What follows belongs to an exercise in optimizing a design on an open flow for small area, a short achievable clock period and few clock cycles; a production flow would make more cautious choices. Function was checked by simulation only, so behaviour that the tests miss may differ from the original. Not every run is shown, and edits may drop behaviour that the tests do not exercise. Power figures rest on the tool's default switching activity, not on a simulated workload.

==> flow/config.mk <==
export PLATFORM = sky130hd
export DESIGN_NAME = CPU
export DESIGN_NICKNAME = CPU
export VERILOG_FILES = /design/flow/design.v
export SDC_FILE = /design/flow/constraint.sdc
export NUM_CORES = 4
export LEC_CHECK = 0
export CAP_MARGIN = 20
export CORE_MARGIN = 2
export CORE_UTILIZATION = 40
export PLACE_DENSITY = 0.6
export SETUP_SLACK_MARGIN = 0.5
export SLEW_MARGIN = 20
==> flow/constraint.sdc <==
create_clock -name core_clock -period 10.0 [get_ports {clk}]
set_input_delay 2.0000 -clock core_clock [delete_from_list [all_inputs] [get_ports {clk}]]
set_output_delay 2.0000 -clock core_clock [all_outputs]
set_load 0.01 [all_outputs]
==> flow/design.v <==
module CPU(
	input clk,
	input rst,
	output reg [15 : 0]PC,
	input  [31 : 0]instr,
	output [15 : 0]mem_addr,
	output [15 : 0]mem_data,
	output write,
	input  [15 : 0]mem_rdata,
	output reg [255 : 0]REGS,
	output halted
);
	reg [2 : 0]CPU_state;
	localparam fetch = 0, decode = 1, execute = 2, memory = 3,
		write_back = 4, PCupdate = 5, stop = 6, error = 7;
	localparam halt = 0, nop = 1, rrmov = 2, irmov = 3, rmmov = 4, mrmov = 5, OPq = 6,
		jxx = 7, call = 8, ret = 9, push = 10, pop = 11;
	localparam aluAdd = 0, aluSub = 1, aluAnd = 2, aluXor = 3;
	localparam jmp = 0, jl = 1, je = 2, jnz = 3;
	localparam irax = 0, irbx = 1, ircx = 2, irdx = 3, irsp = 4, irbp = 5,
    irsi = 6, irdi = 7, ir8 = 8, ir9 = 9, ir10 = 10, ir11 = 11,
    ir12 = 12, ir13 = 13, ir14 = 14, irno = 15;
	wire [3 : 0]icode, ifun, rA, rB;
	wire [15: 0]valC, valP;
	wire instr_valid, need_regids, need_valC;
	wire [3 : 0]srcA, srcB;
	wire [15 : 0]valA, valB;
	wire [15: 0]aluA, aluB;
	wire [3 : 0]alufun;
	wire setCC;
	reg ZF, SF;
	wire [15: 0]valE;
	wire read;
	wire [15: 0]valM;
	wire [3 : 0]dstE, dstM;
	assign halted = CPU_state == stop;
	assign instr_valid = icode > 12 ? 1 : 0;
	assign need_regids = ((icode >= 2 && icode <= 6) || (icode == 10 || icode == 11)) ? 1 : 0;
	assign need_valC = ((icode >= 3 && icode <= 8) && icode != 6) ? 1 : 0;
	assign icode = instr[0+: 4];
	assign ifun = instr[4+: 4];
	assign rA = instr[8+: 4];
	assign rB = instr[12+: 4];
	assign valC = need_regids? instr[16+: 16] : instr[8+: 16];
	assign valP = PC + need_regids * 8 + need_valC * 16 + 8;
	assign srcA = ((icode == rrmov) || (icode == rmmov) || (icode == OPq) || (icode == push)) ? rA :
					((icode == ret || icode == pop)? irsp : 15);
	assign srcB = ((icode == rmmov) || (icode == mrmov) || (icode == OPq)) ? rB :
					(((icode == push) || (icode == pop) || (icode == call) || (icode == ret))? irsp : 15);
	assign valA =  srcA == irno ? 16'd0 : REGS[(srcA * 16)+: 16];
	assign valB =  srcB == irno ? 16'd0 : REGS[(srcB * 16)+: 16];
	assign aluA = ((icode == rrmov)|| (icode == OPq))? valA :
					((icode == irmov || icode == rmmov || icode == mrmov)? valC:
						((icode == call || icode == push)? -8 :
							((icode == pop || icode == ret)? 8 : 1)));
	assign aluB = (icode == rmmov || icode == mrmov || icode == OPq || icode == call || icode == push ||
					icode == ret || icode == pop)? valB : ((icode == rrmov || icode == irmov) ? 0 : 1);
	assign alufun = icode == OPq? ifun : 0;
	assign setCC = icode == OPq? 1 : 0;
	assign valE = alufun == aluAdd? aluA + aluB :
		(alufun == aluSub? aluB - aluA :
			(alufun == aluAnd? aluA & aluB :
				(alufun == aluXor? aluA ^ aluB : 1)));
	assign mem_addr = (icode == rmmov || icode == mrmov || icode == call || icode == push)? valE :
					((icode == pop || icode == ret) ? valA : 1);
	assign mem_data = (icode == rmmov || icode == push)? valA :
					(icode == call? valP : 1);
	assign read = (icode == mrmov || icode == pop || icode == ret)? 1 : 0;
	assign write = (CPU_state == memory) && (icode == rmmov || icode == push || icode == call);
	assign valM = read? mem_rdata : 15;
	assign dstM = (icode == mrmov || icode == pop)? rA : 15;
	assign dstE = (icode == rrmov || icode == irmov || icode == OPq)? rB :
					((icode == push || icode == pop || icode == call || icode == ret)? irsp : 15);
	reg [15 : 0]valM_r;
	always @(posedge clk) begin
		if (rst) begin
			PC <= 0;
			CPU_state <= fetch;
			REGS <= 0;
			ZF <= 0;
			SF <= 0;
			valM_r <= 0;
		end else
		case (CPU_state)
			fetch : begin
				CPU_state <= instr_valid? error : decode;
			end
			decode : begin
				CPU_state <= (icode == halt)? stop : execute;
			end
			execute : begin
				if (setCC) begin
					ZF <= valE == 0;
					SF <= valE[15];
				end
				CPU_state <= memory;
			end
			memory : begin
				valM_r <= valM;
				CPU_state <= write_back;
			end
			write_back : begin
				if (dstE != irno)
					REGS[(dstE * 16)+: 16] <= valE;
				if (dstM != irno)
					REGS[(dstM * 16)+: 16] <= valM_r;
				CPU_state <= PCupdate;
			end
			PCupdate : begin
				PC <= (icode == call ||
					(icode == jxx && (ifun == jmp || (ifun == jnz && ZF == 0) || (ifun == je && ZF == 1) || (ifun == jl && SF == 1))))?
					valC : (icode == ret? valM_r : valP);
				CPU_state <= fetch;
			end
			error : begin
				CPU_state <= fetch;
			end
			default : begin
				CPU_state <= CPU_state;
			end
		endcase
	end
endmodule
==> flow/run.sh <==
#!/bin/bash
# synth_recipe.tcl (not shown) runs the flow's synth.tcl, then flattens the netlist and writes it again
# the make line also repeats each setting of config.mk as NAME=value (left out here)
make -C /OpenROAD-flow-scripts/flow DESIGN_CONFIG=/design/flow/config.mk WORK_HOME=/design/flow/orfs CLKGATE_MAP_FILE= SYNTH_SCRIPT=/design/flow/synth_recipe.tcl finish
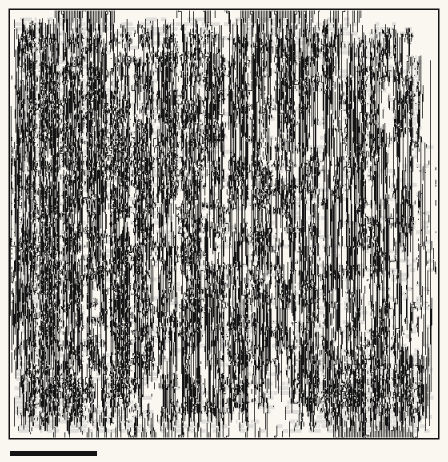
*The metal 2 layer, run 1*
Bar = 50 um. Cells faint in the background.
The layer holds 40% of the routed length. The longest straight run is 163 um.

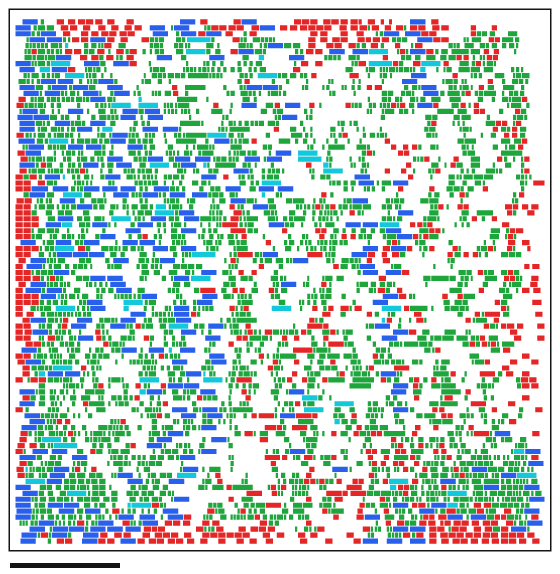
*Placed cells, one colour a class, run 1*
Bar = 50 um.
Blue marks registers, cells 293. Green marks remaining logic cells, cells 2797. Cyan marks clock drivers and dummy loads, cells 69. Red marks remaining buffers and delay cells, cells 693.

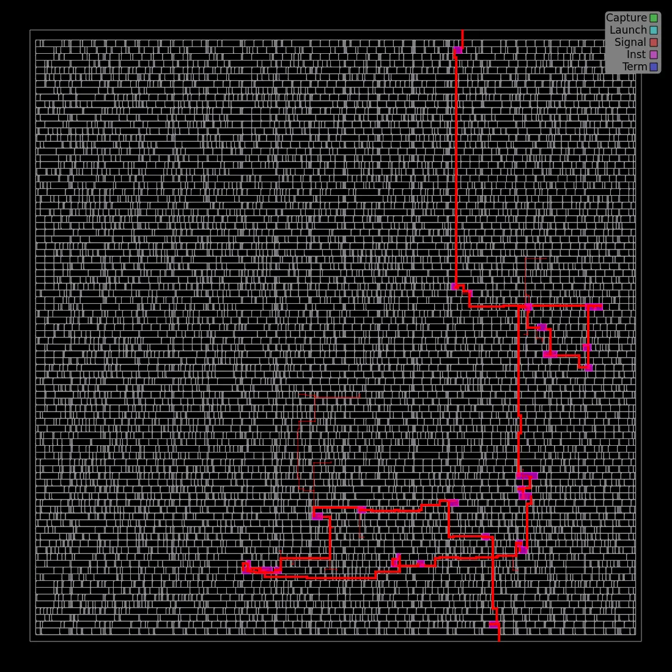
*Critical path on the layout, run 1*
post-layout util: 54.76%
PnR worst setup slack: 383.0 ps
setup TNS: 0 ps

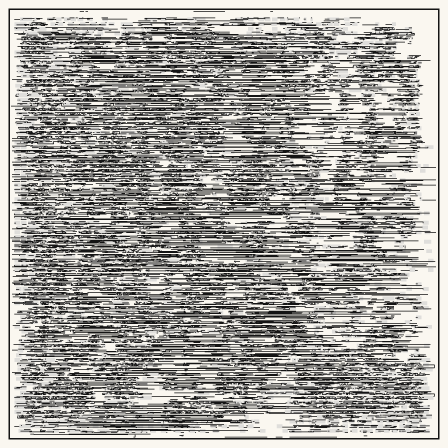
*Metal 1, run 1*
Cells faint in the background.
The layer holds 35% of the routed length. The longest straight run is 116 um. 3622 nets have wire on it. The layer carries 56.0 mm of wire. The wires run mostly horizontal.

==> run notes, run 1 <==
Fin. max-slew vios: 0
Tightest Pin Transition: 1190 ps
Tot GR Track Use: 49.87%
Post-Place Setup Slack: -493.0 ps
Fin nets: 3923
CTS tree: built
Number of distinct library cells after synthesis: 96
Starting Density: 40.56%
CTS root buffer: clkbuf_16
Vias in the first global route: 30820
RSZ-0062 raised after global routing: yes
Synth top cells by count: nand2_1, nor2_1, clkbuf_1, dfxtp_1, a21oi_1
RD Place Congestion: 1.076
Worst Hold Class: reg2reg
Number of remaining DRC errors: 0
Outcome: no timing/DRC/antenna violations
Mux share of post-synthesis cell area: 1.505%
CTS Sinks: 293
Leading cell type in the layout, fill and taps excluded: nand2_1
Die Wd: 246.1 um
Total Power: 4.454 mW
FF+latch count, synth: 293
Vias per inst: 7.279
Area delta synth->final: 35.01%
Ys async rst share: 0%
Final min period: 9617 ps
Testbench counts for the RTL of run 1, summed over its fixed seeds: cycles 912,238.
## run 1: worst paths after layout
check	start	to	slack [ps]	cells past startpoint
worst min register to register	SF	SF	510	2
worst max-delay path	instr[9]	mem_addr[6]	380	27
worst min-delay path	SF	SF	510	2
worst max register to register	REGS[229]	ZF	4270	24
## run 1: power breakdown
group | switching [mW] | total (mW) | leakage [nW] | internal (mW)
registers | 0.160 | 1.38 | 2.37 | 1.22
clock network | 0.626 | 1.48 | 0.635 | 0.858
logic | 1.00 | 1.59 | 8.32 | 0.585
## run 1: critical path, cell delays in order
cell and delay (ps):
clkdlybuf4s50_1 460, buf_4 170, or3_4 360, and2_4 230, buf_6 150, buf_4 130
nand2_1 70, a21oi_2 60, a221oi_2 330, nand2_1 100, a31oi_1 200, buf_4 160
o22ai_1 70, a22o_1 220, nor2b_4 130, buf_4 140, fa_2 390, buf_4 170
maj3_1 370, a221oi_2 300, buf_4 160, o31a_1 150, o2111ai_1 100, a32o_1 280
nand2_1 90, o21ai_0 230, dlygate4sd2_1 390
## run 1: repair_timing
action | CTS | global route
gates cloned | 0 | 1
buffers inserted | 2 | 12
resized for setup | 81 | 92
setup endpoints to repair | 14 | 12
pin swaps | 6 | 30
hold buffers | 0 | 0
## run 1: sequential cells by signal (all words and copies together) (netlist names)
name       cells
CPU_state      3
PC            16
REGS         256
SF             1
ZF             1
valM_r        16
## run 1: cell type report
| type | count | share of cell area (%) |
|---|---|---|
| multi-input cells | 2734 | 53.25 |
| repair buffers | 693 | 20.25 |
| flip-flops and latches | 293 | 18.54 |
| clock buffers | 48 | 3.312 |
| well taps | 765 | 3.024 |
| clock inverters | 21 | 0.8498 |
| inverters | 63 | 0.7470 |
| diodes | 4 | 0.03162 |
## run 1: per-layer routing
metal,routed length (um),part of all wire (%),vias up,GRT usage [%]
met5,118,0.074,-,0
met4,14120,8.9,8,32.34
met3,24240,15,977,17.60
met2,64200,40,3313,73.50
met1,55990,35,15720,61.24
li1,-,-,13620,-
## run 1: logic make-up (layout without fill, tap and decap cells)
logic type | count (synthesis) | in the layout
and+or+nand+nor | 1377 | 1377
AOI/OAI and AO/OA | 1250 | 1250
buffers and inverters | 408 | 825
DFF | 293 | 293
adders and majority gates | 51 | 51
muxes | 35 | 35
xor gates and xnor gates | 21 | 21
other | 0 | 4
## Run 2: files that changed since run 1, shown whole
==> flow/design.v <==
module CPU(
	input clk,
	input rst,
	output reg [15 : 0]PC,
	input  [31 : 0]instr,
	output [15 : 0]mem_addr,
	output [15 : 0]mem_data,
	output write,
	input  [15 : 0]mem_rdata,
	output [255 : 0]REGS,
	output halted
);
	reg [15 : 0] R [0 : 14];
	reg ZF, SF;
	reg halt_r, stuck_r;
	genvar gi;
	generate
		for (gi = 0; gi < 15; gi = gi + 1) begin : g_regs
			assign REGS[gi*16 +: 16] = R[gi];
		end
	endgenerate
	assign REGS[255 : 240] = 16'd0;
	assign halted = halt_r;
	reg        e_we1, e_we2, e_store, e_usesum, e_setcc, e_cin, e_w4;
	reg [1 : 0] e_op;              
	reg [3 : 0] e_d1, e_d2;
	reg [15 : 0] e_x, e_b, e_d;
	wire [15 : 0] sum = e_x + e_b + {15'd0, e_cin};
	reg  [15 : 0] v1;
	always @(*) begin
		case (e_op)
			2'd0: v1 = sum;
			2'd1: v1 = e_x & e_b;
			2'd2: v1 = e_x ^ e_b;
			default: v1 = 16'd1;
		endcase
	end
	assign mem_addr = e_usesum ? sum : R[4];
	assign mem_data = e_d;
	assign write = e_store;
	wire zf_l = e_setcc ? (v1 == 16'd0) : ZF;
	wire sf_l = e_setcc ? v1[15] : SF;
	wire [3 : 0] icode = instr[3 : 0];
	wire [3 : 0] ifun  = instr[7 : 4];
	wire [3 : 0] rA    = instr[11 : 8];
	wire [3 : 0] rB    = instr[15 : 12];
	wire [15 : 0] valC_r = instr[31 : 16];
	wire [15 : 0] valC_j = instr[23 : 8];
	wire i_halt  = icode == 4'd0;
	wire i_rrmov = icode == 4'd2;
	wire i_irmov = icode == 4'd3;
	wire i_rmmov = icode == 4'd4;
	wire i_mrmov = icode == 4'd5;
	wire i_opq   = icode == 4'd6;
	wire i_jxx   = icode == 4'd7;
	wire i_call  = icode == 4'd8;
	wire i_ret   = icode == 4'd9;
	wire i_push  = icode == 4'd10;
	wire i_pop   = icode == 4'd11;
	wire i_inv   = icode >= 4'd13;
	function [15 : 0] rd;
		input [3 : 0] idx;
		begin
			rd = (idx == 4'd15) ? 16'd0 : R[idx];
		end
	endfunction
	wire [15 : 0] a_eff = (e_we2 && e_d2 == rA) ? mem_rdata :
	                      (e_we1 && e_d1 == rA) ? v1 : rd(rA);
	wire [15 : 0] b_eff = (e_we2 && e_d2 == rB) ? mem_rdata :
	                      (e_we1 && e_d1 == rB) ? v1 : rd(rB);
	wire [15 : 0] s_eff = (e_we2 && e_d2 == 4'd4) ? mem_rdata :
	                      (e_we1 && e_d1 == 4'd4) ? v1 : R[4];
	wire cond = (ifun == 4'd0) || (ifun == 4'd1 && sf_l) ||
	            (ifun == 4'd2 && zf_l) || (ifun == 4'd3 && !zf_l);
	wire ret_stall = i_ret && (e_usesum || e_w4);
	wire run = !halt_r && !stuck_r;
	wire go  = run && !ret_stall;    
	wire [15 : 0] p8  = PC + 16'd8;
	wire [15 : 0] p16 = PC + 16'd16;
	wire [15 : 0] p24 = PC + 16'd24;
	wire [15 : 0] p32 = PC + 16'd32;
	reg  [15 : 0] valP;
	always @(*) begin
		case (icode)
			4'd2, 4'd6, 4'd10, 4'd11: valP = p16;
			4'd3, 4'd4, 4'd5:         valP = p32;
			4'd7, 4'd8:               valP = p24;
			default:                  valP = p8;
		endcase
	end
	wire [15 : 0] pc_next = i_ret ? mem_rdata :
	                        (i_call || (i_jxx && cond)) ? valC_j : valP;
	wire f_sub = i_opq && ifun == 4'd1;
	wire f_we1 = ((i_rrmov || i_irmov || i_opq) && rB != 4'd15) ||
	             i_push || i_pop || i_call || i_ret;
	wire [3 : 0] f_d1 = (i_push || i_pop || i_call || i_ret) ? 4'd4 : rB;
	wire f_we2 = (i_mrmov || i_pop) && rA != 4'd15;
	wire f_store = i_rmmov || i_push || i_call;
	wire f_usesum = i_rmmov || i_mrmov || i_push || i_call;
	wire f_w4 = (f_we1 && f_d1 == 4'd4) || (f_we2 && rA == 4'd4);
	reg [1 : 0] f_op;
	always @(*) begin
		if (i_opq)
			case (ifun)
				4'd0, 4'd1: f_op = 2'd0;
				4'd2: f_op = 2'd1;
				4'd3: f_op = 2'd2;
				default: f_op = 2'd3;
			endcase
		else
			f_op = 2'd0;
	end
	wire [15 : 0] f_x = (i_rrmov || i_opq) ? (a_eff ^ {16{f_sub}}) :
	                    (i_push || i_call) ? 16'hFFF8 :
	                    (i_pop || i_ret) ? 16'd8 : valC_r;
	wire [15 : 0] f_b = (i_rmmov || i_mrmov || i_opq) ? b_eff :
	                    (i_push || i_pop || i_call || i_ret) ? s_eff : 16'd0;
	wire [15 : 0] f_dd = i_call ? p24 : a_eff;
	integer k;
	always @(posedge clk) begin
		if (rst) begin
			PC <= 16'd0;
			halt_r <= 1'b0;
			stuck_r <= 1'b0;
			ZF <= 1'b0;
			SF <= 1'b0;
			e_we1 <= 1'b0;
			e_we2 <= 1'b0;
			e_store <= 1'b0;
			e_usesum <= 1'b0;
			e_setcc <= 1'b0;
			e_w4 <= 1'b0;
			for (k = 0; k < 15; k = k + 1)
				R[k] <= 16'd0;
		end else begin
			if (e_we1)
				R[e_d1] <= v1;
			if (e_we2)
				R[e_d2] <= mem_rdata;
			if (e_setcc) begin
				ZF <= v1 == 16'd0;
				SF <= v1[15];
			end
			if (go) begin
				if (i_halt)
					halt_r <= 1'b1;
				else if (i_inv)
					stuck_r <= 1'b1;
				else
					PC <= pc_next;
			end
			e_we1 <= go && f_we1;
			e_we2 <= go && f_we2;
			e_store <= go && f_store;
			e_usesum <= go && f_usesum;
			e_setcc <= go && i_opq;
			e_w4 <= go && f_w4;
		end
		e_op <= f_op;
		e_cin <= f_sub;
		e_d1 <= f_d1;
		e_d2 <= rA;
		e_x <= f_x;
		e_b <= f_b;
		e_d <= f_dd;
	end
endmodule
==> run 2 against run 1 <==
Against the previous run:
- highest routed layer is now met4
- sequential power increased by 24%
- critical path type is now reg2out
- setup slack improved by 3800 ps
- still clean on timing, DRC and antenna
- critical path depth decreased by 17
- die area decreased by 6.0%
- hold slack got worse by 15 ps
- count of clock-buffer cells in the layout increased by 4
- critical endpoint is now mem_addr[14]
- register-to-register slack improved by 700 ps
==> run notes, run 2 <==
Outcome: no timing/DRC/antenna violations
Vias per inst: 6.706 (-7.9%)
Clock power share: 36.4% (+3.1 points)
Met1 global-route usage: 46.47% (-15 points)
Logic pwr share: 22.8% (-13 points)
Die Wd: 238.6 um (-3.0%)
Total Power: 4.183 mW (-6.1%)
Number of remaining DRC errors: 0 (unchanged)
Critical path cell sequence: fa_1, inv_1, fa_1, nor2b_1, o31a_1, o2111ai_1, o31a_1, xnor2_1, mux2_2, clkdlybuf4s50_1
Hold endpoint: stuck_r
Synth top cells by count: nand2_1, o21ai_0, edfxtp_1, clkbuf_1, mux4_2
Reg-to-Reg End: PC[7]
Area delta synth->final: 23.88%
P_sw: 1.319 mW (-26%)
Vias in the first global route: 19670 (-36%)
Internal Power: 2.864 mW (+7.5%)
CTS Hold Bufs: 0 (unchanged)
Largest register FFs: 256 (unchanged)
Fin nets: 2446 (-38%)
Tot GR Track Use: 34.48% (-15 points)
Setup bufs post-CTS: 0 (-2)
Setup TNS: 0 ps (unchanged)
Biggest register: R
Buf/Inv on CP: 2 (-7)
Switching share of power: 31.53% (-8.6 points)
Power share of the sequential group: 40.8% (+9.8 points)
FF+latch count, synth: 341 (+16%)
Hold Path Origin: stuck_r
Ys async rst share: 0% (unchanged)
RD Place Congestion: 0.9600 (-11%)
Worst Hold Class: reg2reg
Crit-path leading delay family: compound AO/OA/AOI/OAI gates
Reg-to-Reg Start: e_x[0]
Hold Path Depth: 2 (unchanged)
Leading cell type in the layout, fill and taps excluded: clkdlybuf4s50_1
CP max-delay cell: clkdlybuf4s50_1
Reg2Reg Setup Slack: 4970 ps (+700 ps)
Most used routing layer: met2
Global routing usage on met2: 53.28% (-20 points)
Fin. max-slew vios: 0 (unchanged)
CTS Sinks: 341 (+16%)
Testbench counts for the RTL of run 2, summed over its fixed seeds: cycles 157,411.
run 2: cell types whose count changed after synthesis, sizes merged, moves of 160 or more:
cell    delta
nor2     -316
edfxtp   +256
dfxtp    -208
a21oi    -179
nand2    -176
mux4     +160
run 2: worst max path at each step:
stage,slack [ps],depth (start not counted),to,from
detailed placement,3900,10,PC[3],instr[3]
global route,3980,10,PC[3],instr[3]
floorplan,5260,9,e_x[11],instr[8]
CTS,4210,10,mem_addr[14],e_x[0]
finish,4230,10,mem_addr[14],e_x[0]
global placement,4090,10,PC[3],instr[3]
run 2: area by class of cell:
class / count / area share [%]
sequential: 341 / 34.42
clock buffer: 52 / 3.936
inverter: 56 / 0.7706
antenna: 2 / 0.01835
tap: 696 / 3.193
clock inverter: 18 / 0.9495
multi-input combinational: 1542 / 42.80
timing repair buffer: 394 / 13.92
run 2: kinds of logic after synthesis:
| logic type | synth area share, % |
|---|---|
| XOR/XNOR | 2.426 |
| buffers and inverters | 5.387 |
| adder cells (fa/ha/maj) | 1.375 |
| multiplexers | 18.77 |
| other | 0.01703 |
| flip-flops | 42.64 |
| AND/OR/NAND/NOR | 12.91 |
| AO/OA/AOI/OAI | 16.47 |
run 2: metal layers:
layer  wire length (um)  vias to the layer above
met4               4626                        0
li1                   -                     8521
met1              37270                    10250
met2              45390                     1733
met3              12860                      291
met5                  0                        -
run 2: metrics by stage:
| stage | cell area, um2 | worst slack [ps] | instances |
|---|---|---|---|
| 2_1_floorplan | 22080 | 5257 | 2177 |
| 3_3_place_gp | 25910 | 4093 | 3027 |
| 3_5_place_dp | 25910 | 3900 | 3027 |
| 4_1_cts | 27240 | 4212 | 3097 |
| 5_1_grt | 27270 | 3980 | 3099 |
| 6_report | 27280 | 4225 | 3101 |
run 2: worst register-to-register path, delay by kind of cell, from the launching register on:
family	cells	cell delay (ps)
AOI/OAI and AO/OA	7	2490
and+or+nand+nor	3	1240
adders and majority gates	2	720
DFF	1	360
buffers and inverters	1	90
run 2: power by group through the flow:
stage	Clock [mW]	Sequential, mW	Combinational, mW
2_1_floorplan	0	1.69	0.522
3_3_place_gp	0	1.73	0.910
5_1_grt	1.58	1.71	0.999
6_report	1.52	1.71	0.954
3_5_place_dp	0	1.73	0.919
4_1_cts	1.52	1.70	0.923
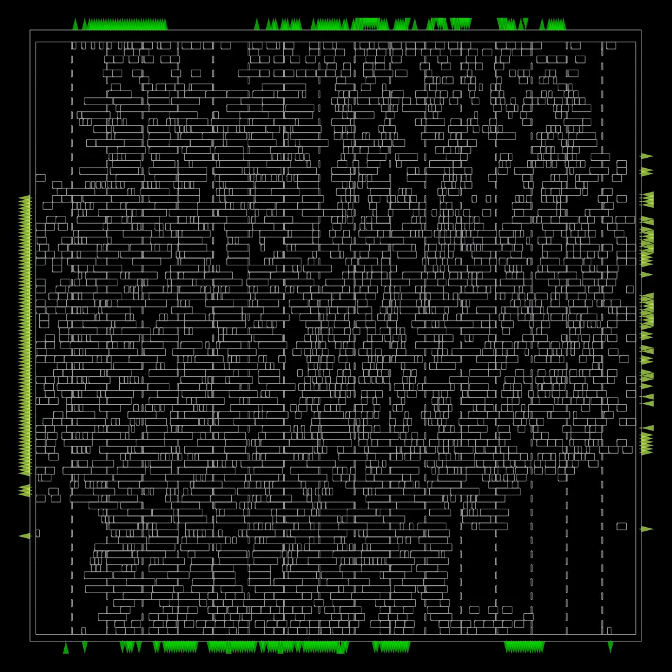
*Cell placement, run 2*
# rows: 85
post-layout util: 50.39%

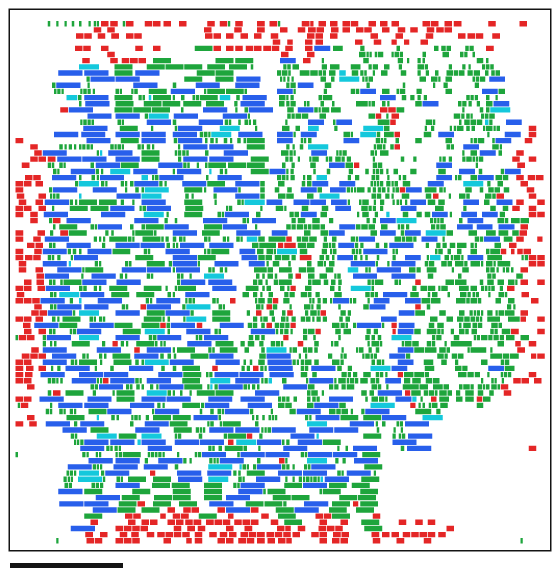
*Placed cells, one colour a class, run 2*
Bar = 50 um.
Red marks remaining buffers and delay cells, cells 394. Cyan marks clock drivers and dummy loads, cells 70. Blue marks registers, cells 341. Green marks remaining logic cells, cells 1598.

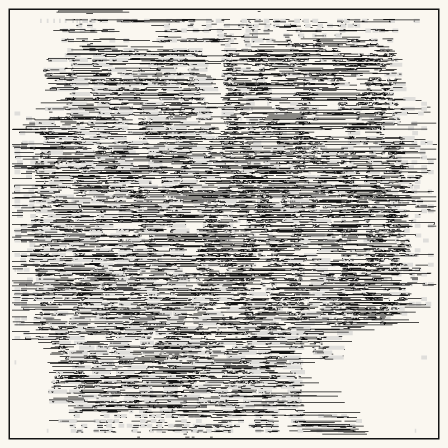
*Metal 1, run 2*
Cells faint in the background.
The layer carries 37.3 mm of wire. 2273 nets have wire on it. The longest straight run is 71.8 um. The wires run mostly horizontal. The layer holds 37% of the routed length.

==> inputs of run 3 (changes only) <==
--- a/flow/design.v
+++ b/flow/design.v
@@ -21,9 +21,9 @@
 	endgenerate
 	assign REGS[255 : 240] = 16'd0;
 	assign halted = halt_r;
-	reg        e_we1, e_we2, e_store, e_usesum, e_setcc, e_cin, e_w4;
+	reg        e_we1, e_wmem, e_wsp, e_store, e_usesum, e_setcc, e_cin, e_w4;
 	reg [1 : 0] e_op;              
-	reg [3 : 0] e_d1, e_d2;
+	reg [3 : 0] e_d1;
 	reg [15 : 0] e_x, e_b, e_d;
 	wire [15 : 0] sum = e_x + e_b + {15'd0, e_cin};
 	reg  [15 : 0] v1;
@@ -58,18 +58,17 @@
 	wire i_push  = icode == 4'd10;
 	wire i_pop   = icode == 4'd11;
 	wire i_inv   = icode >= 4'd13;
+	wire [15 : 0] r4v = e_wsp ? sum : R[4];
 	function [15 : 0] rd;
 		input [3 : 0] idx;
 		begin
-			rd = (idx == 4'd15) ? 16'd0 : R[idx];
+			rd = (idx == 4'd15) ? 16'd0 : (idx == 4'd4) ? r4v : R[idx];
 		end
 	endfunction
-	wire [15 : 0] a_eff = (e_we2 && e_d2 == rA) ? mem_rdata :
-	                      (e_we1 && e_d1 == rA) ? v1 : rd(rA);
-	wire [15 : 0] b_eff = (e_we2 && e_d2 == rB) ? mem_rdata :
-	                      (e_we1 && e_d1 == rB) ? v1 : rd(rB);
-	wire [15 : 0] s_eff = (e_we2 && e_d2 == 4'd4) ? mem_rdata :
-	                      (e_we1 && e_d1 == 4'd4) ? v1 : R[4];
+	wire [15 : 0] wv = e_wmem ? mem_rdata : v1;
+	wire [15 : 0] a_eff = (e_we1 && e_d1 == rA) ? wv : rd(rA);
+	wire [15 : 0] b_eff = (e_we1 && e_d1 == rB) ? wv : rd(rB);
+	wire [15 : 0] s_eff = (e_we1 && e_d1 == 4'd4) ? wv : r4v;
 	wire cond = (ifun == 4'd0) || (ifun == 4'd1 && sf_l) ||
 	            (ifun == 4'd2 && zf_l) || (ifun == 4'd3 && !zf_l);
 	wire ret_stall = i_ret && (e_usesum || e_w4);
@@ -91,13 +90,13 @@
 	wire [15 : 0] pc_next = i_ret ? mem_rdata :
 	                        (i_call || (i_jxx && cond)) ? valC_j : valP;
 	wire f_sub = i_opq && ifun == 4'd1;
+	wire f_wmem = i_mrmov || i_pop;
 	wire f_we1 = ((i_rrmov || i_irmov || i_opq) && rB != 4'd15) ||
-	             i_push || i_pop || i_call || i_ret;
-	wire [3 : 0] f_d1 = (i_push || i_pop || i_call || i_ret) ? 4'd4 : rB;
-	wire f_we2 = (i_mrmov || i_pop) && rA != 4'd15;
+	             (f_wmem && rA != 4'd15) || i_push || i_call || i_ret;
+	wire [3 : 0] f_d1 = (i_push || i_call || i_ret) ? 4'd4 : f_wmem ? rA : rB;
 	wire f_store = i_rmmov || i_push || i_call;
 	wire f_usesum = i_rmmov || i_mrmov || i_push || i_call;
-	wire f_w4 = (f_we1 && f_d1 == 4'd4) || (f_we2 && rA == 4'd4);
+	wire f_w4 = (f_we1 && f_d1 == 4'd4) || i_pop;
 	reg [1 : 0] f_op;
 	always @(*) begin
 		if (i_opq)
@@ -116,7 +115,15 @@
 	wire [15 : 0] f_b = (i_rmmov || i_mrmov || i_opq) ? b_eff :
 	                    (i_push || i_pop || i_call || i_ret) ? s_eff : 16'd0;
 	wire [15 : 0] f_dd = i_call ? p24 : a_eff;
+	wire [15 : 0] wbus = rst ? 16'd0 : wv;
 	integer k;
+	always @(posedge clk) begin
+		for (k = 0; k < 15; k = k + 1)
+			if (rst || (e_we1 && e_d1 == k))
+				R[k] <= wbus;
+			else if (k == 4 && e_wsp)
+				R[k] <= sum;
+	end
 	always @(posedge clk) begin
 		if (rst) begin
 			PC <= 16'd0;
@@ -125,18 +132,12 @@
 			ZF <= 1'b0;
 			SF <= 1'b0;
 			e_we1 <= 1'b0;
-			e_we2 <= 1'b0;
+			e_wsp <= 1'b0;
 			e_store <= 1'b0;
 			e_usesum <= 1'b0;
 			e_setcc <= 1'b0;
 			e_w4 <= 1'b0;
-			for (k = 0; k < 15; k = k + 1)
-				R[k] <= 16'd0;
 		end else begin
-			if (e_we1)
-				R[e_d1] <= v1;
-			if (e_we2)
-				R[e_d2] <= mem_rdata;
 			if (e_setcc) begin
 				ZF <= v1 == 16'd0;
 				SF <= v1[15];
@@ -150,7 +151,7 @@
 					PC <= pc_next;
 			end
 			e_we1 <= go && f_we1;
-			e_we2 <= go && f_we2;
+			e_wsp <= go && i_pop;
 			e_store <= go && f_store;
 			e_usesum <= go && f_usesum;
 			e_setcc <= go && i_opq;
@@ -159,7 +160,7 @@
 		e_op <= f_op;
 		e_cin <= f_sub;
 		e_d1 <= f_d1;
-		e_d2 <= rA;
+		e_wmem <= f_wmem;
 		e_x <= f_x;
 		e_b <= f_b;
 		e_d <= f_dd;
==> run 3 against run 2 <==
Against the previous run:
- clock power shrank 7%
- non-clock buffer count is the same
- via count shrank 13%
- largest power group unchanged
==> run notes, run 3 <==
Buf/Inv on CP: 2 (unchanged)
Tightest Pin Transition: 1149 ps
Fin nets: 2143 (-12%)
CP peak stage delay: 770 ps
Leading cell type in the layout, fill and taps excluded: clkdlybuf4s50_1
Syn Area/Cell: 9.985 um2
Setup bufs post-CTS: 0 (unchanged)
Ys async rst share: 0% (unchanged)
WL final: 90.66 mm
Fin. max-slew vios: 0 (unchanged)
Number of remaining DRC errors: 0 (unchanged)
Worst skew pair latency: 600 ps
Wire length per cell: 33.80 um
Die Wd: 214.1 um (-10%)
Worst-path maximum fanout: 4
Critical path cell sequence: fa_1, inv_1, fa_1, nor2b_4, o21a_1, o21ai_0, o41ai_1, xor2_1, mux2_2, clkdlybuf4s50_1
Port buffer count: 339
RD Place Congestion: 0.9937 (+3.5%)
Largest register FFs: 240 (-6.3%)
Final Hold Fails: 0
Critical path type: reg2out
CTS Sinks: 322 (-5.6%)
CTS Buf Count: 37
FF+latch count, synth: 322 (-5.6%)
Final min period: 6117 ps
Total congestion overflow: 0
Setup TNS: 0 ps (unchanged)
CTS root buffer: clkbuf_16
CTS Hold Bufs: 0 (unchanged)
Biggest register: R
Vias in the first global route: 17110 (-13%)
# rows: 76 (-11%)
Antenna-violating nets left: 0
Worst slew margin: 23.08%
Outcome: no timing/DRC/antenna violations
Commonest cells after routing, fill and taps aside: clkdlybuf4s50_1, edfxtp_1, nor2_1
Largest net degree at the start of global routing: 44
CP max-delay cell: o41ai_1
Vias per inst: 6.734 (+0.41%)
Share of layout cells above drive strength 1: 9.399%
Seq/Total Area, Yosys: 49.19%
Area delta synth->final: 30.86%
Core Footprint: 43360 um2
Yosys top cell area share: 38.08%
Critical path startpoint category: flop
Crit-path leading delay family: compound AO/OA/AOI/OAI gates
Tot GR Track Use: 37.94% (+3.5 points)
EDFF count, synth: 224
Htree depth: 2
Max Root-Sink Buffers: 3
Synth top cells by count: edfxtp_1, nor2_1, nand2_1, o21ai_0
Worst Hold Class: reg2reg
Io pins: 356
Post-Place Cells: 2616 (-14%)
RSZ-0062 raised after global routing: no
Post-layout util: 53.30% (+2.9 points)
Post-CTS Resized: 0
Period utilization: 61.17%
Testbench counts for the RTL of run 3, summed over its fixed seeds: cycles 157,411.
[run 3: final timing paths]
kind / startpoint / end / slack (ps) / cells past startpoint
worst max-delay path: e_x[0] / mem_addr[14] / 3880 / 10
worst min-delay path: halt_r / halt_r / 500 / 1
worst max register to register: e_x[0] / PC[6] / 5120 / 13
worst min register to register: halt_r / halt_r / 500 / 1
[run 3: cells by family after synthesis]
kind of cell | share of synthesized area, %
AO/OA/AOI/OAI | 24.63
XOR/XNOR | 2.529
adder cells (fa/ha/maj) | 1.714
buffers and inverters | 4.123
flip-flops | 49.19
multiplexers | 4.116
other | 0.02123
AND/OR/NAND/NOR | 13.68
[run 3: report_power, final]
| group | total [mW] | leakage, nW | switching, mW | internal (mW) |
|---|---|---|---|---|
| Clock | 1.41 | 0.596 | 0.597 | 0.808 |
| Sequential | 1.82 | 3.10 | 0.206 | 1.61 |
| Combinational | 1.02 | 4.53 | 0.598 | 0.423 |
[run 3: routing by layer]
layer,vias up,GRT usage (%),part of all wire [%]
met5,-,0,0
met4,0,17.45,5.4
met2,1500,59.99,45
met3,306,8.553,12
met1,8793,49.61,38
li1,7461,-,-
[run 3: worst reg2reg max path, cell delays in order, from the launching register on]
cell      delay, ps
dfxtp_1         360
fa_1            260
inv_1            70
fa_1            500
nor2b_4         160
o21a_1          200
o21ai_0         200
o41ai_1         770
mux2_2          450
nor3_1          300
nand4_4         220
a211oi_2        840
nor4_1          180
o31ai_1         290
[run 3: stage by stage]
| stage | hold slack (ps) | instance area [um2] | worst slack (ps) | power (mW) |
|---|---|---|---|---|
| global route | 546.3 | 23110 | 3792 | 4.348 |
| CTS | 515.6 | 23090 | 3934 | 4.214 |
| global placement | 491.8 | 21850 | 4134 | 2.838 |
| finish | 502.2 | 23110 | 3883 | 4.243 |
| floorplan | 460.2 | 17720 | 5580 | 2.214 |
| detailed placement | 496.4 | 21850 | 4044 | 2.824 |
[run 3: cell type report]
class / count / area [um2]
timing repair buffer: 394 / 3801
multi-input combinational: 1286 / 8541
sequential: 322 / 8688
inverter: 29 / 108.9
fill: 3976 / 20250
antenna: 1 / 2.502
tap: 585 / 732.0
clock buffer: 45 / 965.9
clock inverter: 20 / 274.0
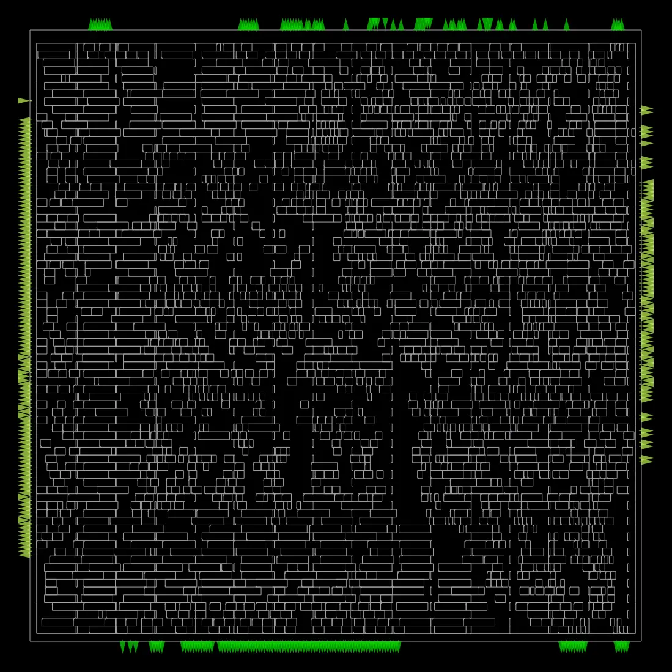
*Cell placement, run 3*
Seq Cell Count: 322
Final Non-Filler Cells: 2682

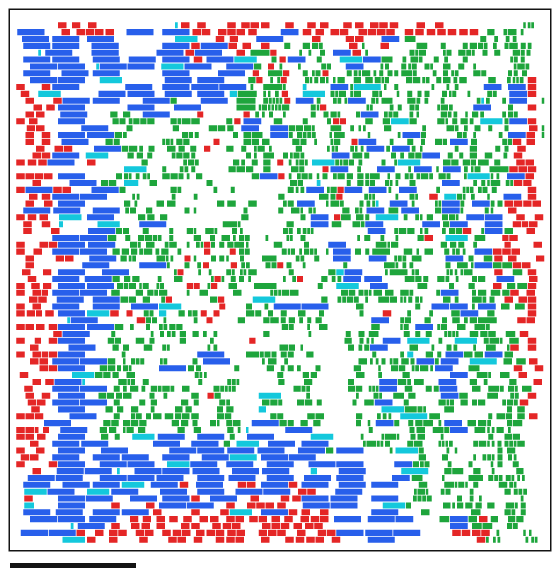
*Placed cells, one colour a class, run 3*
Bar = 50 um.
Green marks remaining logic cells, cells 1315. Cyan marks clock drivers and dummy loads, cells 65. Blue marks registers, cells 322. Red marks remaining buffers and delay cells, cells 394.

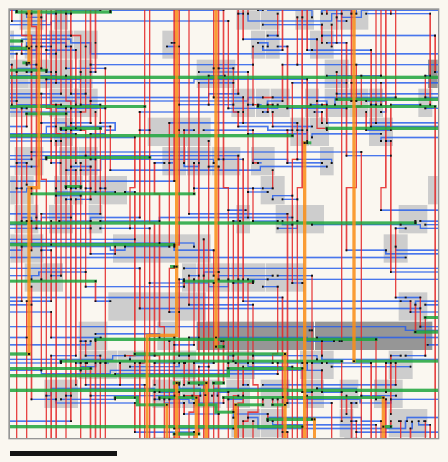
*A small window of the routed layout, run 3*
Bar = 10 um. Window x 87 to 127, y 87 to 127 um. Cells in grey, sequential cells in the stronger grey; small squares are vias.
Red marks M2. Orange marks M4. Green marks M3. Blue marks M1.
Most frequent: nor2_1 (12). 89 logic cells have their middle in the window. Sequential cells in the window: 2. Netlist names of flops here include `R` (2).

==> inputs of run 4 (changes only) <==
--- a/flow/config.mk
+++ b/flow/config.mk
@@ -8,6 +8,7 @@
 export CAP_MARGIN = 20
 export CORE_MARGIN = 2
 export CORE_UTILIZATION = 40
+export CTS_BUF_LIST = sky130_fd_sc_hd__clkbuf_4 sky130_fd_sc_hd__clkbuf_8
 export PLACE_DENSITY = 0.6
-export SETUP_SLACK_MARGIN = 0.5
+export SETUP_SLACK_MARGIN = 5
 export SLEW_MARGIN = 20
==> run 4 against run 3 <==
Against the previous run:
- clock power fell by 11%
- combinational power rose by 4%
- final area rose by 1.3%
- sequential share of layout area fell by 0.46 points
- first-iteration DRC count fell by 6.4%
- non-clock buffer count rose by 20
- core utilization rose by 0.71 points
- setup slack improved by 970 ps
- largest cell class is now multi-input combinational cells
- die area did not move
- fmax rose by 19%
==> run notes, run 4 <==
Met3 routed WL: 10.58 mm (+0.74%)
Wire length per cell: 33.43 um (-1.1%)
Vias per inst: 6.685 (-0.72%)
Tightest Pin Transition: 1102 ps (-47.64 ps)
Metal2 WL: 40.57 mm (-0.57%)
Hold Path Origin: halt_r
Reg2reg path depth: 13 (unchanged)
Total congestion overflow: 0 (unchanged)
Biggest register: R
Worst-path maximum fanout: 3 (-1)
Crit path from: e_x[0]
Htree depth: 2 (unchanged)
Fin nets: 2180 (+1.7%)
Number of remaining DRC errors: 0 (unchanged)
Reg-to-Reg Start: e_x[0]
Wire length on met1: 34.59 mm (+0.37%)
Die Wd: 214.1 um (unchanged)
Final Hold Fails: 0 (unchanged)
Seq/Total Area, Yosys: 49.19% (unchanged)
Largest register FFs: 240 (unchanged)
CTS root buffer: clkbuf_8
Io pins: 356 (unchanged)
# rows: 76 (unchanged)
Reg-to-Reg End: PC[6]
Post-Place Cells: 2616 (unchanged)
Core Footprint: 43360 um2 (unchanged)
CTS Sinks: 322 (unchanged)
Reg2Reg Setup Slack: 5700 ps (+580 ps)
Tot GR Track Use: 38.15% (+0.21 points)
RD Place Congestion: 0.9937 (unchanged)
Vias in the first global route: 17490 (+2.2%)
CTS Hold Bufs: 0 (unchanged)
Synth top cells by count: edfxtp_1, nor2_1, nand2_1, o21ai_0
Critical path startpoint category: flop
ANT cells: 0 (-1)
Setup TNS: 0 ps (unchanged)
FF+latch count, synth: 322 (unchanged)
Outcome: no timing/DRC/antenna violations
run 4: cell counts after synthesis:
No cell type changed its count.
run 4: layout make-up:
cell class,count,area (um2)
Clock buffer,75,925.9
Clock inverter,23,193.9
Fill cell,3951,19940
Inverter,29,108.9
Multi-Input combinational cell,1286,8831
Sequential cell,322,8696
Tap cell,585,732.0
Timing Repair Buffer,414,3933
run 4: layer usage:
| metal | track usage, % | vias to the layer above |
|---|---|---|
| met3 | 8.539 | 343 |
| li1 | - | 7540 |
| met2 | 59.85 | 1582 |
| met5 | 0 | - |
| met4 | 20.05 | 4 |
| met1 | 49.36 | 8809 |
run 4: worst max-delay path by stage:
stage,endpoint,cells after the start
detailed placement,e_x[8],10
CTS,mem_addr[14],11
finish,mem_addr[14],11
floorplan,e_x[3],8
global route,mem_addr[14],11
global placement,e_x[8],10
run 4: worst register-to-register path, stage by stage, from the launching register on:
cell	delay (ps)
dfxtp_2	330
fa_2	410
buf_4	150
buf_4	130
a21o_1	190
and3_4	250
o21ba_1	200
a221o_1	420
nor4_1	400
and3b_2	270
nand4_4	170
a211oi_2	830
nor4_1	170
o31ai_1	290
run 4: repair_timing:
| item | CTS | global route |
|---|---|---|
| buffers inserted | 16 | 3 |
| pin swaps | 17 | 9 |
| hold endpoints to repair | 0 | 0 |
| setup endpoints to repair | 21 | 31 |
| gates resized for setup | 80 | 21 |
run 4: logic make-up (layout without fill, tap and decap cells):
group           Yosys count  after routing  synth area share, %
compound gates          626            626                24.63
simple gates            501            501                13.68
mux                      69             69                4.116
fa+ha+maj                23             23                1.714
flops                   322            322                49.19
xor+xnor                 51             51                2.529
other cells               1             16              0.02123
buf+inv                 176            541                4.123
run 4: power breakdown:
| part | switching, mW | internal [mW] |
|---|---|---|
| Combinational | 0.614 | 0.446 |
| Clock | 0.569 | 0.677 |
| Sequential | 0.209 | 1.61 |
run 4: per-stage QoR:
stage | power, mW | cell area (um2)
2_1_floorplan | 2.214 | 17720
3_3_place_gp | 2.838 | 21850
3_5_place_dp | 2.824 | 21850
4_1_cts | 4.092 | 23330
5_1_grt | 4.229 | 23420
6_report | 4.125 | 23420
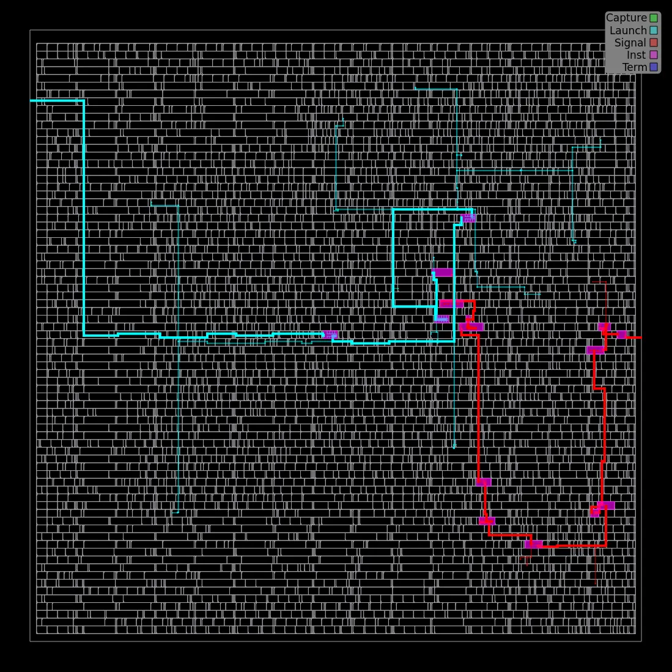
*Critical path on the layout, run 4*
Final min period: 5146 ps
Final Non-Filler Cells: 2734
post-layout util: 54.01%
PnR worst setup slack: 4854 ps

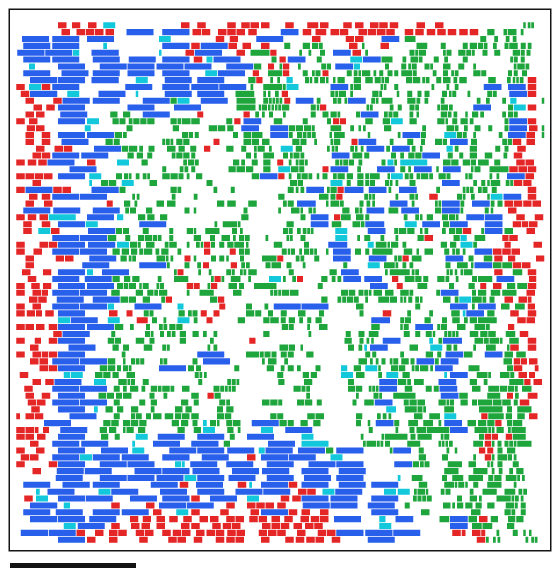
*Placed cells, one colour a class, run 4*
Bar = 50 um.
Blue marks registers, cells 322. Green marks remaining logic cells, cells 1315. Red marks remaining buffers and delay cells, cells 414. Cyan marks clock drivers and dummy loads, cells 98.

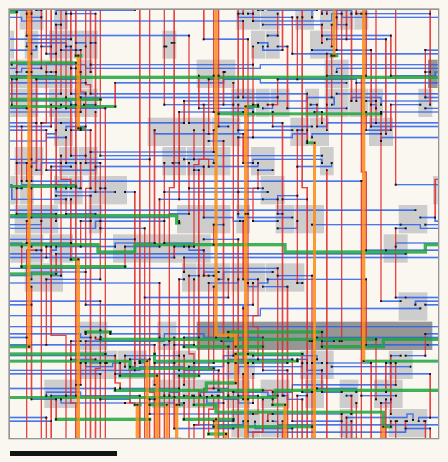
*A small window of the routed layout, run 4*
Bar = 10 um. Window x 87 to 127, y 87 to 127 um. Cells in grey, sequential cells in the stronger grey; small squares are vias.
Orange marks M4. Green marks M3. Red marks M2. Blue marks M1.
Sequential cells in the window: 2. Netlist names of flops here include `R` (2). 89 logic cells have their middle in the window. Most frequent: nor2_1 (12).

--- run 5 (changed files replaced; the others as in run 4) ---
==> flow/design.v <==
module CPU(
	input clk,
	input rst,
	output reg [15 : 0]PC,
	input  [31 : 0]instr,
	output [15 : 0]mem_addr,
	output [15 : 0]mem_data,
	output write,
	input  [15 : 0]mem_rdata,
	output [255 : 0]REGS,
	output halted
);
	reg [15 : 0] R [0 : 14];
	reg ZF, SF;
	reg halt_r, stuck_r;
	genvar gi;
	generate
		for (gi = 0; gi < 15; gi = gi + 1) begin : g_regs
			assign REGS[gi*16 +: 16] = R[gi];
		end
	endgenerate
	assign REGS[255 : 240] = 16'd0;
	assign halted = halt_r;
	reg        e_we;        
	reg        e_wmem;      
	reg        e_wsp;       
	reg        e_store;     
	reg        e_usesum;    
	reg        e_pop;       
	reg        e_w4;        
	reg        e_setcc, e_cin;
	reg [1 : 0] e_op;       
	reg [3 : 0] e_dst;
	reg [15 : 0] e_x, e_b, e_d;
	reg        m_we, m_wmem, m_wsp, m_store, m_mem, m_rspv;
	reg [3 : 0] m_dst;
	reg [15 : 0] m_addr, m_data, m_res;
	wire [15 : 0] sum = e_x + e_b + {15'd0, e_cin};
	reg  [15 : 0] v;
	always @(*) begin
		case (e_op)
			2'd0: v = sum;
			2'd1: v = e_x & e_b;
			2'd2: v = e_x ^ e_b;
			default: v = 16'd1;
		endcase
	end
	wire zf_l = e_setcc ? (v == 16'd0) : ZF;
	wire sf_l = e_setcc ? v[15] : SF;
	assign mem_addr = m_addr;
	assign mem_data = m_data;
	assign write = m_store;
	wire [15 : 0] wv = m_wmem ? mem_rdata : m_res;
	wire [3 : 0] icode = instr[3 : 0];
	wire [3 : 0] ifun  = instr[7 : 4];
	wire [3 : 0] rA    = instr[11 : 8];
	wire [3 : 0] rB    = instr[15 : 12];
	wire [15 : 0] valC_r = instr[31 : 16];
	wire [15 : 0] valC_j = instr[23 : 8];
	wire i_halt  = icode == 4'd0;
	wire i_rrmov = icode == 4'd2;
	wire i_irmov = icode == 4'd3;
	wire i_rmmov = icode == 4'd4;
	wire i_mrmov = icode == 4'd5;
	wire i_opq   = icode == 4'd6;
	wire i_jxx   = icode == 4'd7;
	wire i_call  = icode == 4'd8;
	wire i_ret   = icode == 4'd9;
	wire i_push  = icode == 4'd10;
	wire i_pop   = icode == 4'd11;
	wire i_inv   = icode >= 4'd13;
	function [15 : 0] byp;
		input [3 : 0] idx;
		begin
			if (e_we && !e_wmem && e_dst == idx)
				byp = v;
			else if (e_wsp && idx == 4'd4)
				byp = sum;
			else if (m_we && m_dst == idx)
				byp = wv;
			else if (m_wsp && idx == 4'd4)
				byp = m_res;
			else if (idx == 4'd15)
				byp = 16'd0;
			else
				byp = R[idx];
		end
	endfunction
	wire [15 : 0] a_eff = byp(rA);
	wire [15 : 0] b_eff = byp(rB);
	wire [15 : 0] s_eff = byp(4'd4);
	wire e_load = e_we && e_wmem;
	wire hz_a = e_load && e_dst == rA;
	wire hz_b = e_load && e_dst == rB;
	wire hz_s = e_load && e_dst == 4'd4;
	wire use_a = i_rrmov || i_rmmov || i_opq || i_push;
	wire use_b = i_rmmov || i_mrmov || i_opq;
	wire use_s = i_push || i_pop || i_call;
	wire ret_ok = !m_mem && m_rspv && !e_w4 && !e_store;
	wire stall = (use_a && hz_a) || (use_b && hz_b) || (use_s && hz_s) ||
	             (i_ret && !ret_ok) ||
	             (i_halt && (e_we || e_wsp || e_store));
	wire run = !halt_r && !stuck_r;
	wire go  = run && !stall;    
	wire cond = (ifun == 4'd0) || (ifun == 4'd1 && sf_l) ||
	            (ifun == 4'd2 && zf_l) || (ifun == 4'd3 && !zf_l);
	wire [15 : 0] p8  = PC + 16'd8;
	wire [15 : 0] p16 = PC + 16'd16;
	wire [15 : 0] p24 = PC + 16'd24;
	wire [15 : 0] p32 = PC + 16'd32;
	reg  [15 : 0] valP;
	always @(*) begin
		case (icode)
			4'd2, 4'd6, 4'd10, 4'd11: valP = p16;
			4'd3, 4'd4, 4'd5:         valP = p32;
			4'd7, 4'd8:               valP = p24;
			default:                  valP = p8;
		endcase
	end
	wire [15 : 0] pc_next = i_ret ? mem_rdata :
	                        (i_call || (i_jxx && cond)) ? valC_j : valP;
	wire f_sub = i_opq && ifun == 4'd1;
	wire f_wmem = i_mrmov || i_pop;
	wire f_we = ((i_rrmov || i_irmov || i_opq) && rB != 4'd15) ||
	            (f_wmem && rA != 4'd15) || i_push || i_call || i_ret;
	wire [3 : 0] f_dst = (i_push || i_call || i_ret) ? 4'd4 : f_wmem ? rA : rB;
	wire f_w4 = (f_we && f_dst == 4'd4) || i_pop;
	reg [1 : 0] f_op;
	always @(*) begin
		if (i_opq)
			case (ifun)
				4'd0, 4'd1: f_op = 2'd0;
				4'd2: f_op = 2'd1;
				4'd3: f_op = 2'd2;
				default: f_op = 2'd3;
			endcase
		else
			f_op = 2'd0;
	end
	wire [15 : 0] f_x = (i_rrmov || i_opq) ? (a_eff ^ {16{f_sub}}) :
	                    (i_push || i_call) ? 16'hFFF8 :
	                    (i_pop || i_ret) ? 16'd8 : valC_r;
	wire [15 : 0] f_b = (i_rmmov || i_mrmov || i_opq) ? b_eff :
	                    (i_push || i_pop || i_call || i_ret) ? s_eff : 16'd0;
	wire [15 : 0] f_dd = i_call ? p24 : a_eff;
	wire [15 : 0] wbus = rst ? 16'd0 : wv;
	integer k;
	always @(posedge clk) begin
		for (k = 0; k < 15; k = k + 1)
			if (rst || (m_we && m_dst == k))
				R[k] <= wbus;
			else if (k == 4 && m_wsp)
				R[k] <= m_res;
	end
	always @(posedge clk) begin
		if (rst) begin
			PC <= 16'd0;
			halt_r <= 1'b0;
			stuck_r <= 1'b0;
			ZF <= 1'b0;
			SF <= 1'b0;
			e_we <= 1'b0;
			e_wsp <= 1'b0;
			e_store <= 1'b0;
			e_usesum <= 1'b0;
			e_pop <= 1'b0;
			e_setcc <= 1'b0;
			e_w4 <= 1'b0;
			m_we <= 1'b0;
			m_wsp <= 1'b0;
			m_store <= 1'b0;
			m_mem <= 1'b0;
			m_rspv <= 1'b0;
		end else begin
			if (e_setcc) begin
				ZF <= v == 16'd0;
				SF <= v[15];
			end
			m_we <= e_we;
			m_wsp <= e_wsp;
			m_store <= e_store;
			m_mem <= e_usesum || e_pop;
			m_rspv <= !hz_s;
			if (go) begin
				if (i_halt)
					halt_r <= 1'b1;
				else if (i_inv)
					stuck_r <= 1'b1;
				else
					PC <= pc_next;
			end
			e_we <= go && f_we;
			e_wsp <= go && i_pop;
			e_store <= go && (i_rmmov || i_push || i_call);
			e_usesum <= go && (i_rmmov || i_mrmov || i_push || i_call);
			e_pop <= go && i_pop;
			e_setcc <= go && i_opq;
			e_w4 <= go && f_w4;
		end
		e_op <= f_op;
		e_cin <= f_sub;
		e_dst <= f_dst;
		e_wmem <= f_wmem;
		e_x <= f_x;
		e_b <= f_b;
		e_d <= f_dd;
		m_dst <= e_dst;
		m_wmem <= e_wmem;
		m_res <= v;
		m_data <= e_d;
		m_addr <= e_pop ? e_b : e_usesum ? sum : s_eff;
	end
endmodule
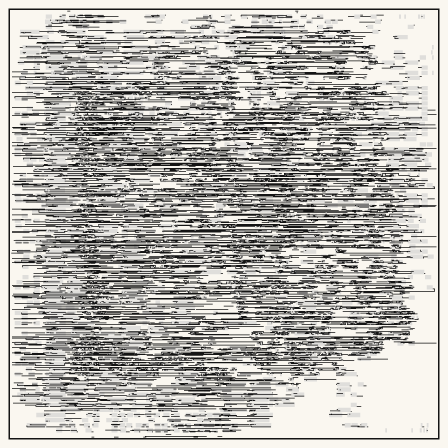
*Metal 1, run 5*
Cells faint in the background.
The layer holds 39% of the routed length. The layer carries 37.7 mm of wire. The longest straight run is 58.6 um. The wires run mostly horizontal.

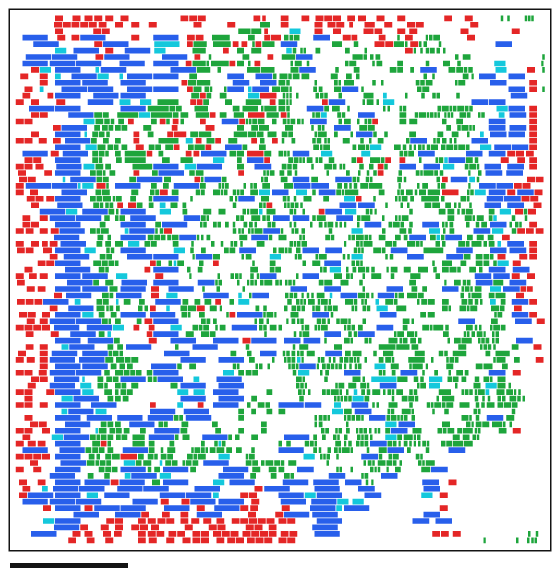
*Placed cells, one colour a class, run 5*
Bar = 50 um.
Blue marks registers, cells 380. Green marks remaining logic cells, cells 1522. Red marks remaining buffers and delay cells, cells 419. Cyan marks clock drivers and dummy loads, cells 127.

==> run 5 against run 4 <==
Against the previous run:
- fmax increased by 4.4%
- still clean on timing, DRC and antenna
- largest power group unchanged
- global-route usage decreased by 2.4 points
- routed wire length increased by 6.3%
- cell count increased by 14%
- power increased by 14%
- flip-flop and latch count increased by 58
- clock skew decreased by 14 ps
- setup slack improved by 220 ps
- non-clock buffer count increased by 5
- largest cell class is now registers
- clock power increased by 23%
- core utilization decreased by 1.8 points
==> run notes, run 5 <==
Outcome: no timing/DRC/antenna violations
CTS Hold Bufs: 0 (unchanged)
PwrDens: 180.0 nW/um2
CTS Buf Count: 69
Adder-Cell Fraction of Synth Area: 1.510% (-0.20 points)
Xor and xnor fraction of the mapped netlist area: 2.707% (+0.18 points)
FF+latch count, synth: 380 (+18%)
Worst Hold Class: reg2reg
Tot GR Track Use: 35.77% (-2.4 points)
Total Power: 4.688 mW (+14%)
Number of remaining DRC errors: 0 (unchanged)
Seq/Total Area, Yosys: 49.11% (-0.081 points)
Buf/Inv on CP: 2
Worst-path maximum fanout: 23 (+20)
Total congestion overflow: 0 (unchanged)
Die Wd: 227.9 um (+6.4%)
Crit-path leading delay family: compound AO/OA/AOI/OAI gates
# rows: 82 (+7.9%)
CTS root buffer: clkbuf_8
Hold Path Origin: e_d[2]
Largest register FFs: 240 (unchanged)
Core Footprint: 49860 um2 (+15%)
Critical path startpoint category: input pin
Simple-gate share of the synthesized area: 14.73% (+1.1 points)
Tightest Pin Transition: 1201 ps (+98.78 ps)
Setup TNS: 0 ps (unchanged)
Reg-to-Reg End: PC[5]
Hpwl dp: 68.30 mm
Largest family of logic cells by synthesized area: compound AO/OA/AOI/OAI gates
Final Hold Fails: 0 (unchanged)
CP endpoint kind: flop
Placed Area: 24350 um2 (+11%)
Reg2reg path depth: 12 (-1)
Wire length per cell: 31.11 um (-7.0%)
Design area: 26040 um2 (+11%)
CTS Sinks: 380 (+18%)
Max-capacitance violation count: 0
Reg-to-Reg Start: e_b[0]
Synth top cells by count: edfxtp_1, nand2_1, nor2_1, a22oi_1, dfxtp_1
Synth Area in Compound Gates: 24.46% (-0.17 points)
Htree depth: 3 (+1)
Io pins: 356 (unchanged)
Number of cells on the critical path: 12 (+1)
Biggest register: R
Vias in the first global route: 19490 (+11%)
RD Place Congestion: 0.9985 (+0.48%)
Reg2Reg Setup Slack: 5420 ps (-280 ps)
Mux share of post-synthesis cell area: 2.614% (-1.5 points)
Vias per inst: 6.560 (-1.9%)
Fin nets: 2465 (+13%)
Testbench counts for the RTL of run 5, summed over its fixed seeds: cycles 160,804.
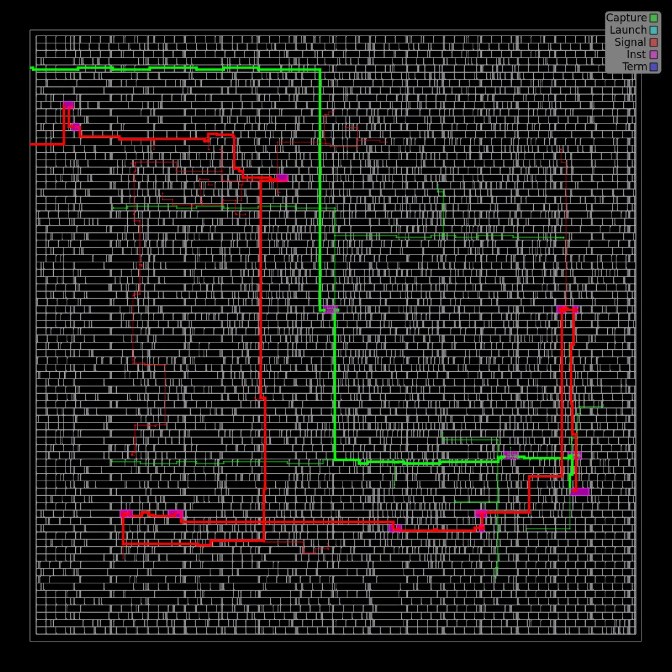
*Critical path on the layout, run 5*
post-layout util: 52.22%
Final min period: 4927 ps

run 5: changes by cell type in the layout (fill, tap and decap cells not counted), moves of 18 or more:
cell      before  now
nand2_1      125  189
dfxtp_1       92  155
a22oi_1      106  160
nor2_1       129  175
a221oi_1      40    7
a22o_1        41   10
nor3_1        19   45
a21oi_1      114  138
inv_1         26   45
clkbuf_8      58   76
run 5: metrics by stage:
stage,instances,util (%),worst slack [ps],hold WS [ps]
3_3_place_gp,2972,48.80,3953,313.6
3_5_place_dp,2973,48.84,3789,312.1
4_1_cts,3104,51.76,4947,326.0
5_1_grt,3120,52.21,5007,326.9
6_report,3122,52.22,5073,325.6
2_1_floorplan,2085,-,5566,309.6
run 5: how the worst max path moves through the flow:
stage / startpoint / to / slack, ps
2_1_floorplan: instr[15] / e_b[4] / 5570
3_3_place_gp: instr[13] / e_b[9] / 3950
3_5_place_dp: instr[13] / e_b[8] / 3790
4_1_cts: instr[2] / PC[13] / 4950
5_1_grt: instr[1] / PC[5] / 5010
6_report: instr[8] / e_x[9] / 5070
run 5: worst reg2reg max path: stages (launching register included):
cell and delay [ps]:
dfxtp_1 380, fa_1 250, inv_1 70, fa_1 440, nand2b_1 260, a21o_1 230
a211oi_1 540, inv_1 280, nor4_2 350, nand4_1 240, o21a_1 320, o41ai_1 910
a221oi_1 170
run 5: report_power, final:
part	internal [mW]	leakage [nW]	switching, mW	total [mW]
clock	0.813	0.751	0.728	1.54
sequential	1.87	3.58	0.197	2.07
combinational	0.435	5.04	0.643	1.08
run 5: area by class of cell:
class                           count  area [um2]
Antenna cell                        2       5.005
Clock buffer                       89        1144
Clock inverter                     38       261.5
Fill cell                        4565       23820
Inverter                           47       176.4
Multi-Input combinational cell   1475        9689
Sequential cell                   380        9851
Tap cell                          672       840.8
Timing Repair Buffer              419        4071
run 5: per-layer routing:
layer	global-route usage, %	vias to the layer above	wire length [um]
met4	16.79	2	5483
li1	-	8578	-
met2	53.44	1763	41250
met1	47.22	9741	37750
met5	0	-	9
met3	11.23	397	12640
run 5: what timing repair did:
item                       4_1_cts  5_1_grt
gates resized for setup         11       17
pin swaps                        1        5
buffers inserted                 4       14
hold endpoints to repair         0        0
setup endpoints to repair       35       29
### Cell placement, run 5

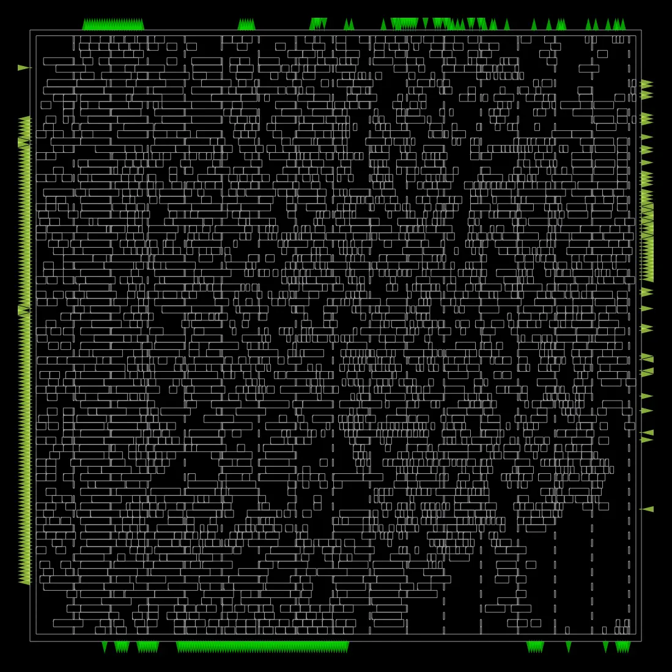

==> inputs of run 6 (changes only) <==
==> flow/flow/run.sh (new file) <==
#!/bin/bash
# Layout flow: the standard ORFS flow, with the port buffers made from
# the smallest buffer cell (instead of the resizer's default pick) and
# smaller clock-tree buffers. Each tool's full output goes to make.log here
# and to the ORFS logs under orfs/logs.
set -euo pipefail
bash standard.sh \
  "BUFFER_PORTS_ARGS=-buffer_cell sky130_fd_sc_hd__buf_1" \
  "CTS_BUF_LIST=sky130_fd_sc_hd__clkbuf_4 sky130_fd_sc_hd__clkbuf_8" \
  SETUP_SLACK_MARGIN=5 \
  finish > make.log 2>&1
==> flow/standard.sh (new file) <==
#!/bin/bash
# synth_recipe.tcl (not shown) runs the flow's synth.tcl, then flattens the netlist and writes it again
# the make line also repeats each setting of config.mk as NAME=value (left out here)
make -C /OpenROAD-flow-scripts/flow DESIGN_CONFIG=/design/flow/config.mk WORK_HOME=/design/flow/orfs CLKGATE_MAP_FILE= SYNTH_SCRIPT=/design/flow/synth_recipe.tcl "${@:-finish}"
--- a/flow/config.mk
+++ b/flow/config.mk
@@ -8,7 +8,5 @@
 export CAP_MARGIN = 20
 export CORE_MARGIN = 2
 export CORE_UTILIZATION = 40
-export CTS_BUF_LIST = sky130_fd_sc_hd__clkbuf_4 sky130_fd_sc_hd__clkbuf_8
 export PLACE_DENSITY = 0.6
-export SETUP_SLACK_MARGIN = 5
 export SLEW_MARGIN = 20
removed: flow/run.sh
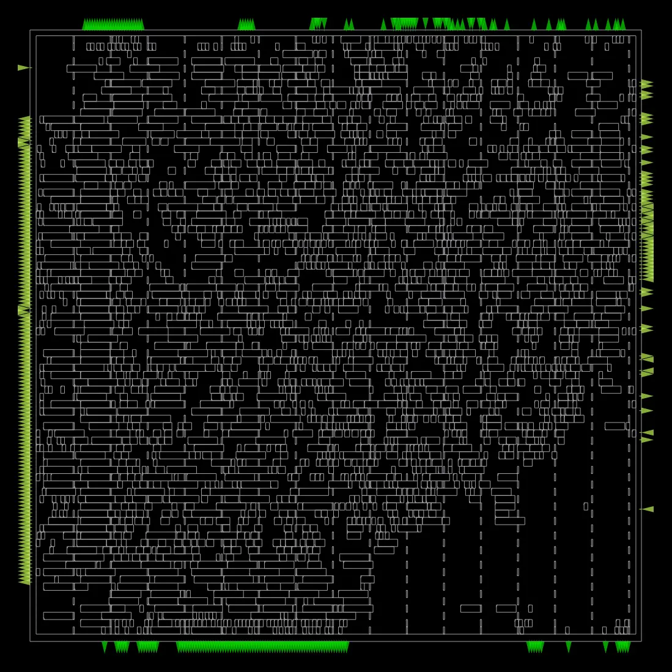
*Cell placement, run 6*
register share of the cell area: 41.34%
number of well taps: 672
Final Non-Filler Cells: 3100

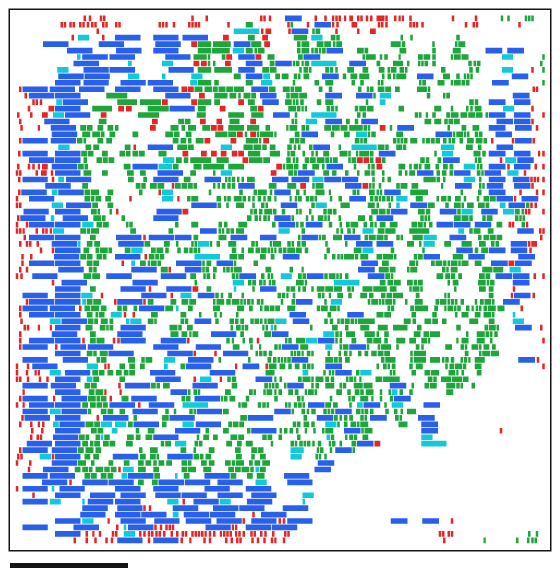
*Placed cells, one colour a class, run 6*
Bar = 50 um.
Blue marks registers, cells 380. Red marks remaining buffers and delay cells, cells 399. Cyan marks clock drivers and dummy loads, cells 127. Green marks remaining logic cells, cells 1522.

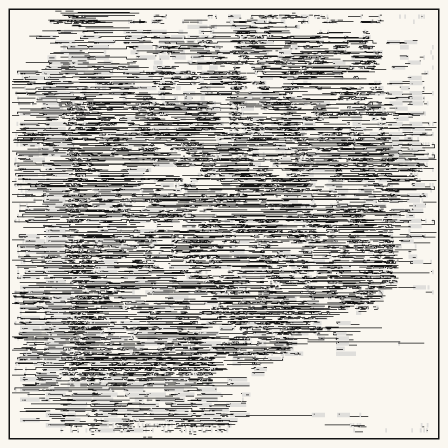
*Metal 1, run 6*
Cells faint in the background.
The layer holds 39% of the routed length. 2196 nets have wire on it. The layer carries 35.8 mm of wire.

==> run 6 against run 5 <==
Against the previous run:
- still clean on timing, DRC and antenna
- count of clock-buffer cells in the layout shrank 2
- routed wire length shrank 4.7%
- power shrank 0.36%
- via count shrank 0.98%
- sequential power is essentially flat
- critical endpoint is now PC[8]
- largest cell class unchanged
==> run notes, run 6 <==
Critical path startpoint category: input pin
Fin nets: 2445 (-0.81%)
FF+latch count, synth: 380 (unchanged)
Reg2reg path depth: 13 (+1)
CP endpoint kind: flop
Vias in the first global route: 19050 (-2.3%)
Outcome: no timing/DRC/antenna violations
Reg2Reg Setup Slack: 5490 ps (+70 ps)
Synth top cells by count: edfxtp_1, nand2_1, nor2_1, a22oi_1, dfxtp_1
Worst-path maximum fanout: 20 (-13%)
Reg-to-Reg Start: e_b[0]
Hpwl dp: 65.47 mm (-4.1%)
RD Place Congestion: 0.9706 (-2.8%)
Core Footprint: 49860 um2 (unchanged)
Critical Path Sink: PC[8]
Hold slack: 327.2 ps (+1.630 ps)
Wire length per cell: 29.86 um (-4.0%)
Tot GR Track Use: 34.22% (-1.5 points)
Htree depth: 3 (unchanged)
Final Hold Fails: 0 (unchanged)
Largest register FFs: 240 (unchanged)
Io pins: 356 (unchanged)
Seq/Total Area, Yosys: 49.11% (unchanged)
Reg-to-Reg End: PC[13]
CTS Hold Bufs: 0 (unchanged)
CTS root buffer: clkbuf_8
CTS Buf Count: 69 (unchanged)
Fill count: 4855 (+6.4%)
Total congestion overflow: 0 (unchanged)
Number of remaining DRC errors: 0 (unchanged)
Vias per inst: 6.542 (-0.27%)
==> run 6: critical path, cell delays in order <==
cell             delay, ps
clkdlybuf4s15_1        630
inv_1                  320
nand2_1                170
nor3_1                  50
o311a_1                360
nor3_1                 580
nand2_2                440
nor2_1                 350
o21a_1                 220
o21ai_1                 80
o211ai_1               200
==> run 6: kinds of logic (layout without fill, tap and decap cells) <==
kind of cell	Yosys count	count (layout)	synth area share, %
AOI/OAI and AO/OA	707	707	24.46
xor gates and xnor gates	62	62	2.707
adders and majority gates	23	23	1.510
buffers and inverters	230	573	4.847
DFF	380	380	49.11
muxes	50	50	2.614
other	1	16	0.01870
and+or+nand+nor	617	617	14.73
==> run 6: where the power goes <==
part / leakage (nW) / switching [mW] / internal [mW]
clock: 0.812 / 0.746 / 0.965
combinational: 4.00 / 0.634 / 0.270
sequential: 3.58 / 0.184 / 1.87
total: 8.39 / 1.56 / 3.11
==> run 6: metal layers <==
layer	vias to the layer above	global-route usage [%]	wire length, um
li1	8528	-	-
met1	9772	45.52	35810
met2	1663	50.78	39690
met3	316	10.88	12250
met4	2	15.73	4801
met5	-	0	13
==> run 6: through the flow <==
step | cells | setup slack [ps] | area [um2] | power (mW) | util (%)
after global placement | 2973 | 4434 | 22220 | 2.943 | 44.57
after global routing | 3100 | 5026 | 23830 | 4.816 | 47.79
after detailed placement | 2973 | 4357 | 22230 | 2.946 | 44.57
after floorplan | 2085 | 5566 | 20110 | 2.522 | -
final | 3100 | 5166 | 23830 | 4.670 | 47.79
after CTS | 3100 | 5059 | 23810 | 4.641 | 47.74
==> run 6: how the worst min path moves through the flow <==
| stage | end | cells past startpoint | slack [ps] |
|---|---|---|---|
| 6_report | m_data[0] | 0 | 330 |
| 3_3_place_gp | m_data[15] | 0 | 310 |
| 5_1_grt | m_data[15] | 0 | 330 |
| 4_1_cts | m_data[15] | 0 | 330 |
| 3_5_place_dp | m_data[15] | 0 | 310 |
| 2_1_floorplan | m_data[0] | 0 | 310 |
==> run 6: final cells by class <==
cell class	count	area, um2	share of cell area, %
sequential	380	9851	41.34
timing repair buffer	399	1730	7.261
clock inverter	40	450.4	1.890
clock buffer	87	1129	4.736
multi-input combinational	1475	9653	40.51
inverter	47	176.4	0.7403
tap	672	840.8	3.528
==> inputs of run 7 (changes only) <==
--- a/flow/flow/run.sh
+++ b/flow/flow/run.sh
@@ -7,5 +7,5 @@
 bash standard.sh \
   "BUFFER_PORTS_ARGS=-buffer_cell sky130_fd_sc_hd__buf_1" \
   "CTS_BUF_LIST=sky130_fd_sc_hd__clkbuf_4 sky130_fd_sc_hd__clkbuf_8" \
-  SETUP_SLACK_MARGIN=5 \
+  SETUP_SLACK_MARGIN=6.6 \
   finish > make.log 2>&1
==> run 7 against run 6 <==
Against the previous run:
- critical endpoint is now e_b[9]
- setup slack better by 960 ps
- sequential share of layout area decreased by 6.9 points
- register-to-register slack better by 790 ps
- routed wire length grew 16%
- flip-flop and latch count is the same
- cell count increased by 7.9%
- final area up 20%
- core utilization up 9.7 points
- combinational power up 31%
- power up 5.8%
==> run notes, run 7 <==
Multi-input logic area: 11450 um2 (+19%)
Post-Place Cells: 2970 (-0.10%)
CTS Buf Count: 71 (+2.9%)
RD Place Congestion: 1.019 (+4.9%)
Largest family of logic cells by synthesized area: compound AO/OA/AOI/OAI gates
Synth top cells by count: edfxtp_1, nand2_1, nor2_1, a22oi_1, dfxtp_1
Post-Place Setup Slack: 4435 ps (+77.18 ps)
Final Non-Filler Cells: 3344 (+7.9%)
Hpwl dp: 67.36 mm (+2.9%)
Number of remaining DRC errors: 0 (unchanged)
Simple-gate share of the synthesized area: 14.73% (unchanged)
Met3 routed WL: 15.27 mm (+25%)
Post-layout util: 57.54% (+9.7 points)
Hold slack: 323.8 ps (-3.463 ps)
Xor and xnor fraction of the mapped netlist area: 2.707% (unchanged)
Total congestion overflow: 0 (unchanged)
Io pins: 356 (unchanged)
CP peak stage delay: 330 ps (-300 ps)
Final Hold Fails: 0 (unchanged)
Top Metal Used: met5
Total Power: 4.940 mW (+5.8%)
Placed Area: 22690 um2 (+2.1%)
FF+latch count, synth: 380 (unchanged)
Wire length per cell: 32.10 um (+7.5%)
Fill count: 4262 (-12%)
Outcome: no timing/DRC/antenna violations
Vias per inst: 6.743 (+3.1%)
CP max-delay cell: a222oi_1
CTS root buffer: clkbuf_8
## run 7: repair_timing
item                       CTS  global route
pin swaps                  212           131
setup endpoints to repair  253           133
gates cloned                21             1
setup buffers              189            36
resized for setup          360           111
## run 7: cells by family after synthesis
group / count (synthesis)
compound gates: 707
xor+xnor: 62
fa+ha+maj: 23
buf+inv: 230
flops: 380
mux: 50
other cells: 1
simple gates: 617
## run 7: cell type report
cell class	instances	area share, %
multi-input cells	1478	39.92
flip-flops and latches	380	34.43
repair buffers	640	16.77
clock buffers	93	4.156
well taps	672	2.931
clock inverters	31	1.112
inverters	47	0.6541
diodes	3	0.02617
## run 7: path summary, 6_finish.rpt
kind | endpoint | slack (ps) | cells after the start
hold reg to reg | m_data[15] | 320 | 0
setup / recovery | e_b[9] | 6120 | 15
hold / removal | m_data[15] | 320 | 0
setup reg to reg | PC[6] | 6280 | 16
## run 7: power breakdown
group	switching (mW)	total (mW)	leakage (nW)	internal, mW
clock	0.746	1.68	0.789	0.938
combinational	0.758	1.18	6.17	0.426
sequential	0.198	2.07	3.58	1.87
total	1.70	4.94	10.5	3.24
## run 7: routing by layer
metal / track usage [%] / up-vias
li1: - / 9045
met1: 48.86 / 10670
met2: 59.05 / 2183
met3: 13.75 / 650
met4: 24.69 / 4
met5: 0 / -
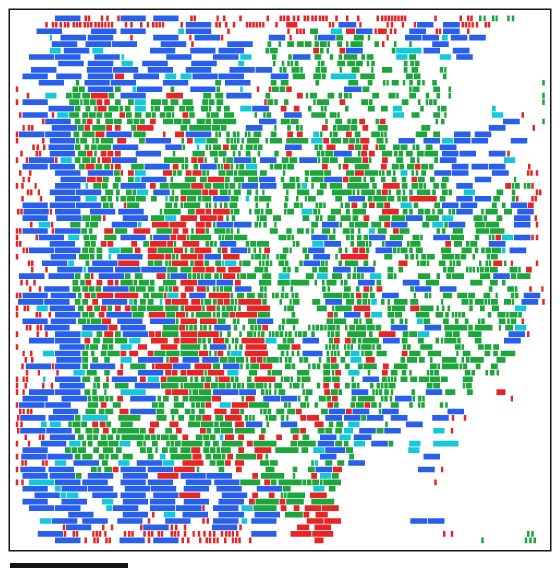
*Placed cells, one colour a class, run 7*
Bar = 50 um.
Cyan marks clock drivers and dummy loads, cells 124. Blue marks registers, cells 380. Red marks remaining buffers and delay cells, cells 640. Green marks remaining logic cells, cells 1525.

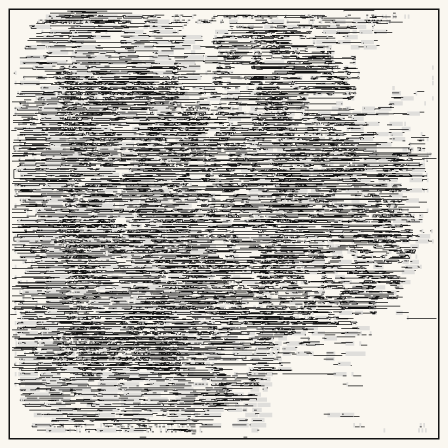
*Metal 1, run 7*
Cells faint in the background.
The longest straight run is 61.6 um. The layer carries 37.5 mm of wire.

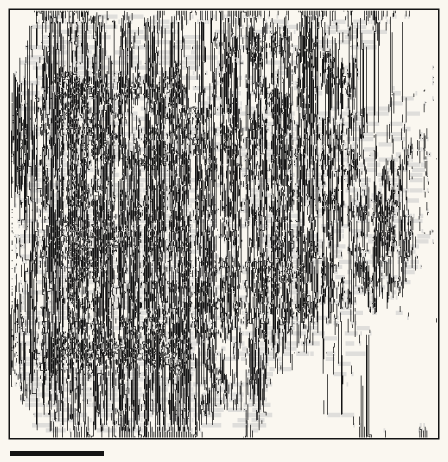
*The metal 2 layer, run 7*
Bar = 50 um. Cells faint in the background.
The longest straight run is 87.5 um. 2417 nets have wire on it. The layer holds 42% of the routed length. The layer carries 45.5 mm of wire. The wires run mostly vertical.

==> run 8: a larger rewrite; changed files in full <==
==> flow/design.v <==
module CPU(
	input clk,
	input rst,
	output reg [15 : 0]PC,
	input  [31 : 0]instr,
	output [15 : 0]mem_addr,
	output [15 : 0]mem_data,
	output write,
	input  [15 : 0]mem_rdata,
	output [255 : 0]REGS,
	output halted
);
	reg [15 : 0] R [0 : 14];
	reg ZF, SF;
	reg halt_r, stuck_r;
	reg [15 : 0] ras;           
	genvar gi;
	generate
		for (gi = 0; gi < 15; gi = gi + 1) begin : g_regs
			assign REGS[gi*16 +: 16] = R[gi];
		end
	endgenerate
	assign REGS[255 : 240] = 16'd0;
	assign halted = halt_r;
	reg        e_we;        
	reg        e_wmem;      
	reg        e_wsp;       
	reg        e_store;     
	reg        e_usesum;    
	reg        e_addrb;     
	reg        e_ret;       
	reg        e_setcc, e_sub;
	reg        e_m8, e_p8;  
	reg        e_usec;      
	reg        e_dc;        
	reg [1 : 0] e_op;       
	reg [3 : 0] e_dst;
	reg [15 : 0] e_a, e_b, e_c;
	reg        m_we, m_wmem, m_wsp, m_store, m_ret;
	reg [3 : 0] m_dst;
	reg [15 : 0] m_addr, m_data, m_res;
	assign mem_addr = m_addr;
	assign mem_data = m_data;
	assign write = m_store;
	wire [15 : 0] wv = m_wmem ? mem_rdata : m_res;
	wire flush = m_ret && (mem_rdata != m_data);
	wire [15 : 0] x = e_m8 ? 16'hFFF8 : e_p8 ? 16'h0008 :
	                  e_usec ? e_c : (e_a ^ {16{e_sub}});
	wire [15 : 0] sum = x + e_b + {15'd0, e_sub};
	reg  [15 : 0] v;
	always @(*) begin
		case (e_op)
			2'd0: v = sum;
			2'd1: v = x & e_b;
			2'd2: v = x ^ e_b;
			default: v = 16'd1;
		endcase
	end
	wire zf_l = e_setcc ? (v == 16'd0) : ZF;
	wire sf_l = e_setcc ? v[15] : SF;
	wire [3 : 0] icode = instr[3 : 0];
	wire [3 : 0] ifun  = instr[7 : 4];
	wire [3 : 0] rA    = instr[11 : 8];
	wire [3 : 0] rB    = instr[15 : 12];
	wire [15 : 0] valC_r = instr[31 : 16];
	wire [15 : 0] valC_j = instr[23 : 8];
	wire i_halt  = icode == 4'd0;
	wire i_rrmov = icode == 4'd2;
	wire i_irmov = icode == 4'd3;
	wire i_rmmov = icode == 4'd4;
	wire i_mrmov = icode == 4'd5;
	wire i_opq   = icode == 4'd6;
	wire i_jxx   = icode == 4'd7;
	wire i_call  = icode == 4'd8;
	wire i_ret   = icode == 4'd9;
	wire i_push  = icode == 4'd10;
	wire i_pop   = icode == 4'd11;
	wire i_inv   = icode >= 4'd13;
	function [16 : 0] fwd;    
		input [3 : 0] idx;
		begin
			if (e_we && !e_wmem && e_dst == idx)
				fwd = {1'b1, v};
			else if (e_wsp && idx == 4'd4)
				fwd = {1'b1, sum};
			else if (m_we && m_dst == idx)
				fwd = {1'b1, wv};
			else if (m_wsp && idx == 4'd4)
				fwd = {1'b1, m_res};
			else
				fwd = 17'd0;
		end
	endfunction
	function [15 : 0] rd;
		input [3 : 0] idx;
		begin
			rd = (idx == 4'd15) ? 16'd0 : R[idx];
		end
	endfunction
	wire [16 : 0] fa = fwd(rA);
	wire [16 : 0] fb = fwd(rB);
	wire [16 : 0] fs = fwd(4'd4);
	wire [15 : 0] a_eff = fa[16] ? fa[15 : 0] : rd(rA);
	wire [15 : 0] b_eff = fb[16] ? fb[15 : 0] : rd(rB);
	wire [15 : 0] s_eff = fs[16] ? fs[15 : 0] : R[4];
	wire e_load = e_we && e_wmem;
	wire hz_a = e_load && e_dst == rA;
	wire hz_b = e_load && e_dst == rB;
	wire hz_s = e_load && e_dst == 4'd4;
	wire use_a = i_rrmov || i_rmmov || i_opq || i_push;
	wire use_b = i_rmmov || i_mrmov || i_opq;
	wire use_s = i_push || i_pop || i_call || i_ret;
	wire stall = (use_a && hz_a) || (use_b && hz_b) || (use_s && hz_s) ||
	             (i_halt && (e_we || e_wsp || e_store)) ||
	             (i_inv && e_ret);
	wire run = !halt_r && !stuck_r;
	wire go  = run && !stall && !flush;    
	wire cond = (ifun == 4'd0) || (ifun == 4'd1 && sf_l) ||
	            (ifun == 4'd2 && zf_l) || (ifun == 4'd3 && !zf_l);
	wire [15 : 0] p8  = PC + 16'd8;
	wire [15 : 0] p16 = PC + 16'd16;
	wire [15 : 0] p24 = PC + 16'd24;
	wire [15 : 0] p32 = PC + 16'd32;
	reg  [15 : 0] valP;
	always @(*) begin
		case (icode)
			4'd2, 4'd6, 4'd10, 4'd11: valP = p16;
			4'd3, 4'd4, 4'd5:         valP = p32;
			4'd7, 4'd8:               valP = p24;
			default:                  valP = p8;
		endcase
	end
	wire [15 : 0] pc_next = i_ret ? ras :
	                        (i_call || (i_jxx && cond)) ? valC_j : valP;
	wire f_wmem = i_mrmov || i_pop;
	wire f_we = ((i_rrmov || i_irmov || i_opq) && rB != 4'd15) ||
	            (f_wmem && rA != 4'd15) || i_push || i_call || i_ret;
	wire [3 : 0] f_dst = (i_push || i_call || i_ret) ? 4'd4 : f_wmem ? rA : rB;
	reg [1 : 0] f_op;
	always @(*) begin
		if (i_opq)
			case (ifun)
				4'd0, 4'd1: f_op = 2'd0;
				4'd2: f_op = 2'd1;
				4'd3: f_op = 2'd2;
				default: f_op = 2'd3;
			endcase
		else
			f_op = 2'd0;
	end
	wire [15 : 0] f_b = (i_rmmov || i_mrmov || i_opq) ? b_eff :
	                    use_s ? s_eff : 16'd0;
	wire [15 : 0] f_c = i_call ? p24 : i_ret ? ras : valC_r;
	wire [15 : 0] wbus = rst ? 16'd0 : wv;
	integer k;
	always @(posedge clk) begin
		for (k = 0; k < 15; k = k + 1)
			if (rst || (m_we && m_dst == k))
				R[k] <= wbus;
			else if (k == 4 && m_wsp)
				R[k] <= m_res;
	end
	always @(posedge clk) begin
		if (rst) begin
			PC <= 16'd0;
			halt_r <= 1'b0;
			stuck_r <= 1'b0;
			ZF <= 1'b0;
			SF <= 1'b0;
			e_we <= 1'b0;
			e_wsp <= 1'b0;
			e_store <= 1'b0;
			e_usesum <= 1'b0;
			e_addrb <= 1'b0;
			e_ret <= 1'b0;
			e_setcc <= 1'b0;
			m_we <= 1'b0;
			m_wsp <= 1'b0;
			m_store <= 1'b0;
			m_ret <= 1'b0;
		end else begin
			if (e_setcc && !flush) begin
				ZF <= v == 16'd0;
				SF <= v[15];
			end
			m_we <= e_we && !flush;
			m_wsp <= e_wsp && !flush;
			m_store <= e_store && !flush;
			m_ret <= e_ret && !flush;
			if (flush)
				PC <= mem_rdata;
			else if (go) begin
				if (i_halt)
					halt_r <= 1'b1;
				else if (i_inv)
					stuck_r <= 1'b1;
				else
					PC <= pc_next;
			end
			e_we <= go && f_we;
			e_wsp <= go && i_pop;
			e_store <= go && (i_rmmov || i_push || i_call);
			e_usesum <= go && (i_rmmov || i_mrmov || i_push || i_call);
			e_addrb <= go && (i_pop || i_ret);
			e_ret <= go && i_ret;
			e_setcc <= go && i_opq;
		end
		if (!rst && go && i_call)
			ras <= p24;
		e_op <= f_op;
		e_sub <= i_opq && ifun == 4'd1;
		e_m8 <= i_push || i_call;
		e_p8 <= i_pop || i_ret;
		e_usec <= i_irmov || i_rmmov || i_mrmov;
		e_dc <= i_call || i_ret;
		e_dst <= f_dst;
		e_wmem <= f_wmem;
		e_a <= a_eff;
		e_b <= f_b;
		e_c <= f_c;
		m_dst <= e_dst;
		m_wmem <= e_wmem;
		m_res <= v;
		m_data <= e_dc ? e_c : e_a;
		m_addr <= e_addrb ? e_b : sum;
	end
endmodule
==> run 8 against run 7 <==
Against the previous run:
- count of clock-buffer cells in the layout fell by 5
- hold slack improved by 41 ps
- power rose by 16%
==> run notes, run 8 <==
CTS Sinks: 399
Reg-to-Reg End: PC[11]
Synth top cells by count: edfxtp_1, nor2_1, a22oi_1, a21oi_1
Commonest cells after routing, fill and taps aside: buf_1, edfxtp_1, buf_4
Io pins: 356 (unchanged)
Max Root-Sink Buffers: 3
Post-Place Setup Slack: 4231 ps (-203.2 ps)
Outcome: no timing/DRC/antenna violations
Core Footprint: 51610 um2
Number of remaining DRC errors: 0 (unchanged)
Vias per inst: 6.609 (-2.0%)
Critical path type: in2reg
Worst skew pair latency: 690 ps
CTS root buffer: clkbuf_8
RD Place Congestion: 0.9868 (-3.1%)
Total congestion overflow: 0 (unchanged)
Wire length per cell: 31.16 um (-2.9%)
Hold Path Depth: 0 (unchanged)
CTS tree: built
Seq/Total Area, Yosys: 50.25%
Final Hold Fails: 0 (unchanged)
Reg2reg path depth: 20 (+4)
# rows: 83
Initial antenna violation count: 2
Final setup vio count: 0
DRT Pass-1 Iters: 9
PwrDens: 208.8 nW/um2
Htree depth: 3
Post-Place Cells: 2955 (-0.51%)
Yosys warning total: 2
Largest register FFs: 240
FF+latch count, synth: 399 (+5.0%)
Largest family of logic cells by synthesized area: compound AO/OA/AOI/OAI gates
Xor and xnor fraction of the mapped netlist area: 3.421% (+0.71 points)
Hold endpoint: m_wmem
Ys async rst share: 0%
EDFF count, synth: 256
Clock skew: 47.15 ps
WL final: 100.5 mm
Port buffer count: 339
Fill count: 4552 (+6.8%)
Reg2Reg Setup Slack: 5540 ps (-740 ps)
Biggest register: R
CTS Buf Count: 72 (+1.4%)
Simple-gate share of the synthesized area: 12.62% (-2.1 points)
LEAKAGE: 9.821 nW
Fin. max-slew vios: 0
Adder-Cell Fraction of Synth Area: 1.442%
Share of layout cells above drive strength 1: 24.37%
DRT iter0 DRCs: 3690
Multi-input logic area: 10970 um2 (-4.2%)
Worst vdd ir: 0.0001488 V
Hpwl dp: 66.92 mm (-0.66%)
Gate Count Post-Synth: 2047
Worst-path clk slew: 60 ps
Period utilization: 44.65%
Testbench counts for the RTL of run 8, summed over its fixed seeds: cycles 154,279.
==> run 8: cells by family after synthesis <==
family          after synthesis
xor+xnor                     82
flops                       399
simple gates                553
buf+inv                     206
mux                          86
other cells                   1
compound gates              697
fa+ha+maj                    23
==> run 8: worst max-delay path, cell delays in order <==
cell and delay, ps:
buf_2 220, nor2b_1 570, nand2_1 330, nand2_1 500, nand4_1 180, or2b_1 260
o211a_4 300, buf_4 150, buf_6 110, a21oi_2 130, nand2b_4 150, a221oi_2 60
==> run 8: worst max path at each step <==
stage / cells after the start / endpoint
3_3_place_gp: 10 / e_b[15]
2_1_floorplan: 17 / PC[10]
6_report: 12 / PC[11]
3_5_place_dp: 11 / PC[13]
5_1_grt: 17 / PC[11]
4_1_cts: 17 / PC[5]
==> run 8: cell type report <==
class,instances,area share [%]
antenna,1,0.009154
clock buffer,88,4.133
clock inverter,45,1.964
inverter,34,0.4806
multi-input combinational,1458,40.12
sequential,399,38.75
tap,680,3.112
timing repair buffer,520,11.43
==> run 8: power breakdown <==
| part | switching [mW] | leakage (nW) | total (mW) | internal (mW) |
|---|---|---|---|---|
| clock | 0.767 | 0.865 | 1.81 | 1.05 |
| sequential | 0.335 | 3.80 | 2.43 | 2.09 |
| combinational | 0.949 | 5.15 | 1.47 | 0.517 |
| total | 2.05 | 9.82 | 5.71 | 3.66 |
==> run 8: per-layer routing <==
layer  vias to the layer above  part of all wire, %  global-route usage (%)
met2                      1922                   43                   52.88
met3                       436                   15                   11.63
met1                     10150                   37                   46.42
met4                         2                  5.7                   16.34
li1                       8806                    -                       -
met5                         -                0.018                  0.9191
==> run 8: through the flow <==
stage	utilization (%)	cell area [um2]	hold slack, ps	power, mW
2_1_floorplan	-	21600	345.6	3.055
3_3_place_gp	44.88	23160	368.1	3.648
4_1_cts	51.02	26330	368.6	5.540
5_1_grt	52.96	27330	377.4	5.876
6_report	52.96	27340	364.9	5.709
3_5_place_dp	44.88	23160	366.0	3.654
==> run 8: timing repair <==
item,in CTS,in global routing
gates cloned,2,3
resized for setup,200,137
setup endpoints to repair,130,85
buffers inserted,96,34
pin swaps,55,60
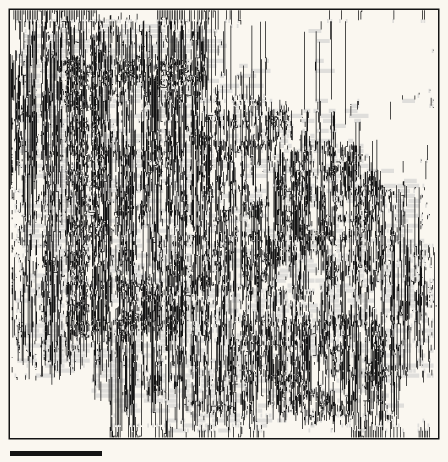
*The metal 2 layer, run 8*
Bar = 50 um. Cells faint in the background.
2210 nets have wire on it. The longest straight run is 80.9 um. The layer holds 43% of the routed length. The layer carries 43.1 mm of wire.

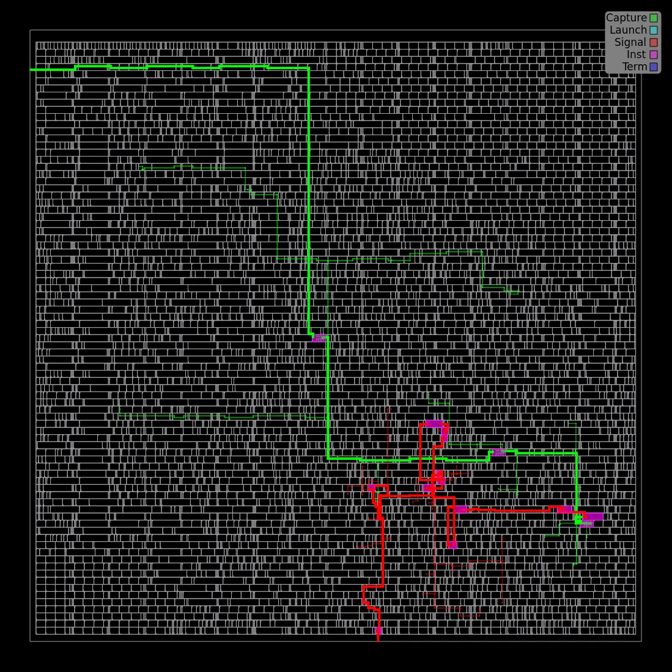
*Critical path on the layout, run 8*
Final Non-Filler Cells: 3225
PnR worst setup slack: 5535 ps
Final min period: 4465 ps

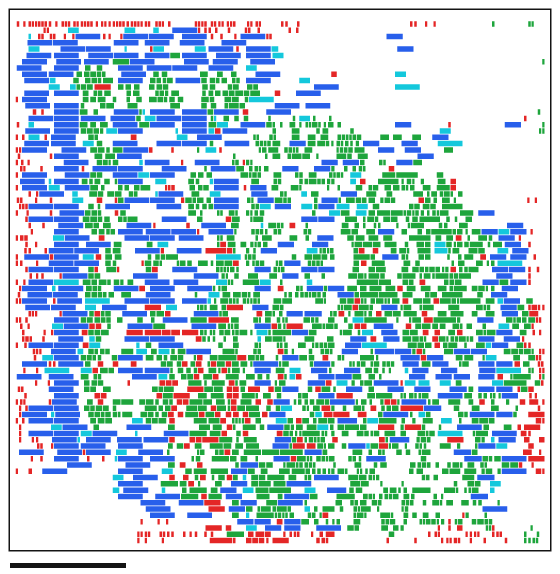
*Placed cells, one colour a class, run 8*
Bar = 50 um.
Blue marks registers, cells 399. Green marks remaining logic cells, cells 1492. Cyan marks clock drivers and dummy loads, cells 133. Red marks remaining buffers and delay cells, cells 520.

==> inputs of run 9 (changes only) <==
--- a/flow/design.v
+++ b/flow/design.v
@@ -46,7 +46,21 @@
 	wire flush = m_ret && (mem_rdata != m_data);
 	wire [15 : 0] x = e_m8 ? 16'hFFF8 : e_p8 ? 16'h0008 :
 	                  e_usec ? e_c : (e_a ^ {16{e_sub}});
-	wire [15 : 0] sum = x + e_b + {15'd0, e_sub};
+	reg [15 : 0] sum, gk, pk, pp;
+	integer j, d;
+	always @(*) begin
+		pp = x ^ e_b;
+		gk = x & e_b;
+		gk[0] = gk[0] | (pp[0] & e_sub);
+		pk = pp;
+		for (d = 1; d < 16; d = d * 2)
+			for (j = 15; j >= d; j = j - 1) begin
+				gk[j] = gk[j] | (pk[j] & gk[j - d]);
+				pk[j] = pk[j] & pk[j - d];
+			end
+		sum = pp ^ {gk[14 : 0], e_sub};
+	end
+	wire sum_zero = (pp == {x[14 : 0] | e_b[14 : 0], e_sub});
 	reg  [15 : 0] v;
 	always @(*) begin
 		case (e_op)
@@ -56,7 +70,16 @@
 			default: v = 16'd1;
 		endcase
 	end
-	wire zf_l = e_setcc ? (v == 16'd0) : ZF;
+	reg v_zero;
+	always @(*) begin
+		case (e_op)
+			2'd0: v_zero = sum_zero;
+			2'd1: v_zero = (x & e_b) == 16'd0;
+			2'd2: v_zero = x == e_b;
+			default: v_zero = 1'b0;
+		endcase
+	end
+	wire zf_l = e_setcc ? v_zero : ZF;
 	wire sf_l = e_setcc ? v[15] : SF;
 	wire [3 : 0] icode = instr[3 : 0];
 	wire [3 : 0] ifun  = instr[7 : 4];
@@ -180,7 +203,7 @@
 			m_ret <= 1'b0;
 		end else begin
 			if (e_setcc && !flush) begin
-				ZF <= v == 16'd0;
+				ZF <= v_zero;
 				SF <= v[15];
 			end
 			m_we <= e_we && !flush;
@@ -205,7 +228,7 @@
 			e_ret <= go && i_ret;
 			e_setcc <= go && i_opq;
 		end
-		if (!rst && go && i_call)
+		if (i_call)
 			ras <= p24;
 		e_op <= f_op;
 		e_sub <= i_opq && ifun == 4'd1;
==> run 9 against run 8 <==
Against the previous run:
- still clean on timing, DRC and antenna
- routed wire length rose by 3.5%
- core utilization is 1.1 points higher
- clock skew rose by 2.9 ps
- fmax rose by 14%
- final area increased by 4.0%
- hold slack improved by 52 ps
- count of clock-buffer cells in the layout rose by 9
- synthesized cell count increased by 3.4%
- non-clock buffer count grew 55
- highest routed layer unchanged
==> run notes, run 9 <==
Outcome: no timing/DRC/antenna violations
Worst vdd ir: 0.0001265 V (-15%)
Metal2 WL: 45.35 mm (+5.1%)
Wire length per cell: 31.10 um (-0.20%)
Final min period: 3933 ps (-532.5 ps)
Placed Area: 23710 um2 (+2.3%)
Met3 routed WL: 13.78 mm (-6.3%)
Fill count: 4707 (+3.4%)
Number of remaining DRC errors: 0 (unchanged)
Final setup vio count: 0 (unchanged)
Worst skew pair latency: 690 ps (about the same)
Seq/Total Area, Yosys: 49.67% (-0.58 points)
CTS root buffer: clkbuf_8
DRT iter0 DRCs: 3733 (+1.2%)
Share of layout cells above drive strength 1: 27.02% (+2.6 points)
Critical path type: reg2reg
Xor and xnor fraction of the mapped netlist area: 4.000% (+0.58 points)
Total congestion overflow: 0 (unchanged)
Clock skew: 50.01 ps (+2.861 ps)
CTS Sinks: 399 (unchanged)
Crit-path leading delay family: compound AO/OA/AOI/OAI gates
Port buffer count: 339 (unchanged)
Period utilization: 39.33% (-5.3 points)
Fin. max-slew vios: 0 (unchanged)
Total Power: 5.698 mW (-0.20%)
Post-layout util: 54.11% (+1.1 points)
LEAKAGE: 10.51 nW (+7.0%)
Largest family of logic cells by synthesized area: compound AO/OA/AOI/OAI gates
DRT Pass-1 Iters: 13 (+4)
Final Hold Fails: 0 (unchanged)
Wire length on met1: 38.92 mm (+5.4%)
Htree depth: 3 (unchanged)
CP max-delay cell: a211o_1
Hpwl dp: 69.54 mm (+3.9%)
Io pins: 356 (unchanged)
Worst-path clk slew: 60 ps (about the same)
Core Footprint: 52550 um2 (+1.8%)
Adder-Cell Fraction of Synth Area: 2.309% (+0.87 points)
Top Metal Used: met5
CTS tree: built
Design area: 28430 um2 (+4.0%)
Testbench counts for the RTL of run 9, summed over its fixed seeds: cycles 154,279.
## run 9: cell types whose count changed after synthesis, sizes merged, moves of 12 or more
cell and change:
ha +15, mux2i -14, nand3 +17, clkbuf +12, o211ai +12, a222oi -18, inv +29, nand2 +12
a21oi -35, a221oi +14
## run 9: worst paths after layout
kind               to  slack [ps]  cells after the start
max reg2reg   e_b[11]        6070                     21
max           e_b[11]        6070                     21
min          m_dst[0]         420                      0
min reg2reg  m_dst[0]         420                      0
## run 9: worst reg2reg max path, cell delays in order, from the launching register on
cell and delay, ps:
dfxtp_4 370, buf_12 130, buf_6 110, xnor2_2 130, nor2_1 50, a21oi_1 130
nor2_1 60, or2_4 280, inv_4 70, ha_4 210, and2_4 150, a221o_1 360
o211ai_4 250, buf_6 140, buf_6 90, a21oi_4 60, o21a_1 200, nor2_4 200
nor4_2 70, a211o_1 400, o22ai_2 200, o22ai_2 100
## run 9: cells by family after synthesis
group / Yosys count
other cells: 1
compound gates: 667
simple gates: 603
flops: 399
fa+ha+maj: 38
xor+xnor: 97
mux: 69
buf+inv: 243
## run 9: through the flow
stage                     instances  hold slack, ps  worst slack [ps]
after floorplan                2132           381.9              5914
after global placement         3039           403.4              4787
after detailed placement       3040           401.3              4782
after CTS                      3291           416.9              6118
after global routing           3342           429.8              5975
final                          3343           417.1              6067
## run 9: layout make-up
cell class                 count  area share, %
multi-input combinational   1490          40.90
inverter                      62         0.8580
antenna                        1       0.008800
tap                          688          3.027
timing repair buffer         575          12.74
clock buffer                  97          4.299
clock inverter                31         0.9461
sequential                   399          37.22
## run 9: where the power goes
part	internal [mW]	total, mW	switching (mW)
Clock	0.884	1.63	0.750
Combinational	0.622	1.64	1.02
Sequential	2.09	2.42	0.337
Total	3.59	5.70	2.11
## run 9: per-layer routing
layer / global-route usage (%) / vias to the layer above
met5: 0 / -
met4: 16.27 / 2
met3: 11.62 / 447
met2: 55.79 / 1843
met1: 47.87 / 10540
li1: - / 9049
## run 9: what timing repair did
| action | CTS | global route |
|---|---|---|
| endpoints found under the setup margin | 102 | 85 |
| gates resized for setup | 250 | 144 |
| cloned | 1 | 1 |
| pin swaps | 98 | 100 |
| buffers inserted | 122 | 50 |
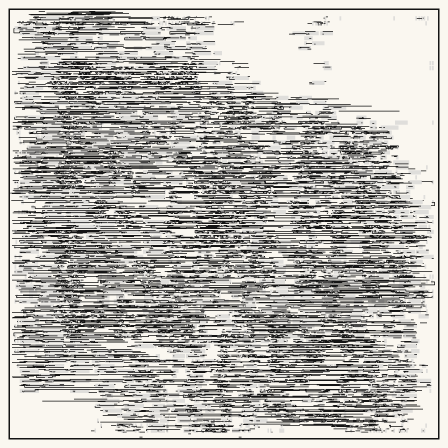
*Metal 1, run 9*
Cells faint in the background.
The wires run mostly horizontal. 2413 nets have wire on it. The layer carries 38.9 mm of wire. The layer holds 37% of the routed length. The longest straight run is 79.1 um.

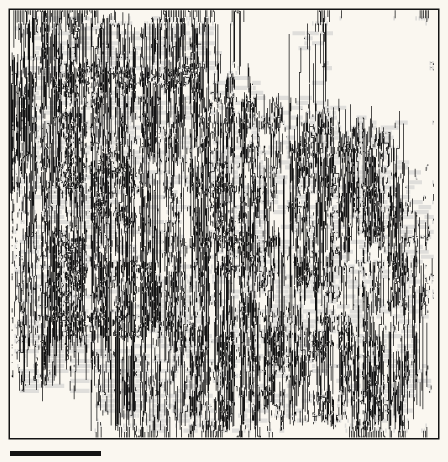
*The metal 2 layer, run 9*
Bar = 50 um. Cells faint in the background.
The longest straight run is 72.4 um. The wires run mostly vertical.

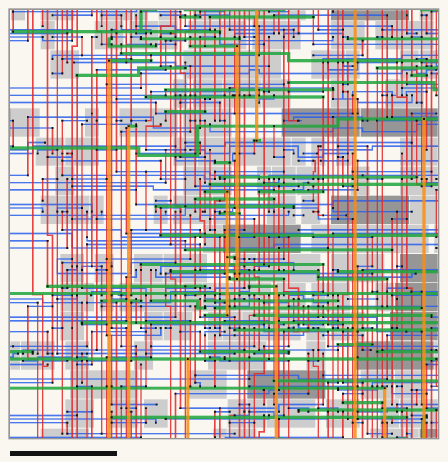
*A small window of the routed layout, run 9*
Bar = 10 um. Window x 97 to 137, y 97 to 137 um. Cells in grey, sequential cells in the stronger grey; small squares are vias.
Green marks M3. Red marks M2. Blue marks M1. Orange marks M4.
Sequential cells in the window: 8. Netlist names of flops here include `m_res` (5), `e_b` (3). Most frequent: a21oi_1 (10), nor2_1 (8), dfxtp_1 (8). 103 logic cells have their middle in the window.

==> inputs of run 10 (changes only) <==
--- a/flow/design.v
+++ b/flow/design.v
@@ -13,6 +13,7 @@
 	reg [15 : 0] R [0 : 14];
 	reg ZF, SF;
 	reg halt_r, stuck_r;
+	reg halt_p;                 
 	reg [15 : 0] ras;           
 	genvar gi;
 	generate
@@ -127,16 +128,9 @@
 	wire [15 : 0] b_eff = fb[16] ? fb[15 : 0] : rd(rB);
 	wire [15 : 0] s_eff = fs[16] ? fs[15 : 0] : R[4];
 	wire e_load = e_we && e_wmem;
-	wire hz_a = e_load && e_dst == rA;
-	wire hz_b = e_load && e_dst == rB;
-	wire hz_s = e_load && e_dst == 4'd4;
-	wire use_a = i_rrmov || i_rmmov || i_opq || i_push;
-	wire use_b = i_rmmov || i_mrmov || i_opq;
+	wire stall = e_load && (e_dst == rA || e_dst == rB || e_dst == 4'd4);
 	wire use_s = i_push || i_pop || i_call || i_ret;
-	wire stall = (use_a && hz_a) || (use_b && hz_b) || (use_s && hz_s) ||
-	             (i_halt && (e_we || e_wsp || e_store)) ||
-	             (i_inv && e_ret);
-	wire run = !halt_r && !stuck_r;
+	wire run = !halt_r && !halt_p && !stuck_r;
 	wire go  = run && !stall && !flush;    
 	wire cond = (ifun == 4'd0) || (ifun == 4'd1 && sf_l) ||
 	            (ifun == 4'd2 && zf_l) || (ifun == 4'd3 && !zf_l);
@@ -187,6 +181,7 @@
 		if (rst) begin
 			PC <= 16'd0;
 			halt_r <= 1'b0;
+			halt_p <= 1'b0;
 			stuck_r <= 1'b0;
 			ZF <= 1'b0;
 			SF <= 1'b0;
@@ -212,13 +207,22 @@
 			m_ret <= e_ret && !flush;
 			if (flush)
 				PC <= mem_rdata;
-			else if (go) begin
-				if (i_halt)
+			else if (go)
+				PC <= pc_next;
+			if (flush) begin
+				halt_p <= 1'b0;
+				stuck_r <= 1'b0;
+			end else begin
+				if (go && i_halt) begin
+					if (e_we || e_wsp || e_store)
+						halt_p <= 1'b1;
+					else
+						halt_r <= 1'b1;
+				end
+				if (halt_p)
 					halt_r <= 1'b1;
-				else if (i_inv)
+				if (go && i_inv)
 					stuck_r <= 1'b1;
-				else
-					PC <= pc_next;
 			end
 			e_we <= go && f_we;
 			e_wsp <= go && i_pop;
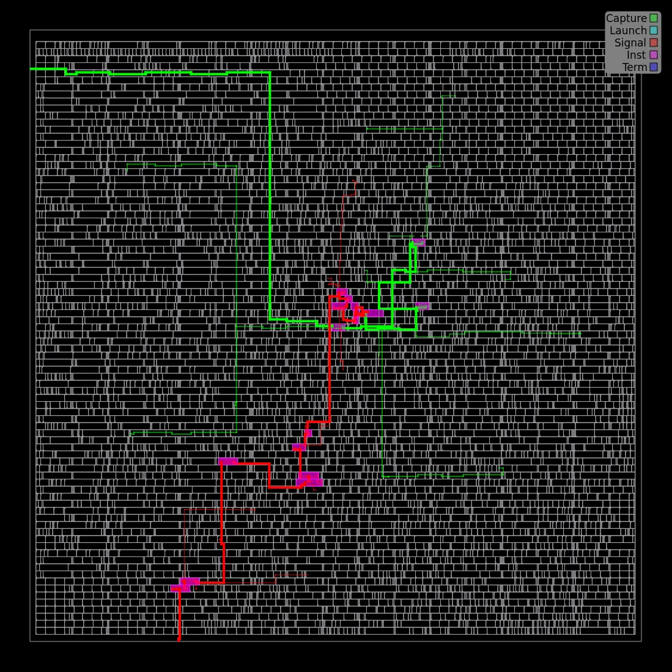
*Critical path on the layout, run 10*
post-layout util: 55.69%
PnR worst setup slack: 6408 ps
Final Non-Filler Cells: 3377
Final min period: 3592 ps

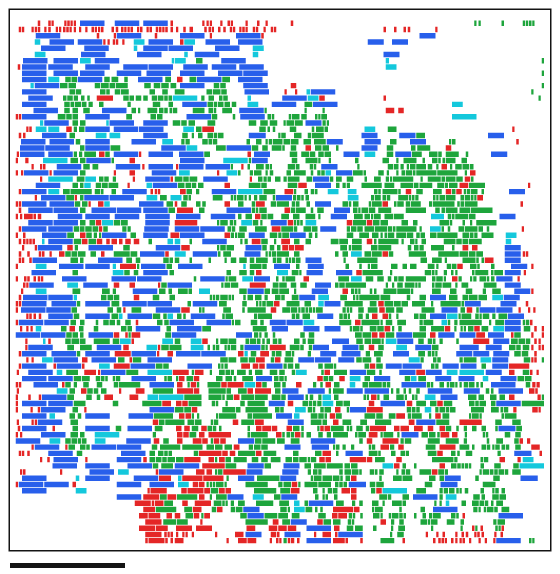
*Placed cells, one colour a class, run 10*
Bar = 50 um.
Green marks remaining logic cells, cells 1552. Cyan marks clock drivers and dummy loads, cells 133. Blue marks registers, cells 400. Red marks remaining buffers and delay cells, cells 604.

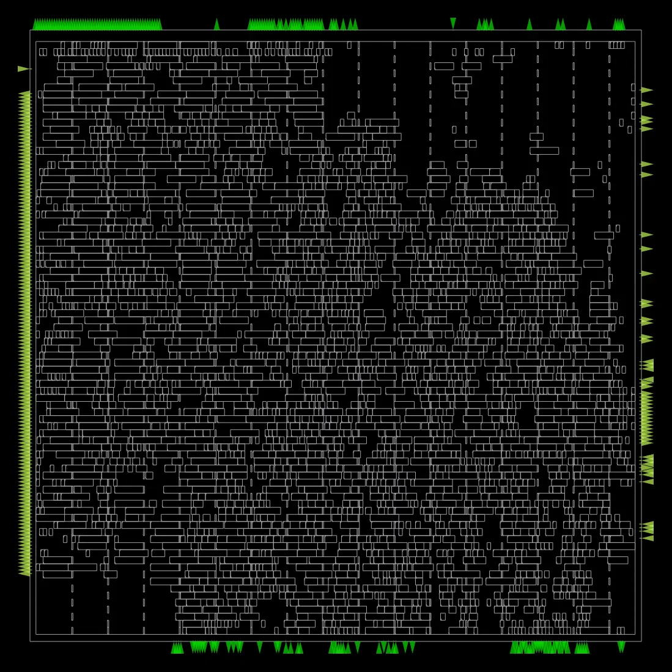
*Cell placement, run 10*
Core Footprint: 52760 um2
# rows: 84

==> run 10 against run 9 <==
Against the previous run:
- setup slack improved by 340 ps
- count of clock-buffer cells in the layout shrank 3
- sequential power rose by 2%
- clock power increased by 16%
- fmax is 9.5% higher
- global-route usage rose by 0.26 points
- synthesized area increased by 1.1%
- hold slack got worse by 7.0 ps
- via count rose by 3.8%
- synthesized cell count is 0.33% higher
- critical path type is now in2reg
- critical endpoint is now e_b[4]
- highest routed layer unchanged
==> run notes, run 10 <==
Outcome: no timing/DRC/antenna violations
ANT cells: 0 (-1)
Total Power: 6.120 mW (+7.4%)
Worst-path clk slew: 70 ps (about the same)
Clock power share: 30.9% (+2.2 points)
Worst vdd ir: 0.0001392 V (+10%)
Final setup vio count: 0 (unchanged)
Reg2reg path depth: 20 (-4.8%)
DRT iter0 DRCs: 3809 (+2.0%)
Clock skew: 52.31 ps (+2.301 ps)
P_clk: 1.89 mW (+16%)
Top pwr grp: sequential cells
Port buffer count: 339 (unchanged)
Yosys warning total: 2
Logic pwr share: 28.8% (about the same)
Htree depth: 3 (unchanged)
Post-Place Cells: 3040 (unchanged)
DRT Pass-1 Iters: 12 (-1)
LEAKAGE: 11.00 nW (+4.7%)
Period utilization: 35.92% (-3.4 points)
Fin. max-slew vios: 0 (unchanged)
Number of distinct library cells after synthesis: 86
Internal Power: 3.885 mW (+8.2%)
Critical path type: in2reg
CTS tree: built
Comb pwr: 1.76 mW (+7%)
EDFF count, synth: 256
Worst-path maximum fanout: 6
Commonest cells after routing, fill and taps aside: buf_1, edfxtp_1, buf_4
Power share of the sequential group: 40.3% (-2.2 points)
Die area: 55530 um2
Initial antenna violation count: 3
Reg-to-Reg End: PC[3]
Seq/Total Area, Yosys: 49.25% (-0.43 points)
WL final: 109.0 mm
Reg-to-Reg Start: e_sub
Io pins: 356 (unchanged)
CTS Sinks: 400 (+0.25%)
Crit path from: instr[15]
Final Hold Fails: 0 (unchanged)
Share of layout cells above drive strength 1: 28.37% (+1.4 points)
Wire length per cell: 32.26 um (+3.7%)
Critical Path Sink: e_b[4]
Seq power: 2.47 mW (+2%)
Worst skew pair latency: 700 ps (about the same)
Vias per inst: 6.724
CTS root buffer: clkbuf_8
Reg2Reg Setup Slack: 6440 ps (+370 ps)
Leading cell type in the layout, fill and taps excluded: buf_1
FF+latch count, synth: 400
Max Root-Sink Buffers: 3
Total congestion overflow: 0 (unchanged)
RD Place Congestion: 0.9732
Hpwl dp: 70.45 mm (+1.3%)
Switching share of power: 36.52% (-0.44 points)
P_sw: 2.235 mW (+6.1%)
Number of remaining DRC errors: 0 (unchanged)
Gate Count Post-Synth: 2124
Critical path startpoint category: input pin
Testbench counts for the RTL of run 10, summed over its fixed seeds: cycles 155,526.
[run 10: cell types whose count changed after synthesis, sizes merged, moves of 7 or more]
cell	delta
a21oi	+9
a221oi	+13
a22oi	-19
buf	+25
clkbuf	-16
mux2i	+7
nand2	-14
nand2b	-12
nand3	-11
nor3	-11
nor4	+8
o22ai	-12
o31a	+7
xnor2	-9
[run 10: cell type report]
class / instances / area, um2
clock buffers: 94 / 1187
clock inverters: 39 / 536.8
fillers: 4600 / 23380
inverters: 62 / 257.7
multi-input cells: 1490 / 11800
flip-flops and latches: 400 / 10600
well taps: 688 / 860.8
repair buffers: 604 / 4138
[run 10: cells by family (layout without fill, tap and decap cells)]
| group | count (synthesis) | count (layout) | synth area share, % |
|---|---|---|---|
| other cells | 1 | 16 | 0.01747 |
| buf+inv | 252 | 799 | 5.083 |
| flops | 400 | 400 | 49.25 |
| fa+ha+maj | 38 | 38 | 2.285 |
| xor+xnor | 92 | 92 | 3.754 |
| simple gates | 592 | 595 | 13.87 |
| mux | 74 | 74 | 3.597 |
| compound gates | 675 | 675 | 22.15 |
[run 10: repair_timing]
action	4_1_cts	5_1_grt
gates resized for setup	317	182
setup buffers	124	63
pin swaps	93	113
hold endpoints to repair	0	0
endpoints found under the setup margin	134	77
cloned	10	7
[run 10: worst min path at each step]
stage / endpoint / from / depth (start not counted)
after CTS: m_wmem / e_wmem / 0
after detailed placement: m_wmem / e_wmem / 0
final: m_wmem / e_wmem / 0
after floorplan: m_wmem / e_wmem / 0
after global routing: m_wmem / e_wmem / 0
after global placement: m_wmem / e_wmem / 0
[run 10: per-stage QoR]
stage / utilization [%] / hold slack, ps / setup slack (ps) / instance area (um2)
after floorplan: - / 351.7 / 5961 / 21930
after global placement: 44.92 / 388.6 / 4719 / 23700
after detailed placement: 44.94 / 387.0 / 4670 / 23710
after CTS: 53.06 / 401.9 / 6391 / 27990
after global routing: 55.69 / 417.6 / 6328 / 29380
final: 55.69 / 410.1 / 6408 / 29380
[run 10: worst max-delay path: stages]
cell and delay, ps:
buf_12 110, buf_12 140, buf_12 130, xor2_4 150, nor4_4 370, mux2i_2 130, buf_4 180, buf_6 130
buf_4 130, a221oi_2 270, nor3_1 70, a211oi_1 190, o22ai_1 100
[run 10: layer usage]
metal	track usage (%)	up-vias	part of all wire [%]
li1	-	9192	-
met5	0	-	0.023
met3	11.95	525	14
met4	18.32	4	6.6
met1	47.11	10850	36
met2	56.34	2135	43
### Metal 1, run 10

Cells faint in the background.
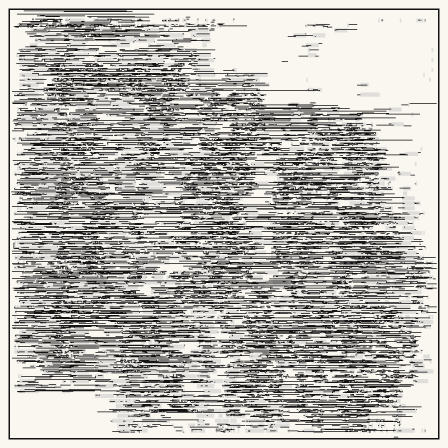

==> inputs of run 11 (changes only) <==
--- a/flow/design.v
+++ b/flow/design.v
@@ -34,6 +34,7 @@
 	reg        e_m8, e_p8;  
 	reg        e_usec;      
 	reg        e_dc;        
+	reg        e_fa, e_fb;  
 	reg [1 : 0] e_op;       
 	reg [3 : 0] e_dst;
 	reg [15 : 0] e_a, e_b, e_c;
@@ -45,13 +46,15 @@
 	assign write = m_store;
 	wire [15 : 0] wv = m_wmem ? mem_rdata : m_res;
 	wire flush = m_ret && (mem_rdata != m_data);
+	wire [15 : 0] a_op = e_fa ? m_res : e_a;
+	wire [15 : 0] b_op = e_fb ? m_res : e_b;
 	wire [15 : 0] x = e_m8 ? 16'hFFF8 : e_p8 ? 16'h0008 :
-	                  e_usec ? e_c : (e_a ^ {16{e_sub}});
+	                  e_usec ? e_c : (a_op ^ {16{e_sub}});
 	reg [15 : 0] sum, gk, pk, pp;
 	integer j, d;
 	always @(*) begin
-		pp = x ^ e_b;
-		gk = x & e_b;
+		pp = x ^ b_op;
+		gk = x & b_op;
 		gk[0] = gk[0] | (pp[0] & e_sub);
 		pk = pp;
 		for (d = 1; d < 16; d = d * 2)
@@ -61,13 +64,13 @@
 			end
 		sum = pp ^ {gk[14 : 0], e_sub};
 	end
-	wire sum_zero = (pp == {x[14 : 0] | e_b[14 : 0], e_sub});
+	wire sum_zero = (pp == {x[14 : 0] | b_op[14 : 0], e_sub});
 	reg  [15 : 0] v;
 	always @(*) begin
 		case (e_op)
 			2'd0: v = sum;
-			2'd1: v = x & e_b;
-			2'd2: v = x ^ e_b;
+			2'd1: v = x & b_op;
+			2'd2: v = x ^ b_op;
 			default: v = 16'd1;
 		endcase
 	end
@@ -75,8 +78,8 @@
 	always @(*) begin
 		case (e_op)
 			2'd0: v_zero = sum_zero;
-			2'd1: v_zero = (x & e_b) == 16'd0;
-			2'd2: v_zero = x == e_b;
+			2'd1: v_zero = (x & b_op) == 16'd0;
+			2'd2: v_zero = x == b_op;
 			default: v_zero = 1'b0;
 		endcase
 	end
@@ -100,14 +103,16 @@
 	wire i_push  = icode == 4'd10;
 	wire i_pop   = icode == 4'd11;
 	wire i_inv   = icode >= 4'd13;
+	function e_hit;
+		input [3 : 0] idx;
+		begin
+			e_hit = (e_we && !e_wmem && e_dst == idx) || (e_wsp && idx == 4'd4);
+		end
+	endfunction
 	function [16 : 0] fwd;    
 		input [3 : 0] idx;
 		begin
-			if (e_we && !e_wmem && e_dst == idx)
-				fwd = {1'b1, v};
-			else if (e_wsp && idx == 4'd4)
-				fwd = {1'b1, sum};
-			else if (m_we && m_dst == idx)
+			if (m_we && m_dst == idx)
 				fwd = {1'b1, wv};
 			else if (m_wsp && idx == 4'd4)
 				fwd = {1'b1, m_res};
@@ -127,9 +132,12 @@
 	wire [15 : 0] a_eff = fa[16] ? fa[15 : 0] : rd(rA);
 	wire [15 : 0] b_eff = fb[16] ? fb[15 : 0] : rd(rB);
 	wire [15 : 0] s_eff = fs[16] ? fs[15 : 0] : R[4];
+	wire use_a = i_rrmov || i_rmmov || i_opq || i_push;
+	wire use_b = i_rmmov || i_mrmov || i_opq;
+	wire use_s = i_push || i_pop || i_call || i_ret;
 	wire e_load = e_we && e_wmem;
-	wire stall = e_load && (e_dst == rA || e_dst == rB || e_dst == 4'd4);
-	wire use_s = i_push || i_pop || i_call || i_ret;
+	wire stall = e_load && ((use_a && e_dst == rA) || (use_b && e_dst == rB) ||
+	                        (use_s && e_dst == 4'd4));
 	wire run = !halt_r && !halt_p && !stuck_r;
 	wire go  = run && !stall && !flush;    
 	wire cond = (ifun == 4'd0) || (ifun == 4'd1 && sf_l) ||
@@ -243,12 +251,14 @@
 		e_dst <= f_dst;
 		e_wmem <= f_wmem;
 		e_a <= a_eff;
+		e_fa <= e_hit(rA);
+		e_fb <= ((i_rmmov || i_mrmov || i_opq) && e_hit(rB)) || (use_s && e_hit(4'd4));
 		e_b <= f_b;
 		e_c <= f_c;
 		m_dst <= e_dst;
 		m_wmem <= e_wmem;
 		m_res <= v;
-		m_data <= e_dc ? e_c : e_a;
-		m_addr <= e_addrb ? e_b : sum;
+		m_data <= e_dc ? e_c : a_op;
+		m_addr <= e_addrb ? b_op : sum;
 	end
 endmodule
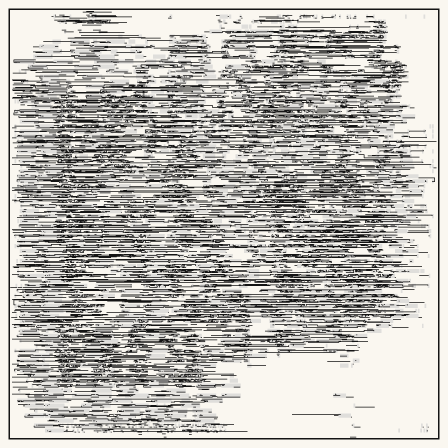
*Metal 1, run 11*
Cells faint in the background.
The wires run mostly horizontal. The longest straight run is 73.1 um. 2265 nets have wire on it. The layer holds 37% of the routed length.

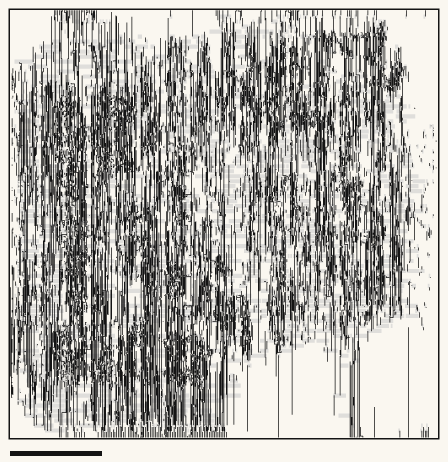
*The metal 2 layer, run 11*
Bar = 50 um. Cells faint in the background.
The longest straight run is 87.2 um. The layer holds 43% of the routed length. The layer carries 41.6 mm of wire. The wires run mostly vertical. 2166 nets have wire on it.

==> run 11 against run 10 <==
Against the previous run:
- clock power shrank 18%
- hold slack got worse by 9.4 ps
- synthesized area shrank 1.9%
- first-iteration DRC count shrank 14%
- sequential share of layout area grew 3.5 points
- combinational power fell by 19%
- global-route usage decreased by 2.1 points
- power fell by 12%
- core utilization is 4.3 points lower
- critical path type is now reg2reg
- critical endpoint is now PC[2]
==> run notes, run 11 <==
CTS Sinks: 402 (+0.50%)
Number of distinct library cells after synthesis: 83 (-3.5%)
Largest family of logic cells by synthesized area: compound AO/OA/AOI/OAI gates
Critical Path Sink: PC[2]
Reg2Reg Setup Slack: 6110 ps (-330 ps)
CTS tree: built
Die area: 54520 um2 (-1.8%)
Critical path startpoint category: flop
Outcome: no timing/DRC/antenna violations
Critical path cell sequence: buf_12, mux2i_4, xnor2_1, o21ai_1, and2_4, inv_4, fa_2, nor3b_2, nand4_1, nor4_4, buf_4, nor4_4, nor3_4, o31ai_4, buf_12, a21o_1, a32o_1
Adder-Cell Fraction of Synth Area: 2.328% (+0.043 points)
Post-layout util: 51.34% (-4.3 points)
Crit-path leading delay family: simple AND/OR/NAND/NOR gates
Worst skew pair latency: 690 ps (about the same)
Leading cell type in the layout, fill and taps excluded: buf_1
Wire length per cell: 30.76 um (-4.6%)
Total Power: 5.404 mW (-12%)
Commonest cells after routing, fill and taps aside: buf_1, edfxtp_1, a22oi_1
Fill count: 4718 (+2.6%)
Max Root-Sink Buffers: 3 (unchanged)
Fin. max-slew vios: 0 (unchanged)
Worst-path maximum fanout: 7 (+1)
CTS root buffer: clkbuf_8
Worst-path clk slew: 60 ps (about the same)
Post-Place Cells: 2957 (-2.7%)
Testbench counts for the RTL of run 11, summed over its fixed seeds: cycles 154,279.
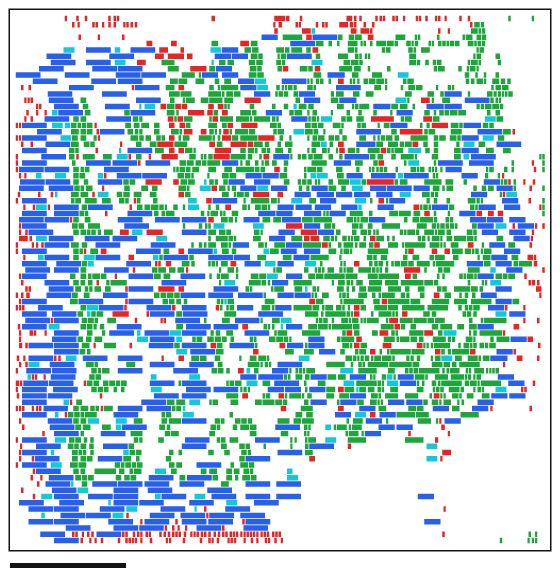
*Placed cells, one colour a class, run 11*
Bar = 50 um.
Cyan marks clock drivers and dummy loads, cells 129. Red marks remaining buffers and delay cells, cells 467. Blue marks registers, cells 402. Green marks remaining logic cells, cells 1486.

[run 11: final cells by class]
class	count	area [um2]	area share (%)
sequential	402	10640	39.59
antenna	3	7.507	0.02794
tap	688	860.8	3.203
inverter	83	321.6	1.197
clock inverter	31	186.4	0.6938
timing repair buffer	467	2708	10.08
multi-input combinational	1403	10930	40.66
clock buffer	98	1224	4.554
[run 11: power by group]
part / switching (mW) / total (mW) / internal (mW)
Sequential: 0.337 / 2.44 / 2.10
Combinational: 0.882 / 1.42 / 0.540
Clock: 0.743 / 1.55 / 0.803
Total: 1.96 / 5.40 / 3.44
[run 11: how the worst min path moves through the flow]
stage / end / startpoint / slack (ps) / depth (start not counted)
floorplan: m_wmem / e_wmem / 340 / 0
global route: m_wmem / e_wmem / 410 / 0
global placement: m_wmem / e_wmem / 390 / 0
CTS: m_dst[0] / e_dst[0] / 410 / 0
finish: m_wmem / e_wmem / 400 / 0
detailed placement: m_wmem / e_wmem / 400 / 0
[run 11: what timing repair did]
item | 4_1_cts | 5_1_grt
cloned | 3 | 0
pin swaps | 64 | 37
resized for setup | 214 | 94
endpoints found under the setup margin | 112 | 109
buffers inserted | 54 | 29
[run 11: per-layer routing]
layer / GRT usage, % / routed length (um) / up-vias
met3: 12.29 / 13370 / 447
met2: 51.55 / 41560 / 1740
met4: 18.95 / 6591 / 4
met1: 44.29 / 36130 / 9848
met5: 0 / 23 / -
li1: - / - / 8527
[run 11: cell families (layout without fill, tap and decap cells)]
group	after synthesis	count (layout)
compound gates	609	609
simple gates	558	558
xor+xnor	93	93
mux	89	89
flops	402	402
buf+inv	256	679
fa+ha+maj	38	38
other cells	1	19
--- run 12: outline of the changes from run 11 ---
flow/design.v: 264 -> 263 lines; modules unchanged: 0
  CPU: edited, 264 -> 263 lines
==> run 12 against run 11 <==
Against the previous run:
- global-route usage up 1.4 points
- hold slack worse by 21 ps
- cell count up 0.22%
- power down 0.38%
- critical path type unchanged
==> run notes, run 12 <==
Starting Density: 40.67%
Worst skew pair latency: 690 ps (about the same)
Tot GR Track Use: 36.18%
Htree depth: 3
EDFF count, synth: 256
Die Wd: 233.1 um
Vias in the first global route: 20230
Largest register FFs: 240
Core Footprint: 51610 um2
Yosys top cell area share: 36.62%
Period utilization: 37.28%
Worst vdd ir: 0.0001274 V
Post-Place Cells: 2908 (-1.7%)
Wire length per cell: 32.09 um (+4.3%)
Post-layout util: 53.45% (+2.1 points)
Fin. max-slew vios: 0 (unchanged)
Final setup vio count: 0
Required time worst endpoint: 10570 ps
Worst-path maximum fanout: 8 (+1)
Critical path startpoint category: flop
CP peak stage delay: 420 ps
Fin nets: 2546
Global-route wire length before repair: 142.2 mm
CTS tree: built
DRT iter0 DRCs: 3452
Setup bufs post-CTS: 93 (+72%)
Die area: 54330 um2 (-0.35%)
Number of distinct library cells after synthesis: 90 (+8.4%)
Buf/Inv on CP: 1
Fill count: 4573 (-3.1%)
Height of the die: 233.1 um
Worst-path clk slew: 70 ps (about the same)
Leading cell type in the layout, fill and taps excluded: buf_1
Crit-path leading delay family: compound AO/OA/AOI/OAI gates
DRT Pass-1 Iters: 12
CTS Sinks: 399 (-0.75%)
Post-CTS Resized: 194 (-9.3%)
CTS root buffer: clkbuf_8
WL final: 102.1 mm
Commonest cells after routing, fill and taps aside: buf_1, edfxtp_1, a22oi_1
Area delta synth->final: 31.42%
Share of layout cells above drive strength 1: 24.87%
Io pins: 356
RSZ-0062 raised after global routing: yes
Ys async rst share: 0%
Critical path cell sequence: buf_12, mux2i_4, xnor2_1, nor2_1, a21o_1, ha_4, nor2b_4, o31a_4, o221a_4, o211ai_4, mux2i_4, a31oi_4, or3_4, a311oi_2
Clock skew: 39.72 ps
Outcome: no timing/DRC/antenna violations
Most used cell, CP: mux2i_4
Synth top cells by count: edfxtp_1, a22oi_1, dfxtp_1, nand2_1, nor2_1
Max Root-Sink Buffers: 3 (unchanged)
Testbench counts for the RTL of run 12, summed over its fixed seeds: cycles 154,279.
-- run 12: metal layers --
| layer | track usage (%) | vias up | wire length, um |
|---|---|---|---|
| li1 | - | 8650 | - |
| met1 | 45.39 | 10290 | 37110 |
| met2 | 55.37 | 1883 | 45020 |
| met3 | 12.30 | 426 | 13580 |
| met4 | 18.35 | 2 | 6382 |
| met5 | 0 | - | 13 |
-- run 12: worst paths after layout --
path / start / endpoint / slack [ps] / cells past startpoint
worst max-delay path: e_fa / PC[4] / 6270 / 14
worst min-delay path: e_wmem / m_wmem / 380 / 0
worst max register to register: e_fa / PC[4] / 6270 / 14
worst min register to register: e_wmem / m_wmem / 380 / 0
-- run 12: cells by family (layout without fill, tap and decap cells) --
logic type | after synthesis | after routing | share of synthesized area [%]
compound gates | 640 | 641 | 22.36
xor+xnor | 86 | 86 | 3.588
fa+ha+maj | 52 | 52 | 3.171
buf+inv | 235 | 719 | 4.834
flops | 399 | 399 | 50.26
mux | 62 | 62 | 3.153
other cells | 1 | 17 | 0.01786
simple gates | 524 | 526 | 12.62
-- run 12: cell type report --
cell class | instances | area (um2) | area share [%]
Timing Repair Buffer | 532 | 3416 | 12.38
Tap cell | 680 | 850.8 | 3.084
Inverter | 56 | 212.7 | 0.7710
Sequential cell | 399 | 10590 | 38.37
Antenna cell | 1 | 2.502 | 0.009071
Clock inverter | 26 | 136.4 | 0.4944
Multi-Input combinational cell | 1383 | 11090 | 40.22
Clock buffer | 105 | 1289 | 4.672
-- run 12: where the power goes --
part | switching, mW | internal (mW) | total (mW) | leakage (nW)
clock network | 0.750 | 0.832 | 1.58 | 0.763
registers | 0.375 | 2.08 | 2.46 | 3.80
logic | 0.831 | 0.512 | 1.34 | 5.54
-- run 12: stage by stage --
step | hold WS (ps) | worst slack, ps | total power, mW | cell area (um2)
CTS | 378.0 | 6283 | 5.254 | 26670
global placement | 368.9 | 4791 | 3.579 | 23440
floorplan | 351.6 | 5998 | 3.033 | 22120
detailed placement | 369.4 | 4703 | 3.589 | 23490
global route | 390.7 | 6211 | 5.541 | 27580
finish | 379.8 | 6272 | 5.383 | 27590
-- run 12: worst reg2reg max path, delay by kind of cell (launching register included) --
kind	cells	cell delay (ps)
AOI/OAI and AO/OA	6	1460
xor gates and xnor gates	1	140
adders and majority gates	1	220
buffers and inverters	1	140
DFF	1	370
muxes	2	680
and+or+nand+nor	3	620
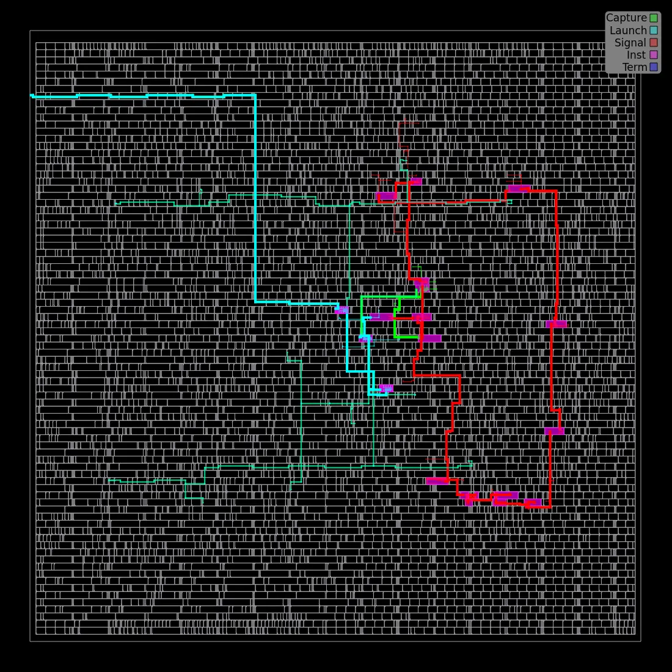
*Critical path on the layout, run 12*
Final min period: 3728 ps
Final Non-Filler Cells: 3182
PnR worst setup slack: 6272 ps

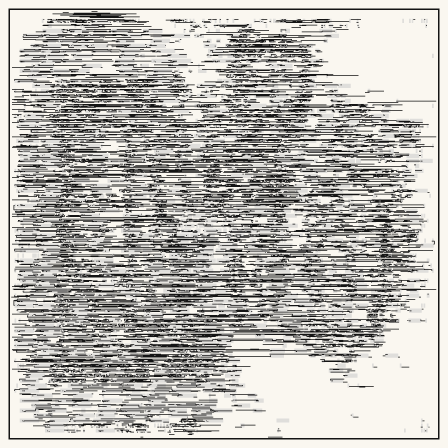
*Metal 1, run 12*
Cells faint in the background.
The layer carries 37.1 mm of wire. 2292 nets have wire on it. The longest straight run is 87.4 um.

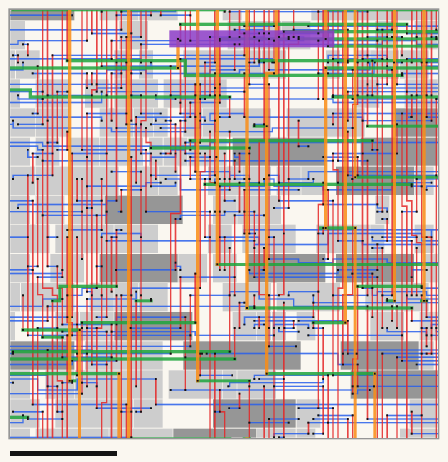
*A small window of the routed layout, run 12*
Bar = 10 um. Window x 97 to 137, y 97 to 137 um. Cells in grey, sequential cells in the stronger grey; small squares are vias.
Blue marks M1. Green marks M3. Red marks M2. Orange marks M4. Purple marks M5.
Sequential cells in the window: 14. Most frequent: buf_4 (11), dfxtp_1 (9), nand2_1 (9). 109 logic cells have their middle in the window. Netlist names of flops here include `PC` (2), `ras` (2).

==> what the ideal ports hide <==
How much do the figures lean on ideal ports? The routed layouts below were timed once more, with nothing changed but the port constraints. Step 1 assumes that a clkbuf_16 drives the clock port and a buf_2 every other input. Step 2 times the ports against the registers' clock, not the clock port: input delays grow and output delays shrink by t, the midpoint of the rising clock arrivals with the driver on. Three values: ideal, step 1, step 2; two values: the first two.
| run | t (ns) | setup WS [ns] |
|---|---|---|
| run 1 | 0.652 | 0.383 / 0.358 / 0.358 |
| run 2 | 0.646 | 4.225 / 4.158 / 3.719 |
| run 3 | 0.639 | 3.883 / 3.828 / 3.920 |
| run 4 | 0.700 | 4.854 / 4.798 / 4.341 |
| run 5 | 0.712 | 5.073 / 5.086 / 4.374 |
| run 6 | 0.729 | 5.166 / 5.200 / 4.471 |
| run 7 | 0.711 | 6.124 / 6.035 / 5.325 |
| run 8 | 0.726 | 5.535 / 5.544 / 4.847 |
| run 9 | 0.727 | 6.067 / 6.067 / 5.522 |
| run 10 | 0.724 | 6.408 / 6.412 / 5.687 |
| run 11 | 0.720 | 6.109 / 6.109 / 5.649 |
| run 12 | 0.724 | 6.272 / 6.272 / 5.572 |
After both steps every run listed still meets setup and hold.
